Context: an optimization exercise on an open-source flow, tuned for small area and a short achievable clock period. The choices shown serve that exercise and are no tape-out recipe.
Not every run is shown, and edits may drop behaviour that the tests do not exercise.
No functional check of the RTL was part of any run shown here.

<file path="flow/run.sh">
#!/bin/bash
# synth_recipe.tcl (not shown) runs the flow's synth.tcl, then flattens the netlist and writes it again
# the make line also repeats each setting of config.mk as NAME=value (left out here)
make -C /OpenROAD-flow-scripts/flow DESIGN_CONFIG=/design/flow/config.mk WORK_HOME=/design/flow/orfs CLKGATE_MAP_FILE= SYNTH_SCRIPT=/design/flow/synth_recipe.tcl finish
</file>
<file path="flow/constraint.sdc">
create_clock -name core_clock -period 45.0 [get_ports {clk}]
set_input_delay 9.0000 -clock core_clock [delete_from_list [all_inputs] [get_ports {clk}]]
set_output_delay 9.0000 -clock core_clock [all_outputs]
set_load 0.01 [all_outputs]
</file>
<file path="flow/design.v">
module bubble_sort (
    input  logic         clk,
    input  logic         rst_n,
    input  logic         in_vld,
    input  logic [255:0] data_in,
    output logic         out_vld,
    output logic [255:0] data_o
);
    logic [2:0] vld_q;
    always_ff @(posedge clk or negedge rst_n)
        if (!rst_n) vld_q <= '0;
        else vld_q <= {vld_q[1:0], in_vld};
    assign out_vld = vld_q[2];
    logic [15:0] r0_0;
    logic [15:0] r0_1;
    logic [15:0] r0_2;
    logic [15:0] r0_3;
    logic [15:0] r0_4;
    logic [15:0] r0_5;
    logic [15:0] r0_6;
    logic [15:0] r0_7;
    logic [15:0] r0_8;
    logic [15:0] r0_9;
    logic [15:0] r0_10;
    logic [15:0] r0_11;
    logic [15:0] r0_12;
    logic [15:0] r0_13;
    logic [15:0] r0_14;
    logic [15:0] r0_15;
    always_ff @(posedge clk) begin
        r0_0 <= data_in[15:0];
        r0_1 <= data_in[31:16];
        r0_2 <= data_in[47:32];
        r0_3 <= data_in[63:48];
        r0_4 <= data_in[79:64];
        r0_5 <= data_in[95:80];
        r0_6 <= data_in[111:96];
        r0_7 <= data_in[127:112];
        r0_8 <= data_in[143:128];
        r0_9 <= data_in[159:144];
        r0_10 <= data_in[175:160];
        r0_11 <= data_in[191:176];
        r0_12 <= data_in[207:192];
        r0_13 <= data_in[223:208];
        r0_14 <= data_in[239:224];
        r0_15 <= data_in[255:240];
    end
    logic s_1_0_13, sn_1_0_13;
    logic [15:0] hi_1_0_13, lo_1_0_13;
    sort_cmp u_c_1_0_13 (.x(r0_0), .y(r0_13), .lt(s_1_0_13));
    sort_inv u_i_1_0_13 (.a(s_1_0_13), .y(sn_1_0_13));
    sort_mux16 u_h_1_0_13 (.a(r0_13), .b(r0_0), .s(s_1_0_13), .sn(sn_1_0_13), .y(hi_1_0_13));
    sort_mux16 u_l_1_0_13 (.a(r0_0), .b(r0_13), .s(s_1_0_13), .sn(sn_1_0_13), .y(lo_1_0_13));
    logic s_1_1_12, sn_1_1_12;
    logic [15:0] hi_1_1_12, lo_1_1_12;
    sort_cmp u_c_1_1_12 (.x(r0_1), .y(r0_12), .lt(s_1_1_12));
    sort_inv u_i_1_1_12 (.a(s_1_1_12), .y(sn_1_1_12));
    sort_mux16 u_h_1_1_12 (.a(r0_12), .b(r0_1), .s(s_1_1_12), .sn(sn_1_1_12), .y(hi_1_1_12));
    sort_mux16 u_l_1_1_12 (.a(r0_1), .b(r0_12), .s(s_1_1_12), .sn(sn_1_1_12), .y(lo_1_1_12));
    logic s_1_2_15, sn_1_2_15;
    logic [15:0] hi_1_2_15, lo_1_2_15;
    sort_cmp u_c_1_2_15 (.x(r0_2), .y(r0_15), .lt(s_1_2_15));
    sort_inv u_i_1_2_15 (.a(s_1_2_15), .y(sn_1_2_15));
    sort_mux16 u_h_1_2_15 (.a(r0_15), .b(r0_2), .s(s_1_2_15), .sn(sn_1_2_15), .y(hi_1_2_15));
    sort_mux16 u_l_1_2_15 (.a(r0_2), .b(r0_15), .s(s_1_2_15), .sn(sn_1_2_15), .y(lo_1_2_15));
    logic s_1_3_14, sn_1_3_14;
    logic [15:0] hi_1_3_14, lo_1_3_14;
    sort_cmp u_c_1_3_14 (.x(r0_3), .y(r0_14), .lt(s_1_3_14));
    sort_inv u_i_1_3_14 (.a(s_1_3_14), .y(sn_1_3_14));
    sort_mux16 u_h_1_3_14 (.a(r0_14), .b(r0_3), .s(s_1_3_14), .sn(sn_1_3_14), .y(hi_1_3_14));
    sort_mux16 u_l_1_3_14 (.a(r0_3), .b(r0_14), .s(s_1_3_14), .sn(sn_1_3_14), .y(lo_1_3_14));
    logic s_1_4_8, sn_1_4_8;
    logic [15:0] hi_1_4_8, lo_1_4_8;
    sort_cmp u_c_1_4_8 (.x(r0_4), .y(r0_8), .lt(s_1_4_8));
    sort_inv u_i_1_4_8 (.a(s_1_4_8), .y(sn_1_4_8));
    sort_mux16 u_h_1_4_8 (.a(r0_8), .b(r0_4), .s(s_1_4_8), .sn(sn_1_4_8), .y(hi_1_4_8));
    sort_mux16 u_l_1_4_8 (.a(r0_4), .b(r0_8), .s(s_1_4_8), .sn(sn_1_4_8), .y(lo_1_4_8));
    logic s_1_5_6, sn_1_5_6;
    logic [15:0] hi_1_5_6, lo_1_5_6;
    sort_cmp u_c_1_5_6 (.x(r0_5), .y(r0_6), .lt(s_1_5_6));
    sort_inv u_i_1_5_6 (.a(s_1_5_6), .y(sn_1_5_6));
    sort_mux16 u_h_1_5_6 (.a(r0_6), .b(r0_5), .s(s_1_5_6), .sn(sn_1_5_6), .y(hi_1_5_6));
    sort_mux16 u_l_1_5_6 (.a(r0_5), .b(r0_6), .s(s_1_5_6), .sn(sn_1_5_6), .y(lo_1_5_6));
    logic s_1_7_11, sn_1_7_11;
    logic [15:0] hi_1_7_11, lo_1_7_11;
    sort_cmp u_c_1_7_11 (.x(r0_7), .y(r0_11), .lt(s_1_7_11));
    sort_inv u_i_1_7_11 (.a(s_1_7_11), .y(sn_1_7_11));
    sort_mux16 u_h_1_7_11 (.a(r0_11), .b(r0_7), .s(s_1_7_11), .sn(sn_1_7_11), .y(hi_1_7_11));
    sort_mux16 u_l_1_7_11 (.a(r0_7), .b(r0_11), .s(s_1_7_11), .sn(sn_1_7_11), .y(lo_1_7_11));
    logic s_1_9_10, sn_1_9_10;
    logic [15:0] hi_1_9_10, lo_1_9_10;
    sort_cmp u_c_1_9_10 (.x(r0_9), .y(r0_10), .lt(s_1_9_10));
    sort_inv u_i_1_9_10 (.a(s_1_9_10), .y(sn_1_9_10));
    sort_mux16 u_h_1_9_10 (.a(r0_10), .b(r0_9), .s(s_1_9_10), .sn(sn_1_9_10), .y(hi_1_9_10));
    sort_mux16 u_l_1_9_10 (.a(r0_9), .b(r0_10), .s(s_1_9_10), .sn(sn_1_9_10), .y(lo_1_9_10));
    logic s_2_0_5, sn_2_0_5;
    logic [15:0] hi_2_0_5, lo_2_0_5;
    sort_cmp u_c_2_0_5 (.x(hi_1_5_6), .y(hi_1_0_13), .lt(s_2_0_5));
    sort_inv u_i_2_0_5 (.a(s_2_0_5), .y(sn_2_0_5));
    sort_mux16 u_h_2_0_5 (.a(hi_1_5_6), .b(hi_1_0_13), .s(s_2_0_5), .sn(sn_2_0_5), .y(hi_2_0_5));
    sort_mux16 u_l_2_0_5 (.a(hi_1_0_13), .b(hi_1_5_6), .s(s_2_0_5), .sn(sn_2_0_5), .y(lo_2_0_5));
    logic s_2_1_7, sn_2_1_7;
    logic [15:0] hi_2_1_7, lo_2_1_7;
    sort_cmp u_c_2_1_7 (.x(hi_1_7_11), .y(hi_1_1_12), .lt(s_2_1_7));
    sort_inv u_i_2_1_7 (.a(s_2_1_7), .y(sn_2_1_7));
    sort_mux16 u_h_2_1_7 (.a(hi_1_7_11), .b(hi_1_1_12), .s(s_2_1_7), .sn(sn_2_1_7), .y(hi_2_1_7));
    sort_mux16 u_l_2_1_7 (.a(hi_1_1_12), .b(hi_1_7_11), .s(s_2_1_7), .sn(sn_2_1_7), .y(lo_2_1_7));
    logic s_2_2_9, sn_2_2_9;
    logic [15:0] hi_2_2_9, lo_2_2_9;
    sort_cmp u_c_2_2_9 (.x(hi_1_9_10), .y(hi_1_2_15), .lt(s_2_2_9));
    sort_inv u_i_2_2_9 (.a(s_2_2_9), .y(sn_2_2_9));
    sort_mux16 u_h_2_2_9 (.a(hi_1_9_10), .b(hi_1_2_15), .s(s_2_2_9), .sn(sn_2_2_9), .y(hi_2_2_9));
    sort_mux16 u_l_2_2_9 (.a(hi_1_2_15), .b(hi_1_9_10), .s(s_2_2_9), .sn(sn_2_2_9), .y(lo_2_2_9));
    logic s_2_3_4, sn_2_3_4;
    logic [15:0] hi_2_3_4, lo_2_3_4;
    sort_cmp u_c_2_3_4 (.x(hi_1_4_8), .y(hi_1_3_14), .lt(s_2_3_4));
    sort_inv u_i_2_3_4 (.a(s_2_3_4), .y(sn_2_3_4));
    sort_mux16 u_h_2_3_4 (.a(hi_1_4_8), .b(hi_1_3_14), .s(s_2_3_4), .sn(sn_2_3_4), .y(hi_2_3_4));
    sort_mux16 u_l_2_3_4 (.a(hi_1_3_14), .b(hi_1_4_8), .s(s_2_3_4), .sn(sn_2_3_4), .y(lo_2_3_4));
    logic s_2_6_13, sn_2_6_13;
    logic [15:0] hi_2_6_13, lo_2_6_13;
    sort_cmp u_c_2_6_13 (.x(lo_1_0_13), .y(lo_1_5_6), .lt(s_2_6_13));
    sort_inv u_i_2_6_13 (.a(s_2_6_13), .y(sn_2_6_13));
    sort_mux16 u_h_2_6_13 (.a(lo_1_0_13), .b(lo_1_5_6), .s(s_2_6_13), .sn(sn_2_6_13), .y(hi_2_6_13));
    sort_mux16 u_l_2_6_13 (.a(lo_1_5_6), .b(lo_1_0_13), .s(s_2_6_13), .sn(sn_2_6_13), .y(lo_2_6_13));
    logic s_2_8_14, sn_2_8_14;
    logic [15:0] hi_2_8_14, lo_2_8_14;
    sort_cmp u_c_2_8_14 (.x(lo_1_3_14), .y(lo_1_4_8), .lt(s_2_8_14));
    sort_inv u_i_2_8_14 (.a(s_2_8_14), .y(sn_2_8_14));
    sort_mux16 u_h_2_8_14 (.a(lo_1_3_14), .b(lo_1_4_8), .s(s_2_8_14), .sn(sn_2_8_14), .y(hi_2_8_14));
    sort_mux16 u_l_2_8_14 (.a(lo_1_4_8), .b(lo_1_3_14), .s(s_2_8_14), .sn(sn_2_8_14), .y(lo_2_8_14));
    logic s_2_10_15, sn_2_10_15;
    logic [15:0] hi_2_10_15, lo_2_10_15;
    sort_cmp u_c_2_10_15 (.x(lo_1_2_15), .y(lo_1_9_10), .lt(s_2_10_15));
    sort_inv u_i_2_10_15 (.a(s_2_10_15), .y(sn_2_10_15));
    sort_mux16 u_h_2_10_15 (.a(lo_1_2_15), .b(lo_1_9_10), .s(s_2_10_15), .sn(sn_2_10_15), .y(hi_2_10_15));
    sort_mux16 u_l_2_10_15 (.a(lo_1_9_10), .b(lo_1_2_15), .s(s_2_10_15), .sn(sn_2_10_15), .y(lo_2_10_15));
    logic s_2_11_12, sn_2_11_12;
    logic [15:0] hi_2_11_12, lo_2_11_12;
    sort_cmp u_c_2_11_12 (.x(lo_1_1_12), .y(lo_1_7_11), .lt(s_2_11_12));
    sort_inv u_i_2_11_12 (.a(s_2_11_12), .y(sn_2_11_12));
    sort_mux16 u_h_2_11_12 (.a(lo_1_1_12), .b(lo_1_7_11), .s(s_2_11_12), .sn(sn_2_11_12), .y(hi_2_11_12));
    sort_mux16 u_l_2_11_12 (.a(lo_1_7_11), .b(lo_1_1_12), .s(s_2_11_12), .sn(sn_2_11_12), .y(lo_2_11_12));
    logic s_3_0_1, sn_3_0_1;
    logic [15:0] hi_3_0_1, lo_3_0_1;
    sort_cmp u_c_3_0_1 (.x(hi_2_0_5), .y(hi_2_1_7), .lt(s_3_0_1));
    sort_inv u_i_3_0_1 (.a(s_3_0_1), .y(sn_3_0_1));
    sort_mux16 u_h_3_0_1 (.a(hi_2_1_7), .b(hi_2_0_5), .s(s_3_0_1), .sn(sn_3_0_1), .y(hi_3_0_1));
    sort_mux16 u_l_3_0_1 (.a(hi_2_0_5), .b(hi_2_1_7), .s(s_3_0_1), .sn(sn_3_0_1), .y(lo_3_0_1));
    logic s_3_2_3, sn_3_2_3;
    logic [15:0] hi_3_2_3, lo_3_2_3;
    sort_cmp u_c_3_2_3 (.x(hi_2_2_9), .y(hi_2_3_4), .lt(s_3_2_3));
    sort_inv u_i_3_2_3 (.a(s_3_2_3), .y(sn_3_2_3));
    sort_mux16 u_h_3_2_3 (.a(hi_2_3_4), .b(hi_2_2_9), .s(s_3_2_3), .sn(sn_3_2_3), .y(hi_3_2_3));
    sort_mux16 u_l_3_2_3 (.a(hi_2_2_9), .b(hi_2_3_4), .s(s_3_2_3), .sn(sn_3_2_3), .y(lo_3_2_3));
    logic s_3_4_5, sn_3_4_5;
    logic [15:0] hi_3_4_5, lo_3_4_5;
    sort_cmp u_c_3_4_5 (.x(lo_2_3_4), .y(lo_2_0_5), .lt(s_3_4_5));
    sort_inv u_i_3_4_5 (.a(s_3_4_5), .y(sn_3_4_5));
    sort_mux16 u_h_3_4_5 (.a(lo_2_0_5), .b(lo_2_3_4), .s(s_3_4_5), .sn(sn_3_4_5), .y(hi_3_4_5));
    sort_mux16 u_l_3_4_5 (.a(lo_2_3_4), .b(lo_2_0_5), .s(s_3_4_5), .sn(sn_3_4_5), .y(lo_3_4_5));
    logic s_3_6_8, sn_3_6_8;
    logic [15:0] hi_3_6_8, lo_3_6_8;
    sort_cmp u_c_3_6_8 (.x(hi_2_6_13), .y(hi_2_8_14), .lt(s_3_6_8));
    sort_inv u_i_3_6_8 (.a(s_3_6_8), .y(sn_3_6_8));
    sort_mux16 u_h_3_6_8 (.a(hi_2_8_14), .b(hi_2_6_13), .s(s_3_6_8), .sn(sn_3_6_8), .y(hi_3_6_8));
    sort_mux16 u_l_3_6_8 (.a(hi_2_6_13), .b(hi_2_8_14), .s(s_3_6_8), .sn(sn_3_6_8), .y(lo_3_6_8));
    logic s_3_7_9, sn_3_7_9;
    logic [15:0] hi_3_7_9, lo_3_7_9;
    sort_cmp u_c_3_7_9 (.x(lo_2_1_7), .y(lo_2_2_9), .lt(s_3_7_9));
    sort_inv u_i_3_7_9 (.a(s_3_7_9), .y(sn_3_7_9));
    sort_mux16 u_h_3_7_9 (.a(lo_2_2_9), .b(lo_2_1_7), .s(s_3_7_9), .sn(sn_3_7_9), .y(hi_3_7_9));
    sort_mux16 u_l_3_7_9 (.a(lo_2_1_7), .b(lo_2_2_9), .s(s_3_7_9), .sn(sn_3_7_9), .y(lo_3_7_9));
    logic s_3_10_11, sn_3_10_11;
    logic [15:0] hi_3_10_11, lo_3_10_11;
    sort_cmp u_c_3_10_11 (.x(hi_2_10_15), .y(hi_2_11_12), .lt(s_3_10_11));
    sort_inv u_i_3_10_11 (.a(s_3_10_11), .y(sn_3_10_11));
    sort_mux16 u_h_3_10_11 (.a(hi_2_11_12), .b(hi_2_10_15), .s(s_3_10_11), .sn(sn_3_10_11), .y(hi_3_10_11));
    sort_mux16 u_l_3_10_11 (.a(hi_2_10_15), .b(hi_2_11_12), .s(s_3_10_11), .sn(sn_3_10_11), .y(lo_3_10_11));
    logic s_3_12_13, sn_3_12_13;
    logic [15:0] hi_3_12_13, lo_3_12_13;
    sort_cmp u_c_3_12_13 (.x(lo_2_11_12), .y(lo_2_6_13), .lt(s_3_12_13));
    sort_inv u_i_3_12_13 (.a(s_3_12_13), .y(sn_3_12_13));
    sort_mux16 u_h_3_12_13 (.a(lo_2_6_13), .b(lo_2_11_12), .s(s_3_12_13), .sn(sn_3_12_13), .y(hi_3_12_13));
    sort_mux16 u_l_3_12_13 (.a(lo_2_11_12), .b(lo_2_6_13), .s(s_3_12_13), .sn(sn_3_12_13), .y(lo_3_12_13));
    logic s_3_14_15, sn_3_14_15;
    logic [15:0] hi_3_14_15, lo_3_14_15;
    sort_cmp u_c_3_14_15 (.x(lo_2_8_14), .y(lo_2_10_15), .lt(s_3_14_15));
    sort_inv u_i_3_14_15 (.a(s_3_14_15), .y(sn_3_14_15));
    sort_mux16 u_h_3_14_15 (.a(lo_2_10_15), .b(lo_2_8_14), .s(s_3_14_15), .sn(sn_3_14_15), .y(hi_3_14_15));
    sort_mux16 u_l_3_14_15 (.a(lo_2_8_14), .b(lo_2_10_15), .s(s_3_14_15), .sn(sn_3_14_15), .y(lo_3_14_15));
    logic s_4_0_2, sn_4_0_2;
    logic [15:0] hi_4_0_2, lo_4_0_2;
    sort_cmp u_c_4_0_2 (.x(hi_3_2_3), .y(hi_3_0_1), .lt(s_4_0_2));
    sort_inv u_i_4_0_2 (.a(s_4_0_2), .y(sn_4_0_2));
    sort_mux16 u_h_4_0_2 (.a(hi_3_2_3), .b(hi_3_0_1), .s(s_4_0_2), .sn(sn_4_0_2), .y(hi_4_0_2));
    sort_mux16 u_l_4_0_2 (.a(hi_3_0_1), .b(hi_3_2_3), .s(s_4_0_2), .sn(sn_4_0_2), .y(lo_4_0_2));
    logic s_4_1_3, sn_4_1_3;
    logic [15:0] hi_4_1_3, lo_4_1_3;
    sort_cmp u_c_4_1_3 (.x(lo_3_2_3), .y(lo_3_0_1), .lt(s_4_1_3));
    sort_inv u_i_4_1_3 (.a(s_4_1_3), .y(sn_4_1_3));
    sort_mux16 u_h_4_1_3 (.a(lo_3_2_3), .b(lo_3_0_1), .s(s_4_1_3), .sn(sn_4_1_3), .y(hi_4_1_3));
    sort_mux16 u_l_4_1_3 (.a(lo_3_0_1), .b(lo_3_2_3), .s(s_4_1_3), .sn(sn_4_1_3), .y(lo_4_1_3));
    logic s_4_4_10, sn_4_4_10;
    logic [15:0] hi_4_4_10, lo_4_4_10;
    sort_cmp u_c_4_4_10 (.x(hi_3_10_11), .y(hi_3_4_5), .lt(s_4_4_10));
    sort_inv u_i_4_4_10 (.a(s_4_4_10), .y(sn_4_4_10));
    sort_mux16 u_h_4_4_10 (.a(hi_3_10_11), .b(hi_3_4_5), .s(s_4_4_10), .sn(sn_4_4_10), .y(hi_4_4_10));
    sort_mux16 u_l_4_4_10 (.a(hi_3_4_5), .b(hi_3_10_11), .s(s_4_4_10), .sn(sn_4_4_10), .y(lo_4_4_10));
    logic s_4_5_11, sn_4_5_11;
    logic [15:0] hi_4_5_11, lo_4_5_11;
    sort_cmp u_c_4_5_11 (.x(lo_3_10_11), .y(lo_3_4_5), .lt(s_4_5_11));
    sort_inv u_i_4_5_11 (.a(s_4_5_11), .y(sn_4_5_11));
    sort_mux16 u_h_4_5_11 (.a(lo_3_10_11), .b(lo_3_4_5), .s(s_4_5_11), .sn(sn_4_5_11), .y(hi_4_5_11));
    sort_mux16 u_l_4_5_11 (.a(lo_3_4_5), .b(lo_3_10_11), .s(s_4_5_11), .sn(sn_4_5_11), .y(lo_4_5_11));
    logic s_4_6_7, sn_4_6_7;
    logic [15:0] hi_4_6_7, lo_4_6_7;
    sort_cmp u_c_4_6_7 (.x(hi_3_7_9), .y(hi_3_6_8), .lt(s_4_6_7));
    sort_inv u_i_4_6_7 (.a(s_4_6_7), .y(sn_4_6_7));
    sort_mux16 u_h_4_6_7 (.a(hi_3_7_9), .b(hi_3_6_8), .s(s_4_6_7), .sn(sn_4_6_7), .y(hi_4_6_7));
    sort_mux16 u_l_4_6_7 (.a(hi_3_6_8), .b(hi_3_7_9), .s(s_4_6_7), .sn(sn_4_6_7), .y(lo_4_6_7));
    logic s_4_8_9, sn_4_8_9;
    logic [15:0] hi_4_8_9, lo_4_8_9;
    sort_cmp u_c_4_8_9 (.x(lo_3_7_9), .y(lo_3_6_8), .lt(s_4_8_9));
    sort_inv u_i_4_8_9 (.a(s_4_8_9), .y(sn_4_8_9));
    sort_mux16 u_h_4_8_9 (.a(lo_3_7_9), .b(lo_3_6_8), .s(s_4_8_9), .sn(sn_4_8_9), .y(hi_4_8_9));
    sort_mux16 u_l_4_8_9 (.a(lo_3_6_8), .b(lo_3_7_9), .s(s_4_8_9), .sn(sn_4_8_9), .y(lo_4_8_9));
    logic s_4_12_14, sn_4_12_14;
    logic [15:0] hi_4_12_14, lo_4_12_14;
    sort_cmp u_c_4_12_14 (.x(hi_3_14_15), .y(hi_3_12_13), .lt(s_4_12_14));
    sort_inv u_i_4_12_14 (.a(s_4_12_14), .y(sn_4_12_14));
    sort_mux16 u_h_4_12_14 (.a(hi_3_14_15), .b(hi_3_12_13), .s(s_4_12_14), .sn(sn_4_12_14), .y(hi_4_12_14));
    sort_mux16 u_l_4_12_14 (.a(hi_3_12_13), .b(hi_3_14_15), .s(s_4_12_14), .sn(sn_4_12_14), .y(lo_4_12_14));
    logic s_4_13_15, sn_4_13_15;
    logic [15:0] hi_4_13_15, lo_4_13_15;
    sort_cmp u_c_4_13_15 (.x(lo_3_14_15), .y(lo_3_12_13), .lt(s_4_13_15));
    sort_inv u_i_4_13_15 (.a(s_4_13_15), .y(sn_4_13_15));
    sort_mux16 u_h_4_13_15 (.a(lo_3_14_15), .b(lo_3_12_13), .s(s_4_13_15), .sn(sn_4_13_15), .y(hi_4_13_15));
    sort_mux16 u_l_4_13_15 (.a(lo_3_12_13), .b(lo_3_14_15), .s(s_4_13_15), .sn(sn_4_13_15), .y(lo_4_13_15));
    logic s_5_1_2, sn_5_1_2;
    logic [15:0] hi_5_1_2, lo_5_1_2;
    sort_cmp u_c_5_1_2 (.x(hi_4_1_3), .y(lo_4_0_2), .lt(s_5_1_2));
    sort_inv u_i_5_1_2 (.a(s_5_1_2), .y(sn_5_1_2));
    sort_mux16 u_h_5_1_2 (.a(lo_4_0_2), .b(hi_4_1_3), .s(s_5_1_2), .sn(sn_5_1_2), .y(hi_5_1_2));
    sort_mux16 u_l_5_1_2 (.a(hi_4_1_3), .b(lo_4_0_2), .s(s_5_1_2), .sn(sn_5_1_2), .y(lo_5_1_2));
    logic s_5_3_12, sn_5_3_12;
    logic [15:0] hi_5_3_12, lo_5_3_12;
    sort_cmp u_c_5_3_12 (.x(lo_4_1_3), .y(hi_4_12_14), .lt(s_5_3_12));
    sort_inv u_i_5_3_12 (.a(s_5_3_12), .y(sn_5_3_12));
    sort_mux16 u_h_5_3_12 (.a(hi_4_12_14), .b(lo_4_1_3), .s(s_5_3_12), .sn(sn_5_3_12), .y(hi_5_3_12));
    sort_mux16 u_l_5_3_12 (.a(lo_4_1_3), .b(hi_4_12_14), .s(s_5_3_12), .sn(sn_5_3_12), .y(lo_5_3_12));
    logic s_5_4_6, sn_5_4_6;
    logic [15:0] hi_5_4_6, lo_5_4_6;
    sort_cmp u_c_5_4_6 (.x(hi_4_4_10), .y(hi_4_6_7), .lt(s_5_4_6));
    sort_inv u_i_5_4_6 (.a(s_5_4_6), .y(sn_5_4_6));
    sort_mux16 u_h_5_4_6 (.a(hi_4_6_7), .b(hi_4_4_10), .s(s_5_4_6), .sn(sn_5_4_6), .y(hi_5_4_6));
    sort_mux16 u_l_5_4_6 (.a(hi_4_4_10), .b(hi_4_6_7), .s(s_5_4_6), .sn(sn_5_4_6), .y(lo_5_4_6));
    logic s_5_5_7, sn_5_5_7;
    logic [15:0] hi_5_5_7, lo_5_5_7;
    sort_cmp u_c_5_5_7 (.x(hi_4_5_11), .y(lo_4_6_7), .lt(s_5_5_7));
    sort_inv u_i_5_5_7 (.a(s_5_5_7), .y(sn_5_5_7));
    sort_mux16 u_h_5_5_7 (.a(lo_4_6_7), .b(hi_4_5_11), .s(s_5_5_7), .sn(sn_5_5_7), .y(hi_5_5_7));
    sort_mux16 u_l_5_5_7 (.a(hi_4_5_11), .b(lo_4_6_7), .s(s_5_5_7), .sn(sn_5_5_7), .y(lo_5_5_7));
    logic s_5_8_10, sn_5_8_10;
    logic [15:0] hi_5_8_10, lo_5_8_10;
    sort_cmp u_c_5_8_10 (.x(hi_4_8_9), .y(lo_4_4_10), .lt(s_5_8_10));
    sort_inv u_i_5_8_10 (.a(s_5_8_10), .y(sn_5_8_10));
    sort_mux16 u_h_5_8_10 (.a(lo_4_4_10), .b(hi_4_8_9), .s(s_5_8_10), .sn(sn_5_8_10), .y(hi_5_8_10));
    sort_mux16 u_l_5_8_10 (.a(hi_4_8_9), .b(lo_4_4_10), .s(s_5_8_10), .sn(sn_5_8_10), .y(lo_5_8_10));
    logic s_5_9_11, sn_5_9_11;
    logic [15:0] hi_5_9_11, lo_5_9_11;
    sort_cmp u_c_5_9_11 (.x(lo_4_8_9), .y(lo_4_5_11), .lt(s_5_9_11));
    sort_inv u_i_5_9_11 (.a(s_5_9_11), .y(sn_5_9_11));
    sort_mux16 u_h_5_9_11 (.a(lo_4_5_11), .b(lo_4_8_9), .s(s_5_9_11), .sn(sn_5_9_11), .y(hi_5_9_11));
    sort_mux16 u_l_5_9_11 (.a(lo_4_8_9), .b(lo_4_5_11), .s(s_5_9_11), .sn(sn_5_9_11), .y(lo_5_9_11));
    logic s_5_13_14, sn_5_13_14;
    logic [15:0] hi_5_13_14, lo_5_13_14;
    sort_cmp u_c_5_13_14 (.x(hi_4_13_15), .y(lo_4_12_14), .lt(s_5_13_14));
    sort_inv u_i_5_13_14 (.a(s_5_13_14), .y(sn_5_13_14));
    sort_mux16 u_h_5_13_14 (.a(lo_4_12_14), .b(hi_4_13_15), .s(s_5_13_14), .sn(sn_5_13_14), .y(hi_5_13_14));
    sort_mux16 u_l_5_13_14 (.a(hi_4_13_15), .b(lo_4_12_14), .s(s_5_13_14), .sn(sn_5_13_14), .y(lo_5_13_14));
    logic [15:0] r1_0;
    logic [15:0] r1_1;
    logic [15:0] r1_2;
    logic [15:0] r1_3;
    logic [15:0] r1_4;
    logic [15:0] r1_5;
    logic [15:0] r1_6;
    logic [15:0] r1_7;
    logic [15:0] r1_8;
    logic [15:0] r1_9;
    logic [15:0] r1_10;
    logic [15:0] r1_11;
    logic [15:0] r1_12;
    logic [15:0] r1_13;
    logic [15:0] r1_14;
    logic [15:0] r1_15;
    always_ff @(posedge clk) begin
        r1_0 <= hi_4_0_2;
        r1_1 <= hi_5_1_2;
        r1_2 <= lo_5_1_2;
        r1_3 <= hi_5_3_12;
        r1_4 <= hi_5_4_6;
        r1_5 <= hi_5_5_7;
        r1_6 <= lo_5_4_6;
        r1_7 <= lo_5_5_7;
        r1_8 <= hi_5_8_10;
        r1_9 <= hi_5_9_11;
        r1_10 <= lo_5_8_10;
        r1_11 <= lo_5_9_11;
        r1_12 <= lo_5_3_12;
        r1_13 <= hi_5_13_14;
        r1_14 <= lo_5_13_14;
        r1_15 <= lo_4_13_15;
    end
    logic s_6_1_4, sn_6_1_4;
    logic [15:0] hi_6_1_4, lo_6_1_4;
    sort_cmp u_c_6_1_4 (.x(r1_4), .y(r1_1), .lt(s_6_1_4));
    sort_inv u_i_6_1_4 (.a(s_6_1_4), .y(sn_6_1_4));
    sort_mux16 u_h_6_1_4 (.a(r1_4), .b(r1_1), .s(s_6_1_4), .sn(sn_6_1_4), .y(hi_6_1_4));
    sort_mux16 u_l_6_1_4 (.a(r1_1), .b(r1_4), .s(s_6_1_4), .sn(sn_6_1_4), .y(lo_6_1_4));
    logic s_6_2_6, sn_6_2_6;
    logic [15:0] hi_6_2_6, lo_6_2_6;
    sort_cmp u_c_6_2_6 (.x(r1_6), .y(r1_2), .lt(s_6_2_6));
    sort_inv u_i_6_2_6 (.a(s_6_2_6), .y(sn_6_2_6));
    sort_mux16 u_h_6_2_6 (.a(r1_6), .b(r1_2), .s(s_6_2_6), .sn(sn_6_2_6), .y(hi_6_2_6));
    sort_mux16 u_l_6_2_6 (.a(r1_2), .b(r1_6), .s(s_6_2_6), .sn(sn_6_2_6), .y(lo_6_2_6));
    logic s_6_5_8, sn_6_5_8;
    logic [15:0] hi_6_5_8, lo_6_5_8;
    sort_cmp u_c_6_5_8 (.x(r1_8), .y(r1_5), .lt(s_6_5_8));
    sort_inv u_i_6_5_8 (.a(s_6_5_8), .y(sn_6_5_8));
    sort_mux16 u_h_6_5_8 (.a(r1_8), .b(r1_5), .s(s_6_5_8), .sn(sn_6_5_8), .y(hi_6_5_8));
    sort_mux16 u_l_6_5_8 (.a(r1_5), .b(r1_8), .s(s_6_5_8), .sn(sn_6_5_8), .y(lo_6_5_8));
    logic s_6_7_10, sn_6_7_10;
    logic [15:0] hi_6_7_10, lo_6_7_10;
    sort_cmp u_c_6_7_10 (.x(r1_10), .y(r1_7), .lt(s_6_7_10));
    sort_inv u_i_6_7_10 (.a(s_6_7_10), .y(sn_6_7_10));
    sort_mux16 u_h_6_7_10 (.a(r1_10), .b(r1_7), .s(s_6_7_10), .sn(sn_6_7_10), .y(hi_6_7_10));
    sort_mux16 u_l_6_7_10 (.a(r1_7), .b(r1_10), .s(s_6_7_10), .sn(sn_6_7_10), .y(lo_6_7_10));
    logic s_6_9_13, sn_6_9_13;
    logic [15:0] hi_6_9_13, lo_6_9_13;
    sort_cmp u_c_6_9_13 (.x(r1_13), .y(r1_9), .lt(s_6_9_13));
    sort_inv u_i_6_9_13 (.a(s_6_9_13), .y(sn_6_9_13));
    sort_mux16 u_h_6_9_13 (.a(r1_13), .b(r1_9), .s(s_6_9_13), .sn(sn_6_9_13), .y(hi_6_9_13));
    sort_mux16 u_l_6_9_13 (.a(r1_9), .b(r1_13), .s(s_6_9_13), .sn(sn_6_9_13), .y(lo_6_9_13));
    logic s_6_11_14, sn_6_11_14;
    logic [15:0] hi_6_11_14, lo_6_11_14;
    sort_cmp u_c_6_11_14 (.x(r1_14), .y(r1_11), .lt(s_6_11_14));
    sort_inv u_i_6_11_14 (.a(s_6_11_14), .y(sn_6_11_14));
    sort_mux16 u_h_6_11_14 (.a(r1_14), .b(r1_11), .s(s_6_11_14), .sn(sn_6_11_14), .y(hi_6_11_14));
    sort_mux16 u_l_6_11_14 (.a(r1_11), .b(r1_14), .s(s_6_11_14), .sn(sn_6_11_14), .y(lo_6_11_14));
    logic s_7_2_4, sn_7_2_4;
    logic [15:0] hi_7_2_4, lo_7_2_4;
    sort_cmp u_c_7_2_4 (.x(hi_6_2_6), .y(lo_6_1_4), .lt(s_7_2_4));
    sort_inv u_i_7_2_4 (.a(s_7_2_4), .y(sn_7_2_4));
    sort_mux16 u_h_7_2_4 (.a(lo_6_1_4), .b(hi_6_2_6), .s(s_7_2_4), .sn(sn_7_2_4), .y(hi_7_2_4));
    sort_mux16 u_l_7_2_4 (.a(hi_6_2_6), .b(lo_6_1_4), .s(s_7_2_4), .sn(sn_7_2_4), .y(lo_7_2_4));
    logic [15:0] iv0;
    sort_inv16 u_iv0 (.a(lo_6_2_6), .y(iv0));
    logic s_7_3_6, sn_7_3_6;
    logic [15:0] hi_7_3_6, lo_7_3_6;
    sort_cmp u_c_7_3_6 (.x(iv0), .y(r1_3), .lt(s_7_3_6));
    sort_inv u_i_7_3_6 (.a(s_7_3_6), .y(sn_7_3_6));
    sort_mux16 u_h_7_3_6 (.a(iv0), .b(r1_3), .s(s_7_3_6), .sn(sn_7_3_6), .y(hi_7_3_6));
    sort_mux16 u_l_7_3_6 (.a(r1_3), .b(iv0), .s(s_7_3_6), .sn(sn_7_3_6), .y(lo_7_3_6));
    logic [15:0] iv1;
    sort_inv16 u_iv1 (.a(r1_12), .y(iv1));
    logic s_7_9_12, sn_7_9_12;
    logic [15:0] hi_7_9_12, lo_7_9_12;
    sort_cmp u_c_7_9_12 (.x(hi_6_9_13), .y(iv1), .lt(s_7_9_12));
    sort_inv u_i_7_9_12 (.a(s_7_9_12), .y(sn_7_9_12));
    sort_mux16 u_h_7_9_12 (.a(iv1), .b(hi_6_9_13), .s(s_7_9_12), .sn(sn_7_9_12), .y(hi_7_9_12));
    sort_mux16 u_l_7_9_12 (.a(hi_6_9_13), .b(iv1), .s(s_7_9_12), .sn(sn_7_9_12), .y(lo_7_9_12));
    logic s_7_11_13, sn_7_11_13;
    logic [15:0] hi_7_11_13, lo_7_11_13;
    sort_cmp u_c_7_11_13 (.x(hi_6_11_14), .y(lo_6_9_13), .lt(s_7_11_13));
    sort_inv u_i_7_11_13 (.a(s_7_11_13), .y(sn_7_11_13));
    sort_mux16 u_h_7_11_13 (.a(lo_6_9_13), .b(hi_6_11_14), .s(s_7_11_13), .sn(sn_7_11_13), .y(hi_7_11_13));
    sort_mux16 u_l_7_11_13 (.a(hi_6_11_14), .b(lo_6_9_13), .s(s_7_11_13), .sn(sn_7_11_13), .y(lo_7_11_13));
    logic s_8_3_5, sn_8_3_5;
    logic [15:0] hi_8_3_5, lo_8_3_5;
    sort_cmp u_c_8_3_5 (.x(hi_7_3_6), .y(hi_6_5_8), .lt(s_8_3_5));
    sort_inv u_i_8_3_5 (.a(s_8_3_5), .y(sn_8_3_5));
    sort_mux16 u_h_8_3_5 (.a(hi_6_5_8), .b(hi_7_3_6), .s(s_8_3_5), .sn(sn_8_3_5), .y(hi_8_3_5));
    sort_mux16 u_l_8_3_5 (.a(hi_7_3_6), .b(hi_6_5_8), .s(s_8_3_5), .sn(sn_8_3_5), .y(lo_8_3_5));
    logic s_8_6_8, sn_8_6_8;
    logic [15:0] hi_8_6_8, lo_8_6_8;
    sort_cmp u_c_8_6_8 (.x(lo_7_3_6), .y(lo_6_5_8), .lt(s_8_6_8));
    sort_inv u_i_8_6_8 (.a(s_8_6_8), .y(sn_8_6_8));
    sort_mux16 u_h_8_6_8 (.a(lo_6_5_8), .b(lo_7_3_6), .s(s_8_6_8), .sn(sn_8_6_8), .y(hi_8_6_8));
    sort_mux16 u_l_8_6_8 (.a(lo_7_3_6), .b(lo_6_5_8), .s(s_8_6_8), .sn(sn_8_6_8), .y(lo_8_6_8));
    logic [15:0] iv2;
    sort_inv16 u_iv2 (.a(hi_7_9_12), .y(iv2));
    logic s_8_7_9, sn_8_7_9;
    logic [15:0] hi_8_7_9, lo_8_7_9;
    sort_cmp u_c_8_7_9 (.x(hi_6_7_10), .y(iv2), .lt(s_8_7_9));
    sort_inv u_i_8_7_9 (.a(s_8_7_9), .y(sn_8_7_9));
    sort_mux16 u_h_8_7_9 (.a(iv2), .b(hi_6_7_10), .s(s_8_7_9), .sn(sn_8_7_9), .y(hi_8_7_9));
    sort_mux16 u_l_8_7_9 (.a(hi_6_7_10), .b(iv2), .s(s_8_7_9), .sn(sn_8_7_9), .y(lo_8_7_9));
    logic [15:0] iv3;
    sort_inv16 u_iv3 (.a(lo_7_9_12), .y(iv3));
    logic s_8_10_12, sn_8_10_12;
    logic [15:0] hi_8_10_12, lo_8_10_12;
    sort_cmp u_c_8_10_12 (.x(lo_6_7_10), .y(iv3), .lt(s_8_10_12));
    sort_inv u_i_8_10_12 (.a(s_8_10_12), .y(sn_8_10_12));
    sort_mux16 u_h_8_10_12 (.a(iv3), .b(lo_6_7_10), .s(s_8_10_12), .sn(sn_8_10_12), .y(hi_8_10_12));
    sort_mux16 u_l_8_10_12 (.a(lo_6_7_10), .b(iv3), .s(s_8_10_12), .sn(sn_8_10_12), .y(lo_8_10_12));
    logic s_9_3_4, sn_9_3_4;
    logic [15:0] hi_9_3_4, lo_9_3_4;
    sort_cmp u_c_9_3_4 (.x(lo_7_2_4), .y(hi_8_3_5), .lt(s_9_3_4));
    sort_inv u_i_9_3_4 (.a(s_9_3_4), .y(sn_9_3_4));
    sort_mux16 u_h_9_3_4 (.a(lo_7_2_4), .b(hi_8_3_5), .s(s_9_3_4), .sn(sn_9_3_4), .y(hi_9_3_4));
    sort_mux16 u_l_9_3_4 (.a(hi_8_3_5), .b(lo_7_2_4), .s(s_9_3_4), .sn(sn_9_3_4), .y(lo_9_3_4));
    logic s_9_5_6, sn_9_5_6;
    logic [15:0] hi_9_5_6, lo_9_5_6;
    sort_cmp u_c_9_5_6 (.x(hi_8_6_8), .y(lo_8_3_5), .lt(s_9_5_6));
    sort_inv u_i_9_5_6 (.a(s_9_5_6), .y(sn_9_5_6));
    sort_mux16 u_h_9_5_6 (.a(hi_8_6_8), .b(lo_8_3_5), .s(s_9_5_6), .sn(sn_9_5_6), .y(hi_9_5_6));
    sort_mux16 u_l_9_5_6 (.a(lo_8_3_5), .b(hi_8_6_8), .s(s_9_5_6), .sn(sn_9_5_6), .y(lo_9_5_6));
    logic s_9_7_8, sn_9_7_8;
    logic [15:0] hi_9_7_8, lo_9_7_8;
    sort_cmp u_c_9_7_8 (.x(lo_8_6_8), .y(hi_8_7_9), .lt(s_9_7_8));
    sort_inv u_i_9_7_8 (.a(s_9_7_8), .y(sn_9_7_8));
    sort_mux16 u_h_9_7_8 (.a(lo_8_6_8), .b(hi_8_7_9), .s(s_9_7_8), .sn(sn_9_7_8), .y(hi_9_7_8));
    sort_mux16 u_l_9_7_8 (.a(hi_8_7_9), .b(lo_8_6_8), .s(s_9_7_8), .sn(sn_9_7_8), .y(lo_9_7_8));
    logic s_9_9_10, sn_9_9_10;
    logic [15:0] hi_9_9_10, lo_9_9_10;
    sort_cmp u_c_9_9_10 (.x(hi_8_10_12), .y(lo_8_7_9), .lt(s_9_9_10));
    sort_inv u_i_9_9_10 (.a(s_9_9_10), .y(sn_9_9_10));
    sort_mux16 u_h_9_9_10 (.a(hi_8_10_12), .b(lo_8_7_9), .s(s_9_9_10), .sn(sn_9_9_10), .y(hi_9_9_10));
    sort_mux16 u_l_9_9_10 (.a(lo_8_7_9), .b(hi_8_10_12), .s(s_9_9_10), .sn(sn_9_9_10), .y(lo_9_9_10));
    logic s_9_11_12, sn_9_11_12;
    logic [15:0] hi_9_11_12, lo_9_11_12;
    sort_cmp u_c_9_11_12 (.x(lo_8_10_12), .y(hi_7_11_13), .lt(s_9_11_12));
    sort_inv u_i_9_11_12 (.a(s_9_11_12), .y(sn_9_11_12));
    sort_mux16 u_h_9_11_12 (.a(lo_8_10_12), .b(hi_7_11_13), .s(s_9_11_12), .sn(sn_9_11_12), .y(hi_9_11_12));
    sort_mux16 u_l_9_11_12 (.a(hi_7_11_13), .b(lo_8_10_12), .s(s_9_11_12), .sn(sn_9_11_12), .y(lo_9_11_12));
    logic s_10_6_7, sn_10_6_7;
    logic [15:0] hi_10_6_7, lo_10_6_7;
    sort_cmp u_c_10_6_7 (.x(lo_9_5_6), .y(hi_9_7_8), .lt(s_10_6_7));
    sort_inv u_i_10_6_7 (.a(s_10_6_7), .y(sn_10_6_7));
    sort_mux16 u_h_10_6_7 (.a(hi_9_7_8), .b(lo_9_5_6), .s(s_10_6_7), .sn(sn_10_6_7), .y(hi_10_6_7));
    sort_mux16 u_l_10_6_7 (.a(lo_9_5_6), .b(hi_9_7_8), .s(s_10_6_7), .sn(sn_10_6_7), .y(lo_10_6_7));
    logic s_10_8_9, sn_10_8_9;
    logic [15:0] hi_10_8_9, lo_10_8_9;
    sort_cmp u_c_10_8_9 (.x(lo_9_7_8), .y(hi_9_9_10), .lt(s_10_8_9));
    sort_inv u_i_10_8_9 (.a(s_10_8_9), .y(sn_10_8_9));
    sort_mux16 u_h_10_8_9 (.a(hi_9_9_10), .b(lo_9_7_8), .s(s_10_8_9), .sn(sn_10_8_9), .y(hi_10_8_9));
    sort_mux16 u_l_10_8_9 (.a(lo_9_7_8), .b(hi_9_9_10), .s(s_10_8_9), .sn(sn_10_8_9), .y(lo_10_8_9));
    logic [15:0] iv4;
    sort_inv16 u_iv4 (.a(hi_7_2_4), .y(iv4));
    logic [15:0] iv5;
    sort_inv16 u_iv5 (.a(hi_10_6_7), .y(iv5));
    logic [15:0] iv6;
    sort_inv16 u_iv6 (.a(lo_10_6_7), .y(iv6));
    logic [15:0] iv7;
    sort_inv16 u_iv7 (.a(hi_10_8_9), .y(iv7));
    logic [15:0] iv8;
    sort_inv16 u_iv8 (.a(lo_10_8_9), .y(iv8));
    logic [15:0] iv9;
    sort_inv16 u_iv9 (.a(lo_7_11_13), .y(iv9));
    logic [15:0] r2_0;
    logic [15:0] r2_1;
    logic [15:0] r2_2;
    logic [15:0] r2_3;
    logic [15:0] r2_4;
    logic [15:0] r2_5;
    logic [15:0] r2_6;
    logic [15:0] r2_7;
    logic [15:0] r2_8;
    logic [15:0] r2_9;
    logic [15:0] r2_10;
    logic [15:0] r2_11;
    logic [15:0] r2_12;
    logic [15:0] r2_13;
    logic [15:0] r2_14;
    logic [15:0] r2_15;
    always_ff @(posedge clk) begin
        r2_0 <= r1_0;
        r2_1 <= hi_6_1_4;
        r2_2 <= iv4;
        r2_3 <= hi_9_3_4;
        r2_4 <= lo_9_3_4;
        r2_5 <= hi_9_5_6;
        r2_6 <= iv5;
        r2_7 <= iv6;
        r2_8 <= iv7;
        r2_9 <= iv8;
        r2_10 <= lo_9_9_10;
        r2_11 <= hi_9_11_12;
        r2_12 <= lo_9_11_12;
        r2_13 <= iv9;
        r2_14 <= lo_6_11_14;
        r2_15 <= r1_15;
    end
    assign data_o[15:0] = r2_0;
    assign data_o[31:16] = r2_1;
    assign data_o[47:32] = r2_2;
    assign data_o[63:48] = r2_3;
    assign data_o[79:64] = r2_4;
    assign data_o[95:80] = r2_5;
    assign data_o[111:96] = r2_6;
    assign data_o[127:112] = r2_7;
    assign data_o[143:128] = r2_8;
    assign data_o[159:144] = r2_9;
    assign data_o[175:160] = r2_10;
    assign data_o[191:176] = r2_11;
    assign data_o[207:192] = r2_12;
    assign data_o[223:208] = r2_13;
    assign data_o[239:224] = r2_14;
    assign data_o[255:240] = r2_15;
endmodule
module sort_mux16 (input logic [15:0] a, b, input logic s, sn, output logic [15:0] y);
    for (genvar k = 0; k < 16; k++) begin : g
        sort_mux1 u (.a(a[k]), .b(b[k]), .s(s), .sn(sn), .y(y[k]));
    end
endmodule
module sort_mux1 (input logic a, b, s, sn, output logic y);
    assign y = ~((a | sn) & (b | s));
endmodule
module sort_inv (input logic a, output logic y);
    assign y = ~a;
endmodule
module sort_inv16 (input logic [15:0] a, output logic [15:0] y);
    assign y = ~a;
endmodule
module sort_cmp (input logic [15:0] x, y, output logic lt);
    assign lt = x < y;
endmodule
</file>
<file path="flow/config.mk">
export PLATFORM = sky130hd
export DESIGN_NAME = bubble_sort
export DESIGN_NICKNAME = bubble_sort
export VERILOG_FILES = /design/flow/design.v
export SDC_FILE = /design/flow/constraint.sdc
export NUM_CORES = 4
export LEC_CHECK = 0
export CAP_MARGIN = 20
export CORE_MARGIN = 2
export CORE_UTILIZATION = 40
export SLEW_MARGIN = 20
export SYNTH_HIERARCHICAL = 1
export SYNTH_MINIMUM_KEEP_SIZE = 0
</file>
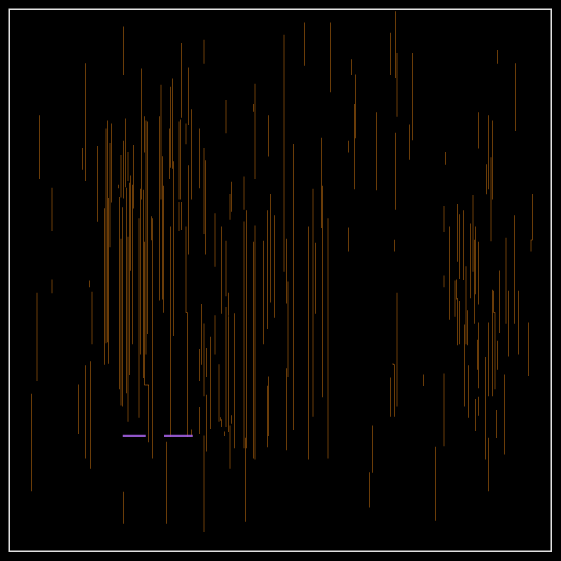
run_1/metal_stack.png
Scale: 1.5 px per um. Only two layers are drawn.
legend:
  met4:
    color: orange
    wire_length: 10800 um
  met5:
    color: purple
    wire_length: 31.3 um
Vias: 51380
routed len/inst: 24.18 um

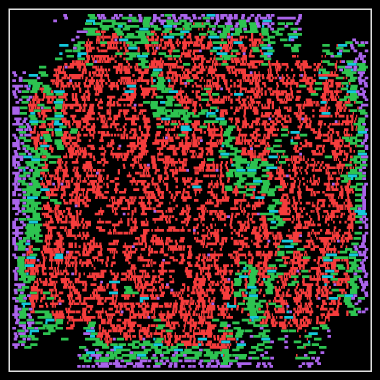
run_1/cell_classes.png
Scale: 1 px per um.
legend:
  flops:
    color: green
    cells: 771
  clock drivers and dummy loads:
    color: cyan
    cells: 152
  other buffers and delay cells:
    color: purple
    cells: 576
  all other logic:
    color: red
    cells: 5260

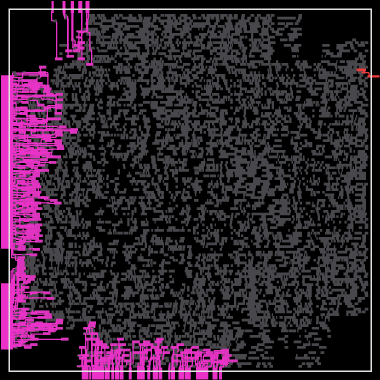
run_1/port_nets.png
Scale: 1 px per um.
legend:
  data_in:
    color: magenta
    direction: input
    edge: 175 left, 72 bottom, 9 top
    end_cells: 256
    wire: 6960 um
  in_vld:
    color: red
    direction: input
    edge: right
    end_cells: 1
    wire: 20.2 um
# port buffers: 515
IO Count: 516

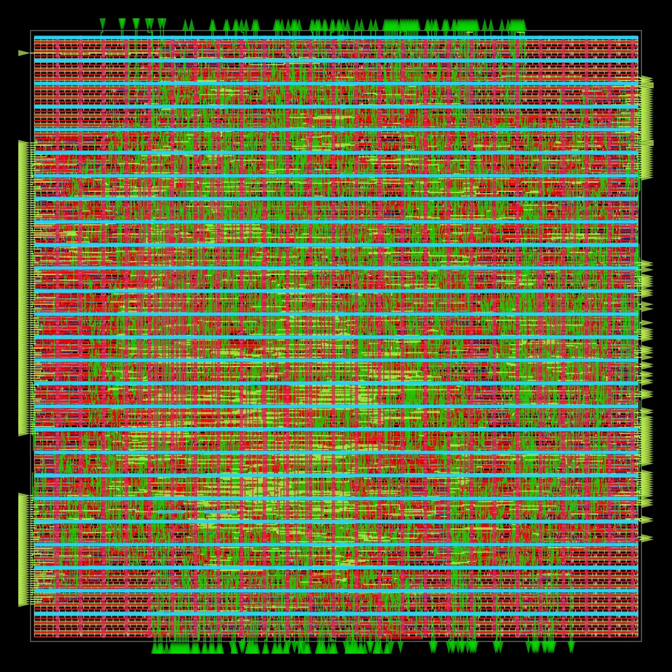
run_1/layout.png
Die Span X: 360.4 um
# rows: 130
final cell utilization of the core: 48.96%

==> impl_metrics.env, run 1 <==
export IMPL_min_path_type="flip-flop to flip-flop"
export IMPL_globalRouteTotalUtil_pct=29.97
export IMPL_drive_gt1_share_pct=3.847
export IMPL_grt_pass1_wl_mm=294.6
export IMPL_finalSetupTns_ns=0
export IMPL_yosys_warnings=7
export IMPL_initial_core_util_pct=40.36
export IMPL_crit_path_max_fanout=33
export IMPL_fillers=12180
export IMPL_clock_buffers=105
export IMPL_ys_seq_area_share_pct=30.41
export IMPL_r2r_slack_ns=31.17
export IMPL_crit_buf_inv=13
export IMPL_crit_end="r1_14[7]"
export IMPL_reg2reg_to="r1_14[7]"
export IMPL_ant_nets=0
export IMPL_start_kind="flip-flop"
export IMPL_synth_edff_count=0
export IMPL_cp_data_arrival_time_ns=14.44
export IMPL_seq_share_pct=25.07
export IMPL_fmax_mhz=72.33
export IMPL_synthMostInstantiatedCell="o22ai_1"
export IMPL_ff_latch_area_um2=15450
export IMPL_status="finished clean"
export IMPL_synthesis_nets=7190
export IMPL_signal_buffers=576
export IMPL_synthTopCellsByArea="dfxtp_1, o22ai_1, ha_1"
export IMPL_clock_path_buffers=3
export IMPL_rr_startpoint="r0_15[13]"
export IMPL_grt_max_degree=34
export IMPL_cts_sinks=771
export IMPL_max_slew_margin_rel_pct=31.48
export IMPL_gr_usage_met1_pct=38.58
export IMPL_cp_top_family="compound AO/OA/AOI/OAI gates"
export IMPL_startpoint="r0_15[13]"
export IMPL_grt_pass1_vias=46400
export IMPL_clk_share_pct=4.716
export IMPL_final_common_cell="o22ai_1"
export IMPL_cp_data_required_time_ns=45.62
export IMPL_worst_pin_slew_ns=1.028
export IMPL_dpl_cell_count=8257
run_1/pdn.png
Scale: 1 px per um. Pins as bars on the die edge.
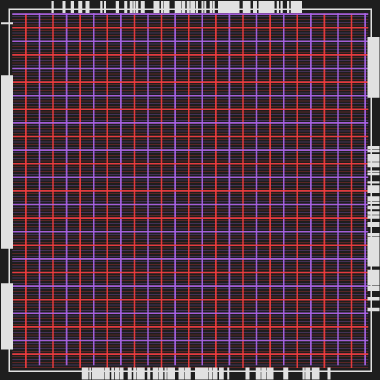

## Run 2: what changed since run 1
--- a/flow/design.v
+++ b/flow/design.v
@@ -527,3 +527,20 @@
 module sort_cmp (input logic [15:0] x, y, output logic lt);
-    assign lt = x < y;
+    logic [15:0] e;
+    logic [7:0] g1, e1;
+    logic [3:0] g2, e2;
+    logic [1:0] g3, e3;
+    assign e = ~(x ^ y);
+    for (genvar i = 0; i < 8; i++) begin : l1
+        assign g1[i] = e[2*i+1] ? y[2*i] : y[2*i+1];
+        assign e1[i] = e[2*i+1] & e[2*i];
+    end
+    for (genvar i = 0; i < 4; i++) begin : l2
+        assign g2[i] = e1[2*i+1] ? g1[2*i] : g1[2*i+1];
+        assign e2[i] = e1[2*i+1] & e1[2*i];
+    end
+    for (genvar i = 0; i < 2; i++) begin : l3
+        assign g3[i] = e2[2*i+1] ? g2[2*i] : g2[2*i+1];
+        assign e3[i] = e2[2*i+1] & e2[2*i];
+    end
+    assign lt = e3[1] ? g3[0] : g3[1];
 endmodule
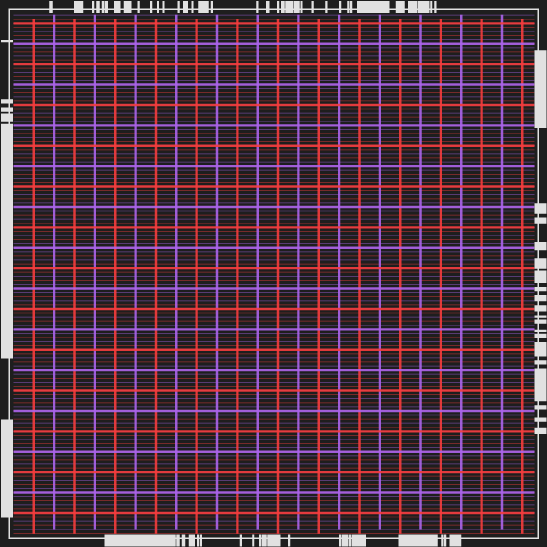
run_2/pdn.png
Scale: 1.5 px per um. Pins as bars on the die edge.
legend:
  VSS:
    color: red
  VDD:
    color: purple
met4 straps: 25
rows: 127
met5 straps: 25
Core Region: 120000 um2
Die Span X: 351.6 um

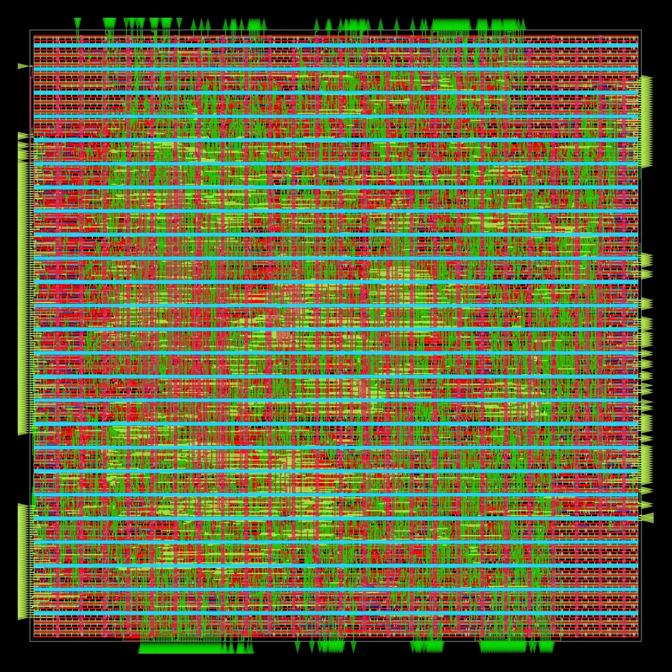
run_2/layout.png
final wirelength: 199.8 mm
non-filler cells in the finished layout: 8188
# rows: 127
final cell utilization of the core: 49.67%
final instance area: 59590 um2

==> run 2 against run 1 <==
Against the previous run: die area decreased by 4.8%; sequential share of layout area rose by 0.86 points; setup slack got worse by 0.45 ns; critical path depth rose by 1.
==> impl_metrics.env, run 2 <==
export IMPL_max_slew_margin_rel_pct=13.47
export IMPL_min_path_type="flip-flop to flip-flop"
export IMPL_drive_gt1_share_pct=5.809
export IMPL_finalSetupTns_ns=0
export IMPL_status="finished clean"
export IMPL_clk_share_pct=5.029
export IMPL_grt_max_degree=34
export IMPL_clock_buffers=99
export IMPL_dpl_cell_count=8026
export IMPL_ff_latch_area_um2=15450
export IMPL_initial_core_util_pct=40.29
export IMPL_cp_data_required_time_ns=45.64
export IMPL_signal_buffers=578
export IMPL_startpoint="r0_7[8]"
export IMPL_cp_top_family="compound AO/OA/AOI/OAI gates"
export IMPL_synth_edff_count=0
export IMPL_gr_usage_met1_pct=39.43
export IMPL_synthesis_nets=6110
export IMPL_fillers=11510
export IMPL_r2r_slack_ns=30.73
export IMPL_crit_path_max_fanout=33
export IMPL_crit_end="r1_5[3]"
export IMPL_ant_nets=0
export IMPL_crit_buf_inv=9
export IMPL_final_common_cell="o22ai_1"
export IMPL_clock_path_buffers=3
export IMPL_yosys_warnings=7
export IMPL_num_io_pins=516
export IMPL_reg2reg_to="r1_5[3]"
export IMPL_fmax_mhz=70.07
export IMPL_rr_startpoint="r0_7[8]"
export IMPL_synthTopCellsByArea="dfxtp_1, o22ai_1, xnor2_1"
export IMPL_start_kind="flip-flop"
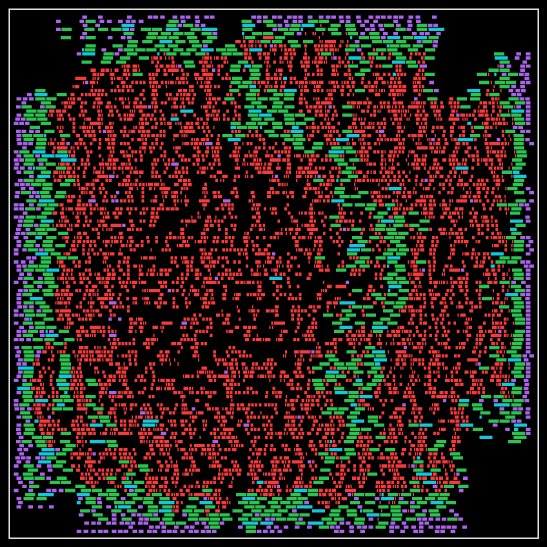
run_2/cell_classes.png
Scale: 1.5 px per um.
legend:
  flops:
    color: green
    cells: 771
  other buffers and delay cells:
    color: purple
    cells: 578
  clock drivers and dummy loads:
    color: cyan
    cells: 147
  all other logic:
    color: red
    cells: 5080

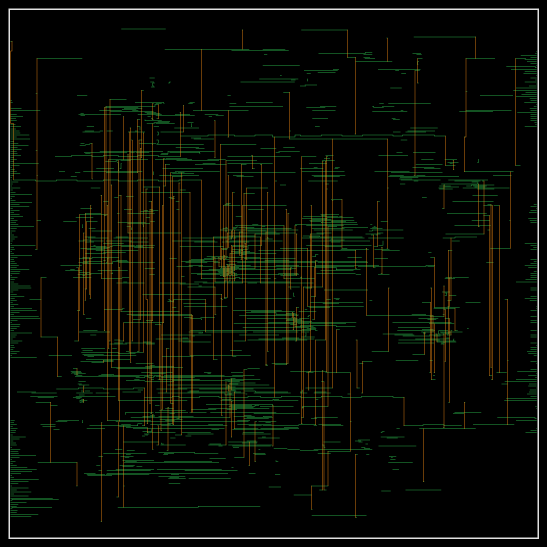
run_2/metal_stack.png
Scale: 1.5 px per um. Only two layers are drawn.
legend:
  met4:
    color: orange
    wire_length: 11100 um
  met3:
    color: green
    wire_length: 15200 um
GRT Total Usage: 30.85%
routed len/inst: 24.40 um
Vias: 49930

run_2/port_nets.png
Scale: 1.5 px per um.
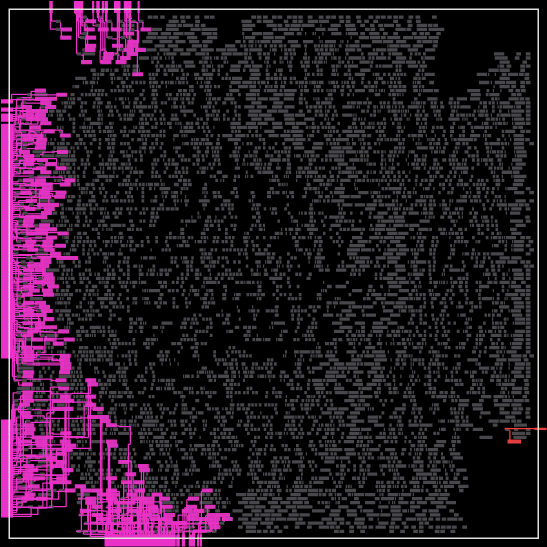

## Run 3: what changed since run 2
--- a/flow/config.mk
+++ b/flow/config.mk
@@ -7,6 +7,6 @@
 export LEC_CHECK = 0
-export CAP_MARGIN = 20
+export CAP_MARGIN = 70
 export CORE_MARGIN = 2
 export CORE_UTILIZATION = 40
-export SLEW_MARGIN = 20
+export SLEW_MARGIN = 70
 export SYNTH_HIERARCHICAL = 1
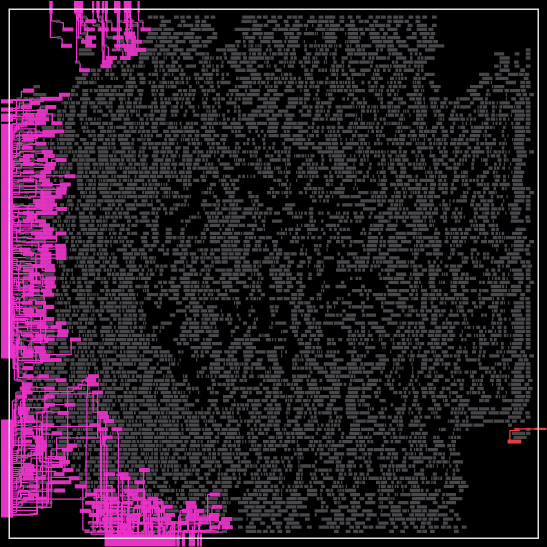
run_3/port_nets.png
Scale: 1.5 px per um.
legend:
  in_vld:
    color: red
    direction: input
    edge: right
    end_cells: 1
    wire: 28.2 um
  data_in:
    color: magenta
    direction: input
    edge: 171 left, 61 bottom, 24 top
    end_cells: 256
    wire: 7950 um

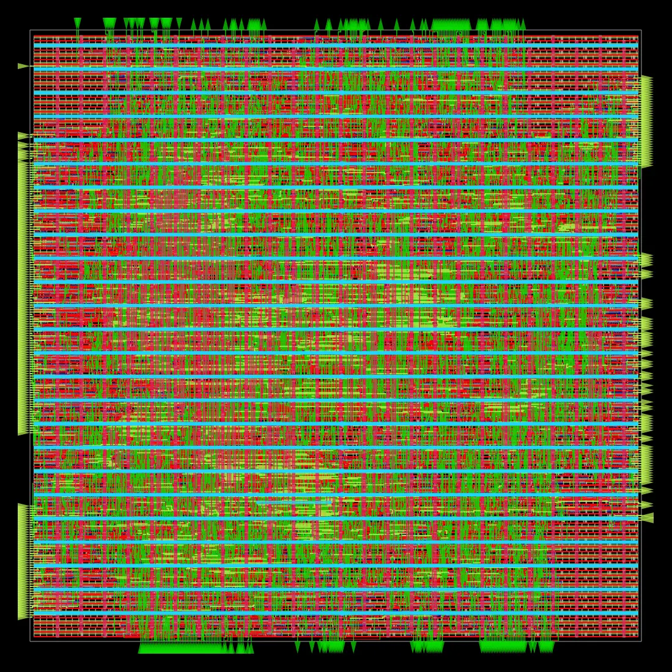
run_3/layout.png
final instance area: 71920 um2
Die H: 351.6 um
final wirelength: 209.4 mm
non-filler cells in the finished layout: 8419

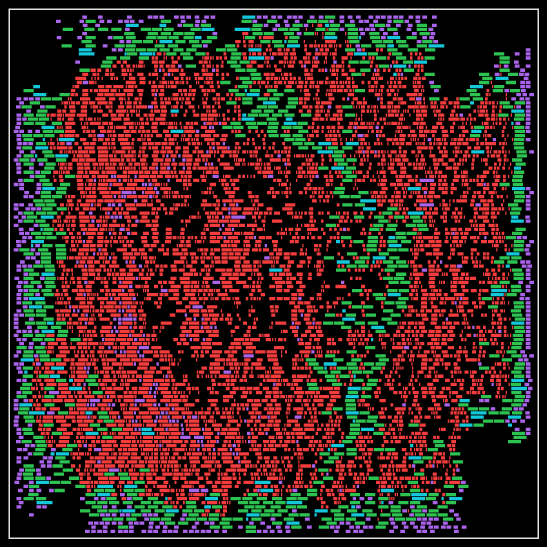
run_3/cell_classes.png
Scale: 1.5 px per um.
legend:
  clock drivers and dummy loads:
    color: cyan
    cells: 150
  all other logic:
    color: red
    cells: 5080
  other buffers and delay cells:
    color: purple
    cells: 806
  flops:
    color: green
    cells: 771
fraction of area in registers: 21.48%
final cell utilization of the core: 59.95%

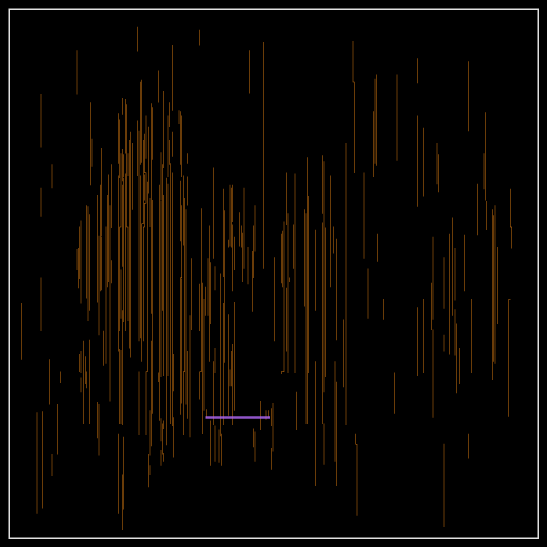
run_3/metal_stack.png
Scale: 1.5 px per um. Only two layers are drawn.
legend:
  met4:
    color: orange
    wire_length: 13500 um
  met5:
    color: purple
    wire_length: 41.4 um
Vias: 52170
routed len/inst: 24.87 um

==> run 3 against run 2 <==
Against the previous run: still clean; hold slack lost 0.00090 ns; sequential cell count unchanged; critical path depth is 11 higher; fmax increased by 9.0%; area after synthesis unchanged; clock-buffer cell count unchanged; setup slack improved by 1.2 ns; critical path type unchanged.
==> impl_metrics.env, run 3 <==
export IMPL_startpoint="r0_14[9]"
export IMPL_clock_path_buffers=3
export IMPL_synthTopCellsByArea="dfxtp_1, o22ai_1, xnor2_1"
export IMPL_dpl_cell_count=8248
export IMPL_r2r_slack_ns=31.90
export IMPL_die_w_um=351.6
export IMPL_clock_buffers=99
export IMPL_grt_max_degree=34
export IMPL_finalSetupTns_ns=0
export IMPL_ff_latch_area_um2=15450
export IMPL_globalRouteTotalUtil_pct=32.55
export IMPL_ant_nets=0
export IMPL_fillers=10040
export IMPL_gr_usage_met1_pct=40.56
export IMPL_signal_buffers=806
export IMPL_synthesis_nets=6110
export IMPL_fmax_mhz=76.34
export IMPL_crit_end="r1_14[1]"
export IMPL_reg2reg_to="r1_14[1]"
export IMPL_clk_share_pct=4.207
export IMPL_cp_data_required_time_ns=45.61
export IMPL_num_rows=127
export IMPL_status="finished clean"
export IMPL_core_area_um2=120000
export IMPL_crit_path_max_fanout=33
export IMPL_num_io_pins=516
export IMPL_yosys_warnings=7
export IMPL_max_slew_margin_rel_pct=66.59
export IMPL_start_kind="flip-flop"
export IMPL_initial_core_util_pct=40.29
export IMPL_cp_top_family="buffers and inverters"
## Run 4: large edit since run 3, in outline
flow/design.v: 546 -> 3312 lines; modules unchanged: 0
  bubble_sort: edited, 512 -> 3312 lines
  removed: sort_mux16, sort_mux1, sort_inv, sort_inv16, sort_cmp
--- a/flow/config.mk
+++ b/flow/config.mk
@@ -6,8 +6,6 @@
 export NUM_CORES = 4
 export LEC_CHECK = 0
-export CAP_MARGIN = 70
+export CAP_MARGIN = 20
 export CORE_MARGIN = 2
 export CORE_UTILIZATION = 40
-export SLEW_MARGIN = 70
-export SYNTH_HIERARCHICAL = 1
-export SYNTH_MINIMUM_KEEP_SIZE = 0
+export SLEW_MARGIN = 20
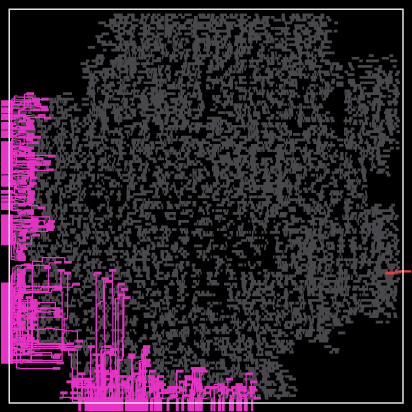
run_4/port_nets.png
Scale: 1 px per um.
legend:
  in_vld:
    color: red
    direction: input
    edge: right
    end_cells: 1
    wire: 24.8 um
  data_in:
    color: magenta
    direction: input
    edge: 145 left, 111 bottom
    end_cells: 256
    wire: 8780 um

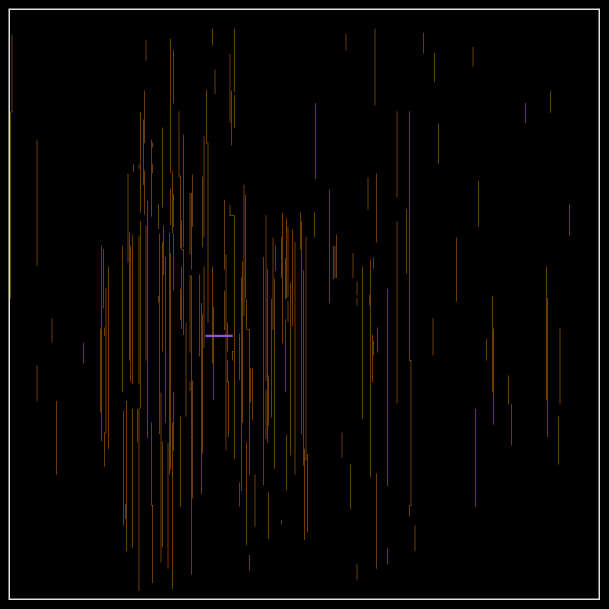
run_4/metal_stack.png
Scale: 1.5 px per um. Only two layers are drawn.
legend:
  met4:
    color: orange
    wire_length: 11100 um
  met5:
    color: purple
    wire_length: 16.6 um
final wirelength: 224.7 mm
routed len/inst: 23.76 um

==> run 4 against run 3 <==
Against the previous run: synthesized cell count increased by 19%; non-clock buffer count decreased by 229; utilization decreased by 13 points; critical path depth rose by 1; clock skew up 0.0039 ns; critical path type unchanged; largest cell class unchanged.
==> impl_metrics.env, run 4 <==
export IMPL_ant_nets=0
export IMPL_synthTopCellsByArea="dfxtp_1, mux2i_1, ha_1"
export IMPL_status="finished clean"
export IMPL_dpl_cell_count=9301
export IMPL_max_slew_margin_rel_pct=24.26
export IMPL_ff_latch_area_um2=15450
export IMPL_cp_data_required_time_ns=45.59
export IMPL_die_w_um=392.3
export IMPL_crit_end="r1_10[11]"
export IMPL_utilization_pct=47.19
export IMPL_globalRouteTotalUtil_pct=28.36
export IMPL_reg2reg_to="r1_10[11]"
export IMPL_clk_share_pct=4.126
export IMPL_startpoint="r0_3[9]"
export IMPL_yosys_warnings=1
export IMPL_fmax_mhz=67.70
export IMPL_synthesis_nets=8070
export IMPL_crit_path_max_fanout=49
export IMPL_vias=52870
export IMPL_num_rows=142
export IMPL_signal_buffers=577
export IMPL_finalSetupTns_ns=0
export IMPL_post_route_period_util_pct=32.82
export IMPL_cp_top_family="compound AO/OA/AOI/OAI gates"
export IMPL_gr_usage_met1_pct=36.82
export IMPL_clock_buffers=109
export IMPL_initial_core_util_pct=40.28
export IMPL_r2r_slack_ns=30.23
export IMPL_fillers=14420
export IMPL_clock_path_buffers=3
export IMPL_seq_share_pct=21.86
export IMPL_start_kind="flip-flop"
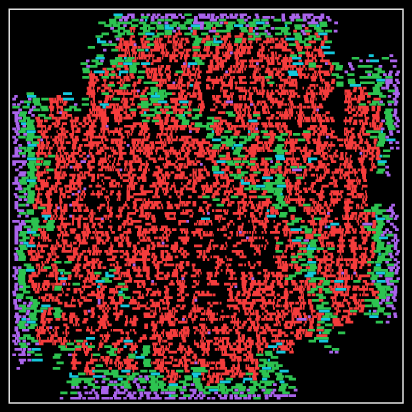
run_4/cell_classes.png
Scale: 1 px per um.
legend:
  other buffers and delay cells:
    color: purple
    cells: 577
  flops:
    color: green
    cells: 771
  all other logic:
    color: red
    cells: 5942
  clock drivers and dummy loads:
    color: cyan
    cells: 154
final instance area: 70680 um2
Core Region: 149800 um2

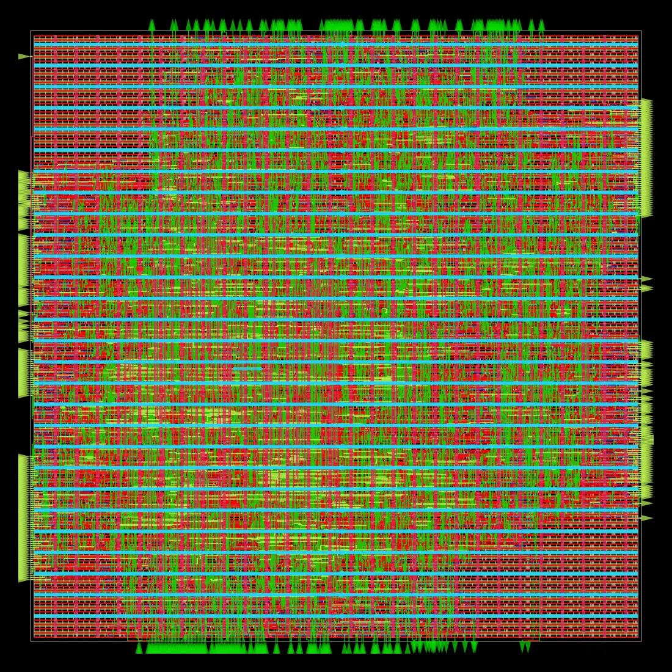
run_4/layout.png
Die H: 392.3 um
non-filler cells in the finished layout: 9460
die area: 153900 um2

## Run 5: what changed since run 4
--- a/flow/config.mk
+++ b/flow/config.mk
@@ -7,2 +7,3 @@
 export LEC_CHECK = 0
+export ABC_CLOCK_PERIOD_IN_PS = 8000
 export CAP_MARGIN = 20
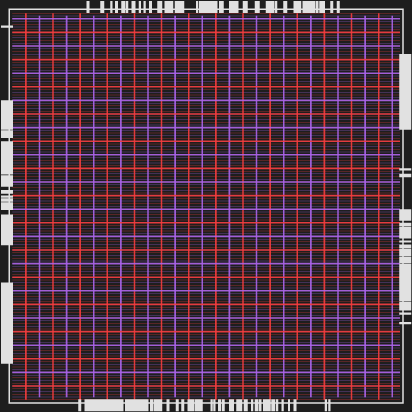
run_5/pdn.png
Scale: 1 px per um. Pins as bars on the die edge.
legend:
  VSS:
    color: red
  VDD:
    color: purple
met4 straps: 28
rows: 142
met5 straps: 28

==> run 5 against run 4 <==
Against the previous run: hold slack is the same; sequential share of layout area is the same; register-to-register slack is essentially flat; routed wire length unchanged; die area did not move.
==> impl_metrics.env, run 5 <==
export IMPL_start_kind="flip-flop"
export IMPL_synthesis_nets=8070
export IMPL_finalSetupTns_ns=0
export IMPL_cts_tree="built"
export IMPL_die_area_um2=153900
export IMPL_crit_end="r1_10[11]"
export IMPL_initial_core_util_pct=40.28
export IMPL_design_area_um2=70680
export IMPL_die_w_um=392.3
export IMPL_max_slew_margin_rel_pct=24.26
export IMPL_vias=52870
export IMPL_fillers=14420
export IMPL_drt_total_wl_mm=224.7
export IMPL_core_area_um2=149800
export IMPL_fmax_mhz=67.70
export IMPL_synth_xor_area_share_pct=0
export IMPL_ant_nets=0
export IMPL_ff_latch_area_um2=15450
export IMPL_crit_path_max_fanout=49
export IMPL_gr_usage_met1_pct=36.82
export IMPL_r2r_slack_ns=30.23
export IMPL_num_rows=142
export IMPL_signal_buffers=577
export IMPL_globalRouteTotalUtil_pct=28.36
export IMPL_cp_data_required_time_ns=45.59
export IMPL_dpl_cell_count=9301
export IMPL_die_h_um=392.3
export IMPL_post_route_period_util_pct=32.82
export IMPL_utilization_pct=47.19
export IMPL_yosys_warnings=1
export IMPL_instances_no_fill=9460
export IMPL_clk_share_pct=4.126
export IMPL_reg2reg_to="r1_10[11]"
export IMPL_routedWlPerCell_um=23.76
export IMPL_status="finished clean"
export IMPL_startpoint="r0_3[9]"

what the ideal ports hide:
How much do the figures lean on ideal ports? The routed layouts below were timed once more, with nothing changed but the port constraints.
Step 1 sets driving cells, clkbuf_16 on the clock port and buf_2 on the other inputs (assumed; they add their load-dependent delay and slew).
Step 2, shift: input delay + t, output delay - t, t = (earliest + latest rising clock arrival at the registers) / 2. This alone moves slack from input paths to output paths.
a / b / c = no drivers / after step 1 / after step 2; a / b = the first two.
run | t, ns | setup slack, ns | worst setup path at the end
run 1 | 0.786 | 31.174 / 31.174 / 31.174 | register to register
run 2 | 0.786 | 30.728 / 30.728 / 30.728 | register to register
run 3 | 0.797 | 31.901 / 31.901 / 31.901 | register to register
run 4 | 0.782 | 30.229 / 30.229 / 30.229 | register to register
run 5 | 0.782 | 30.229 / 30.229 / 30.229 | register to register
After both steps every run listed still meets setup and hold.
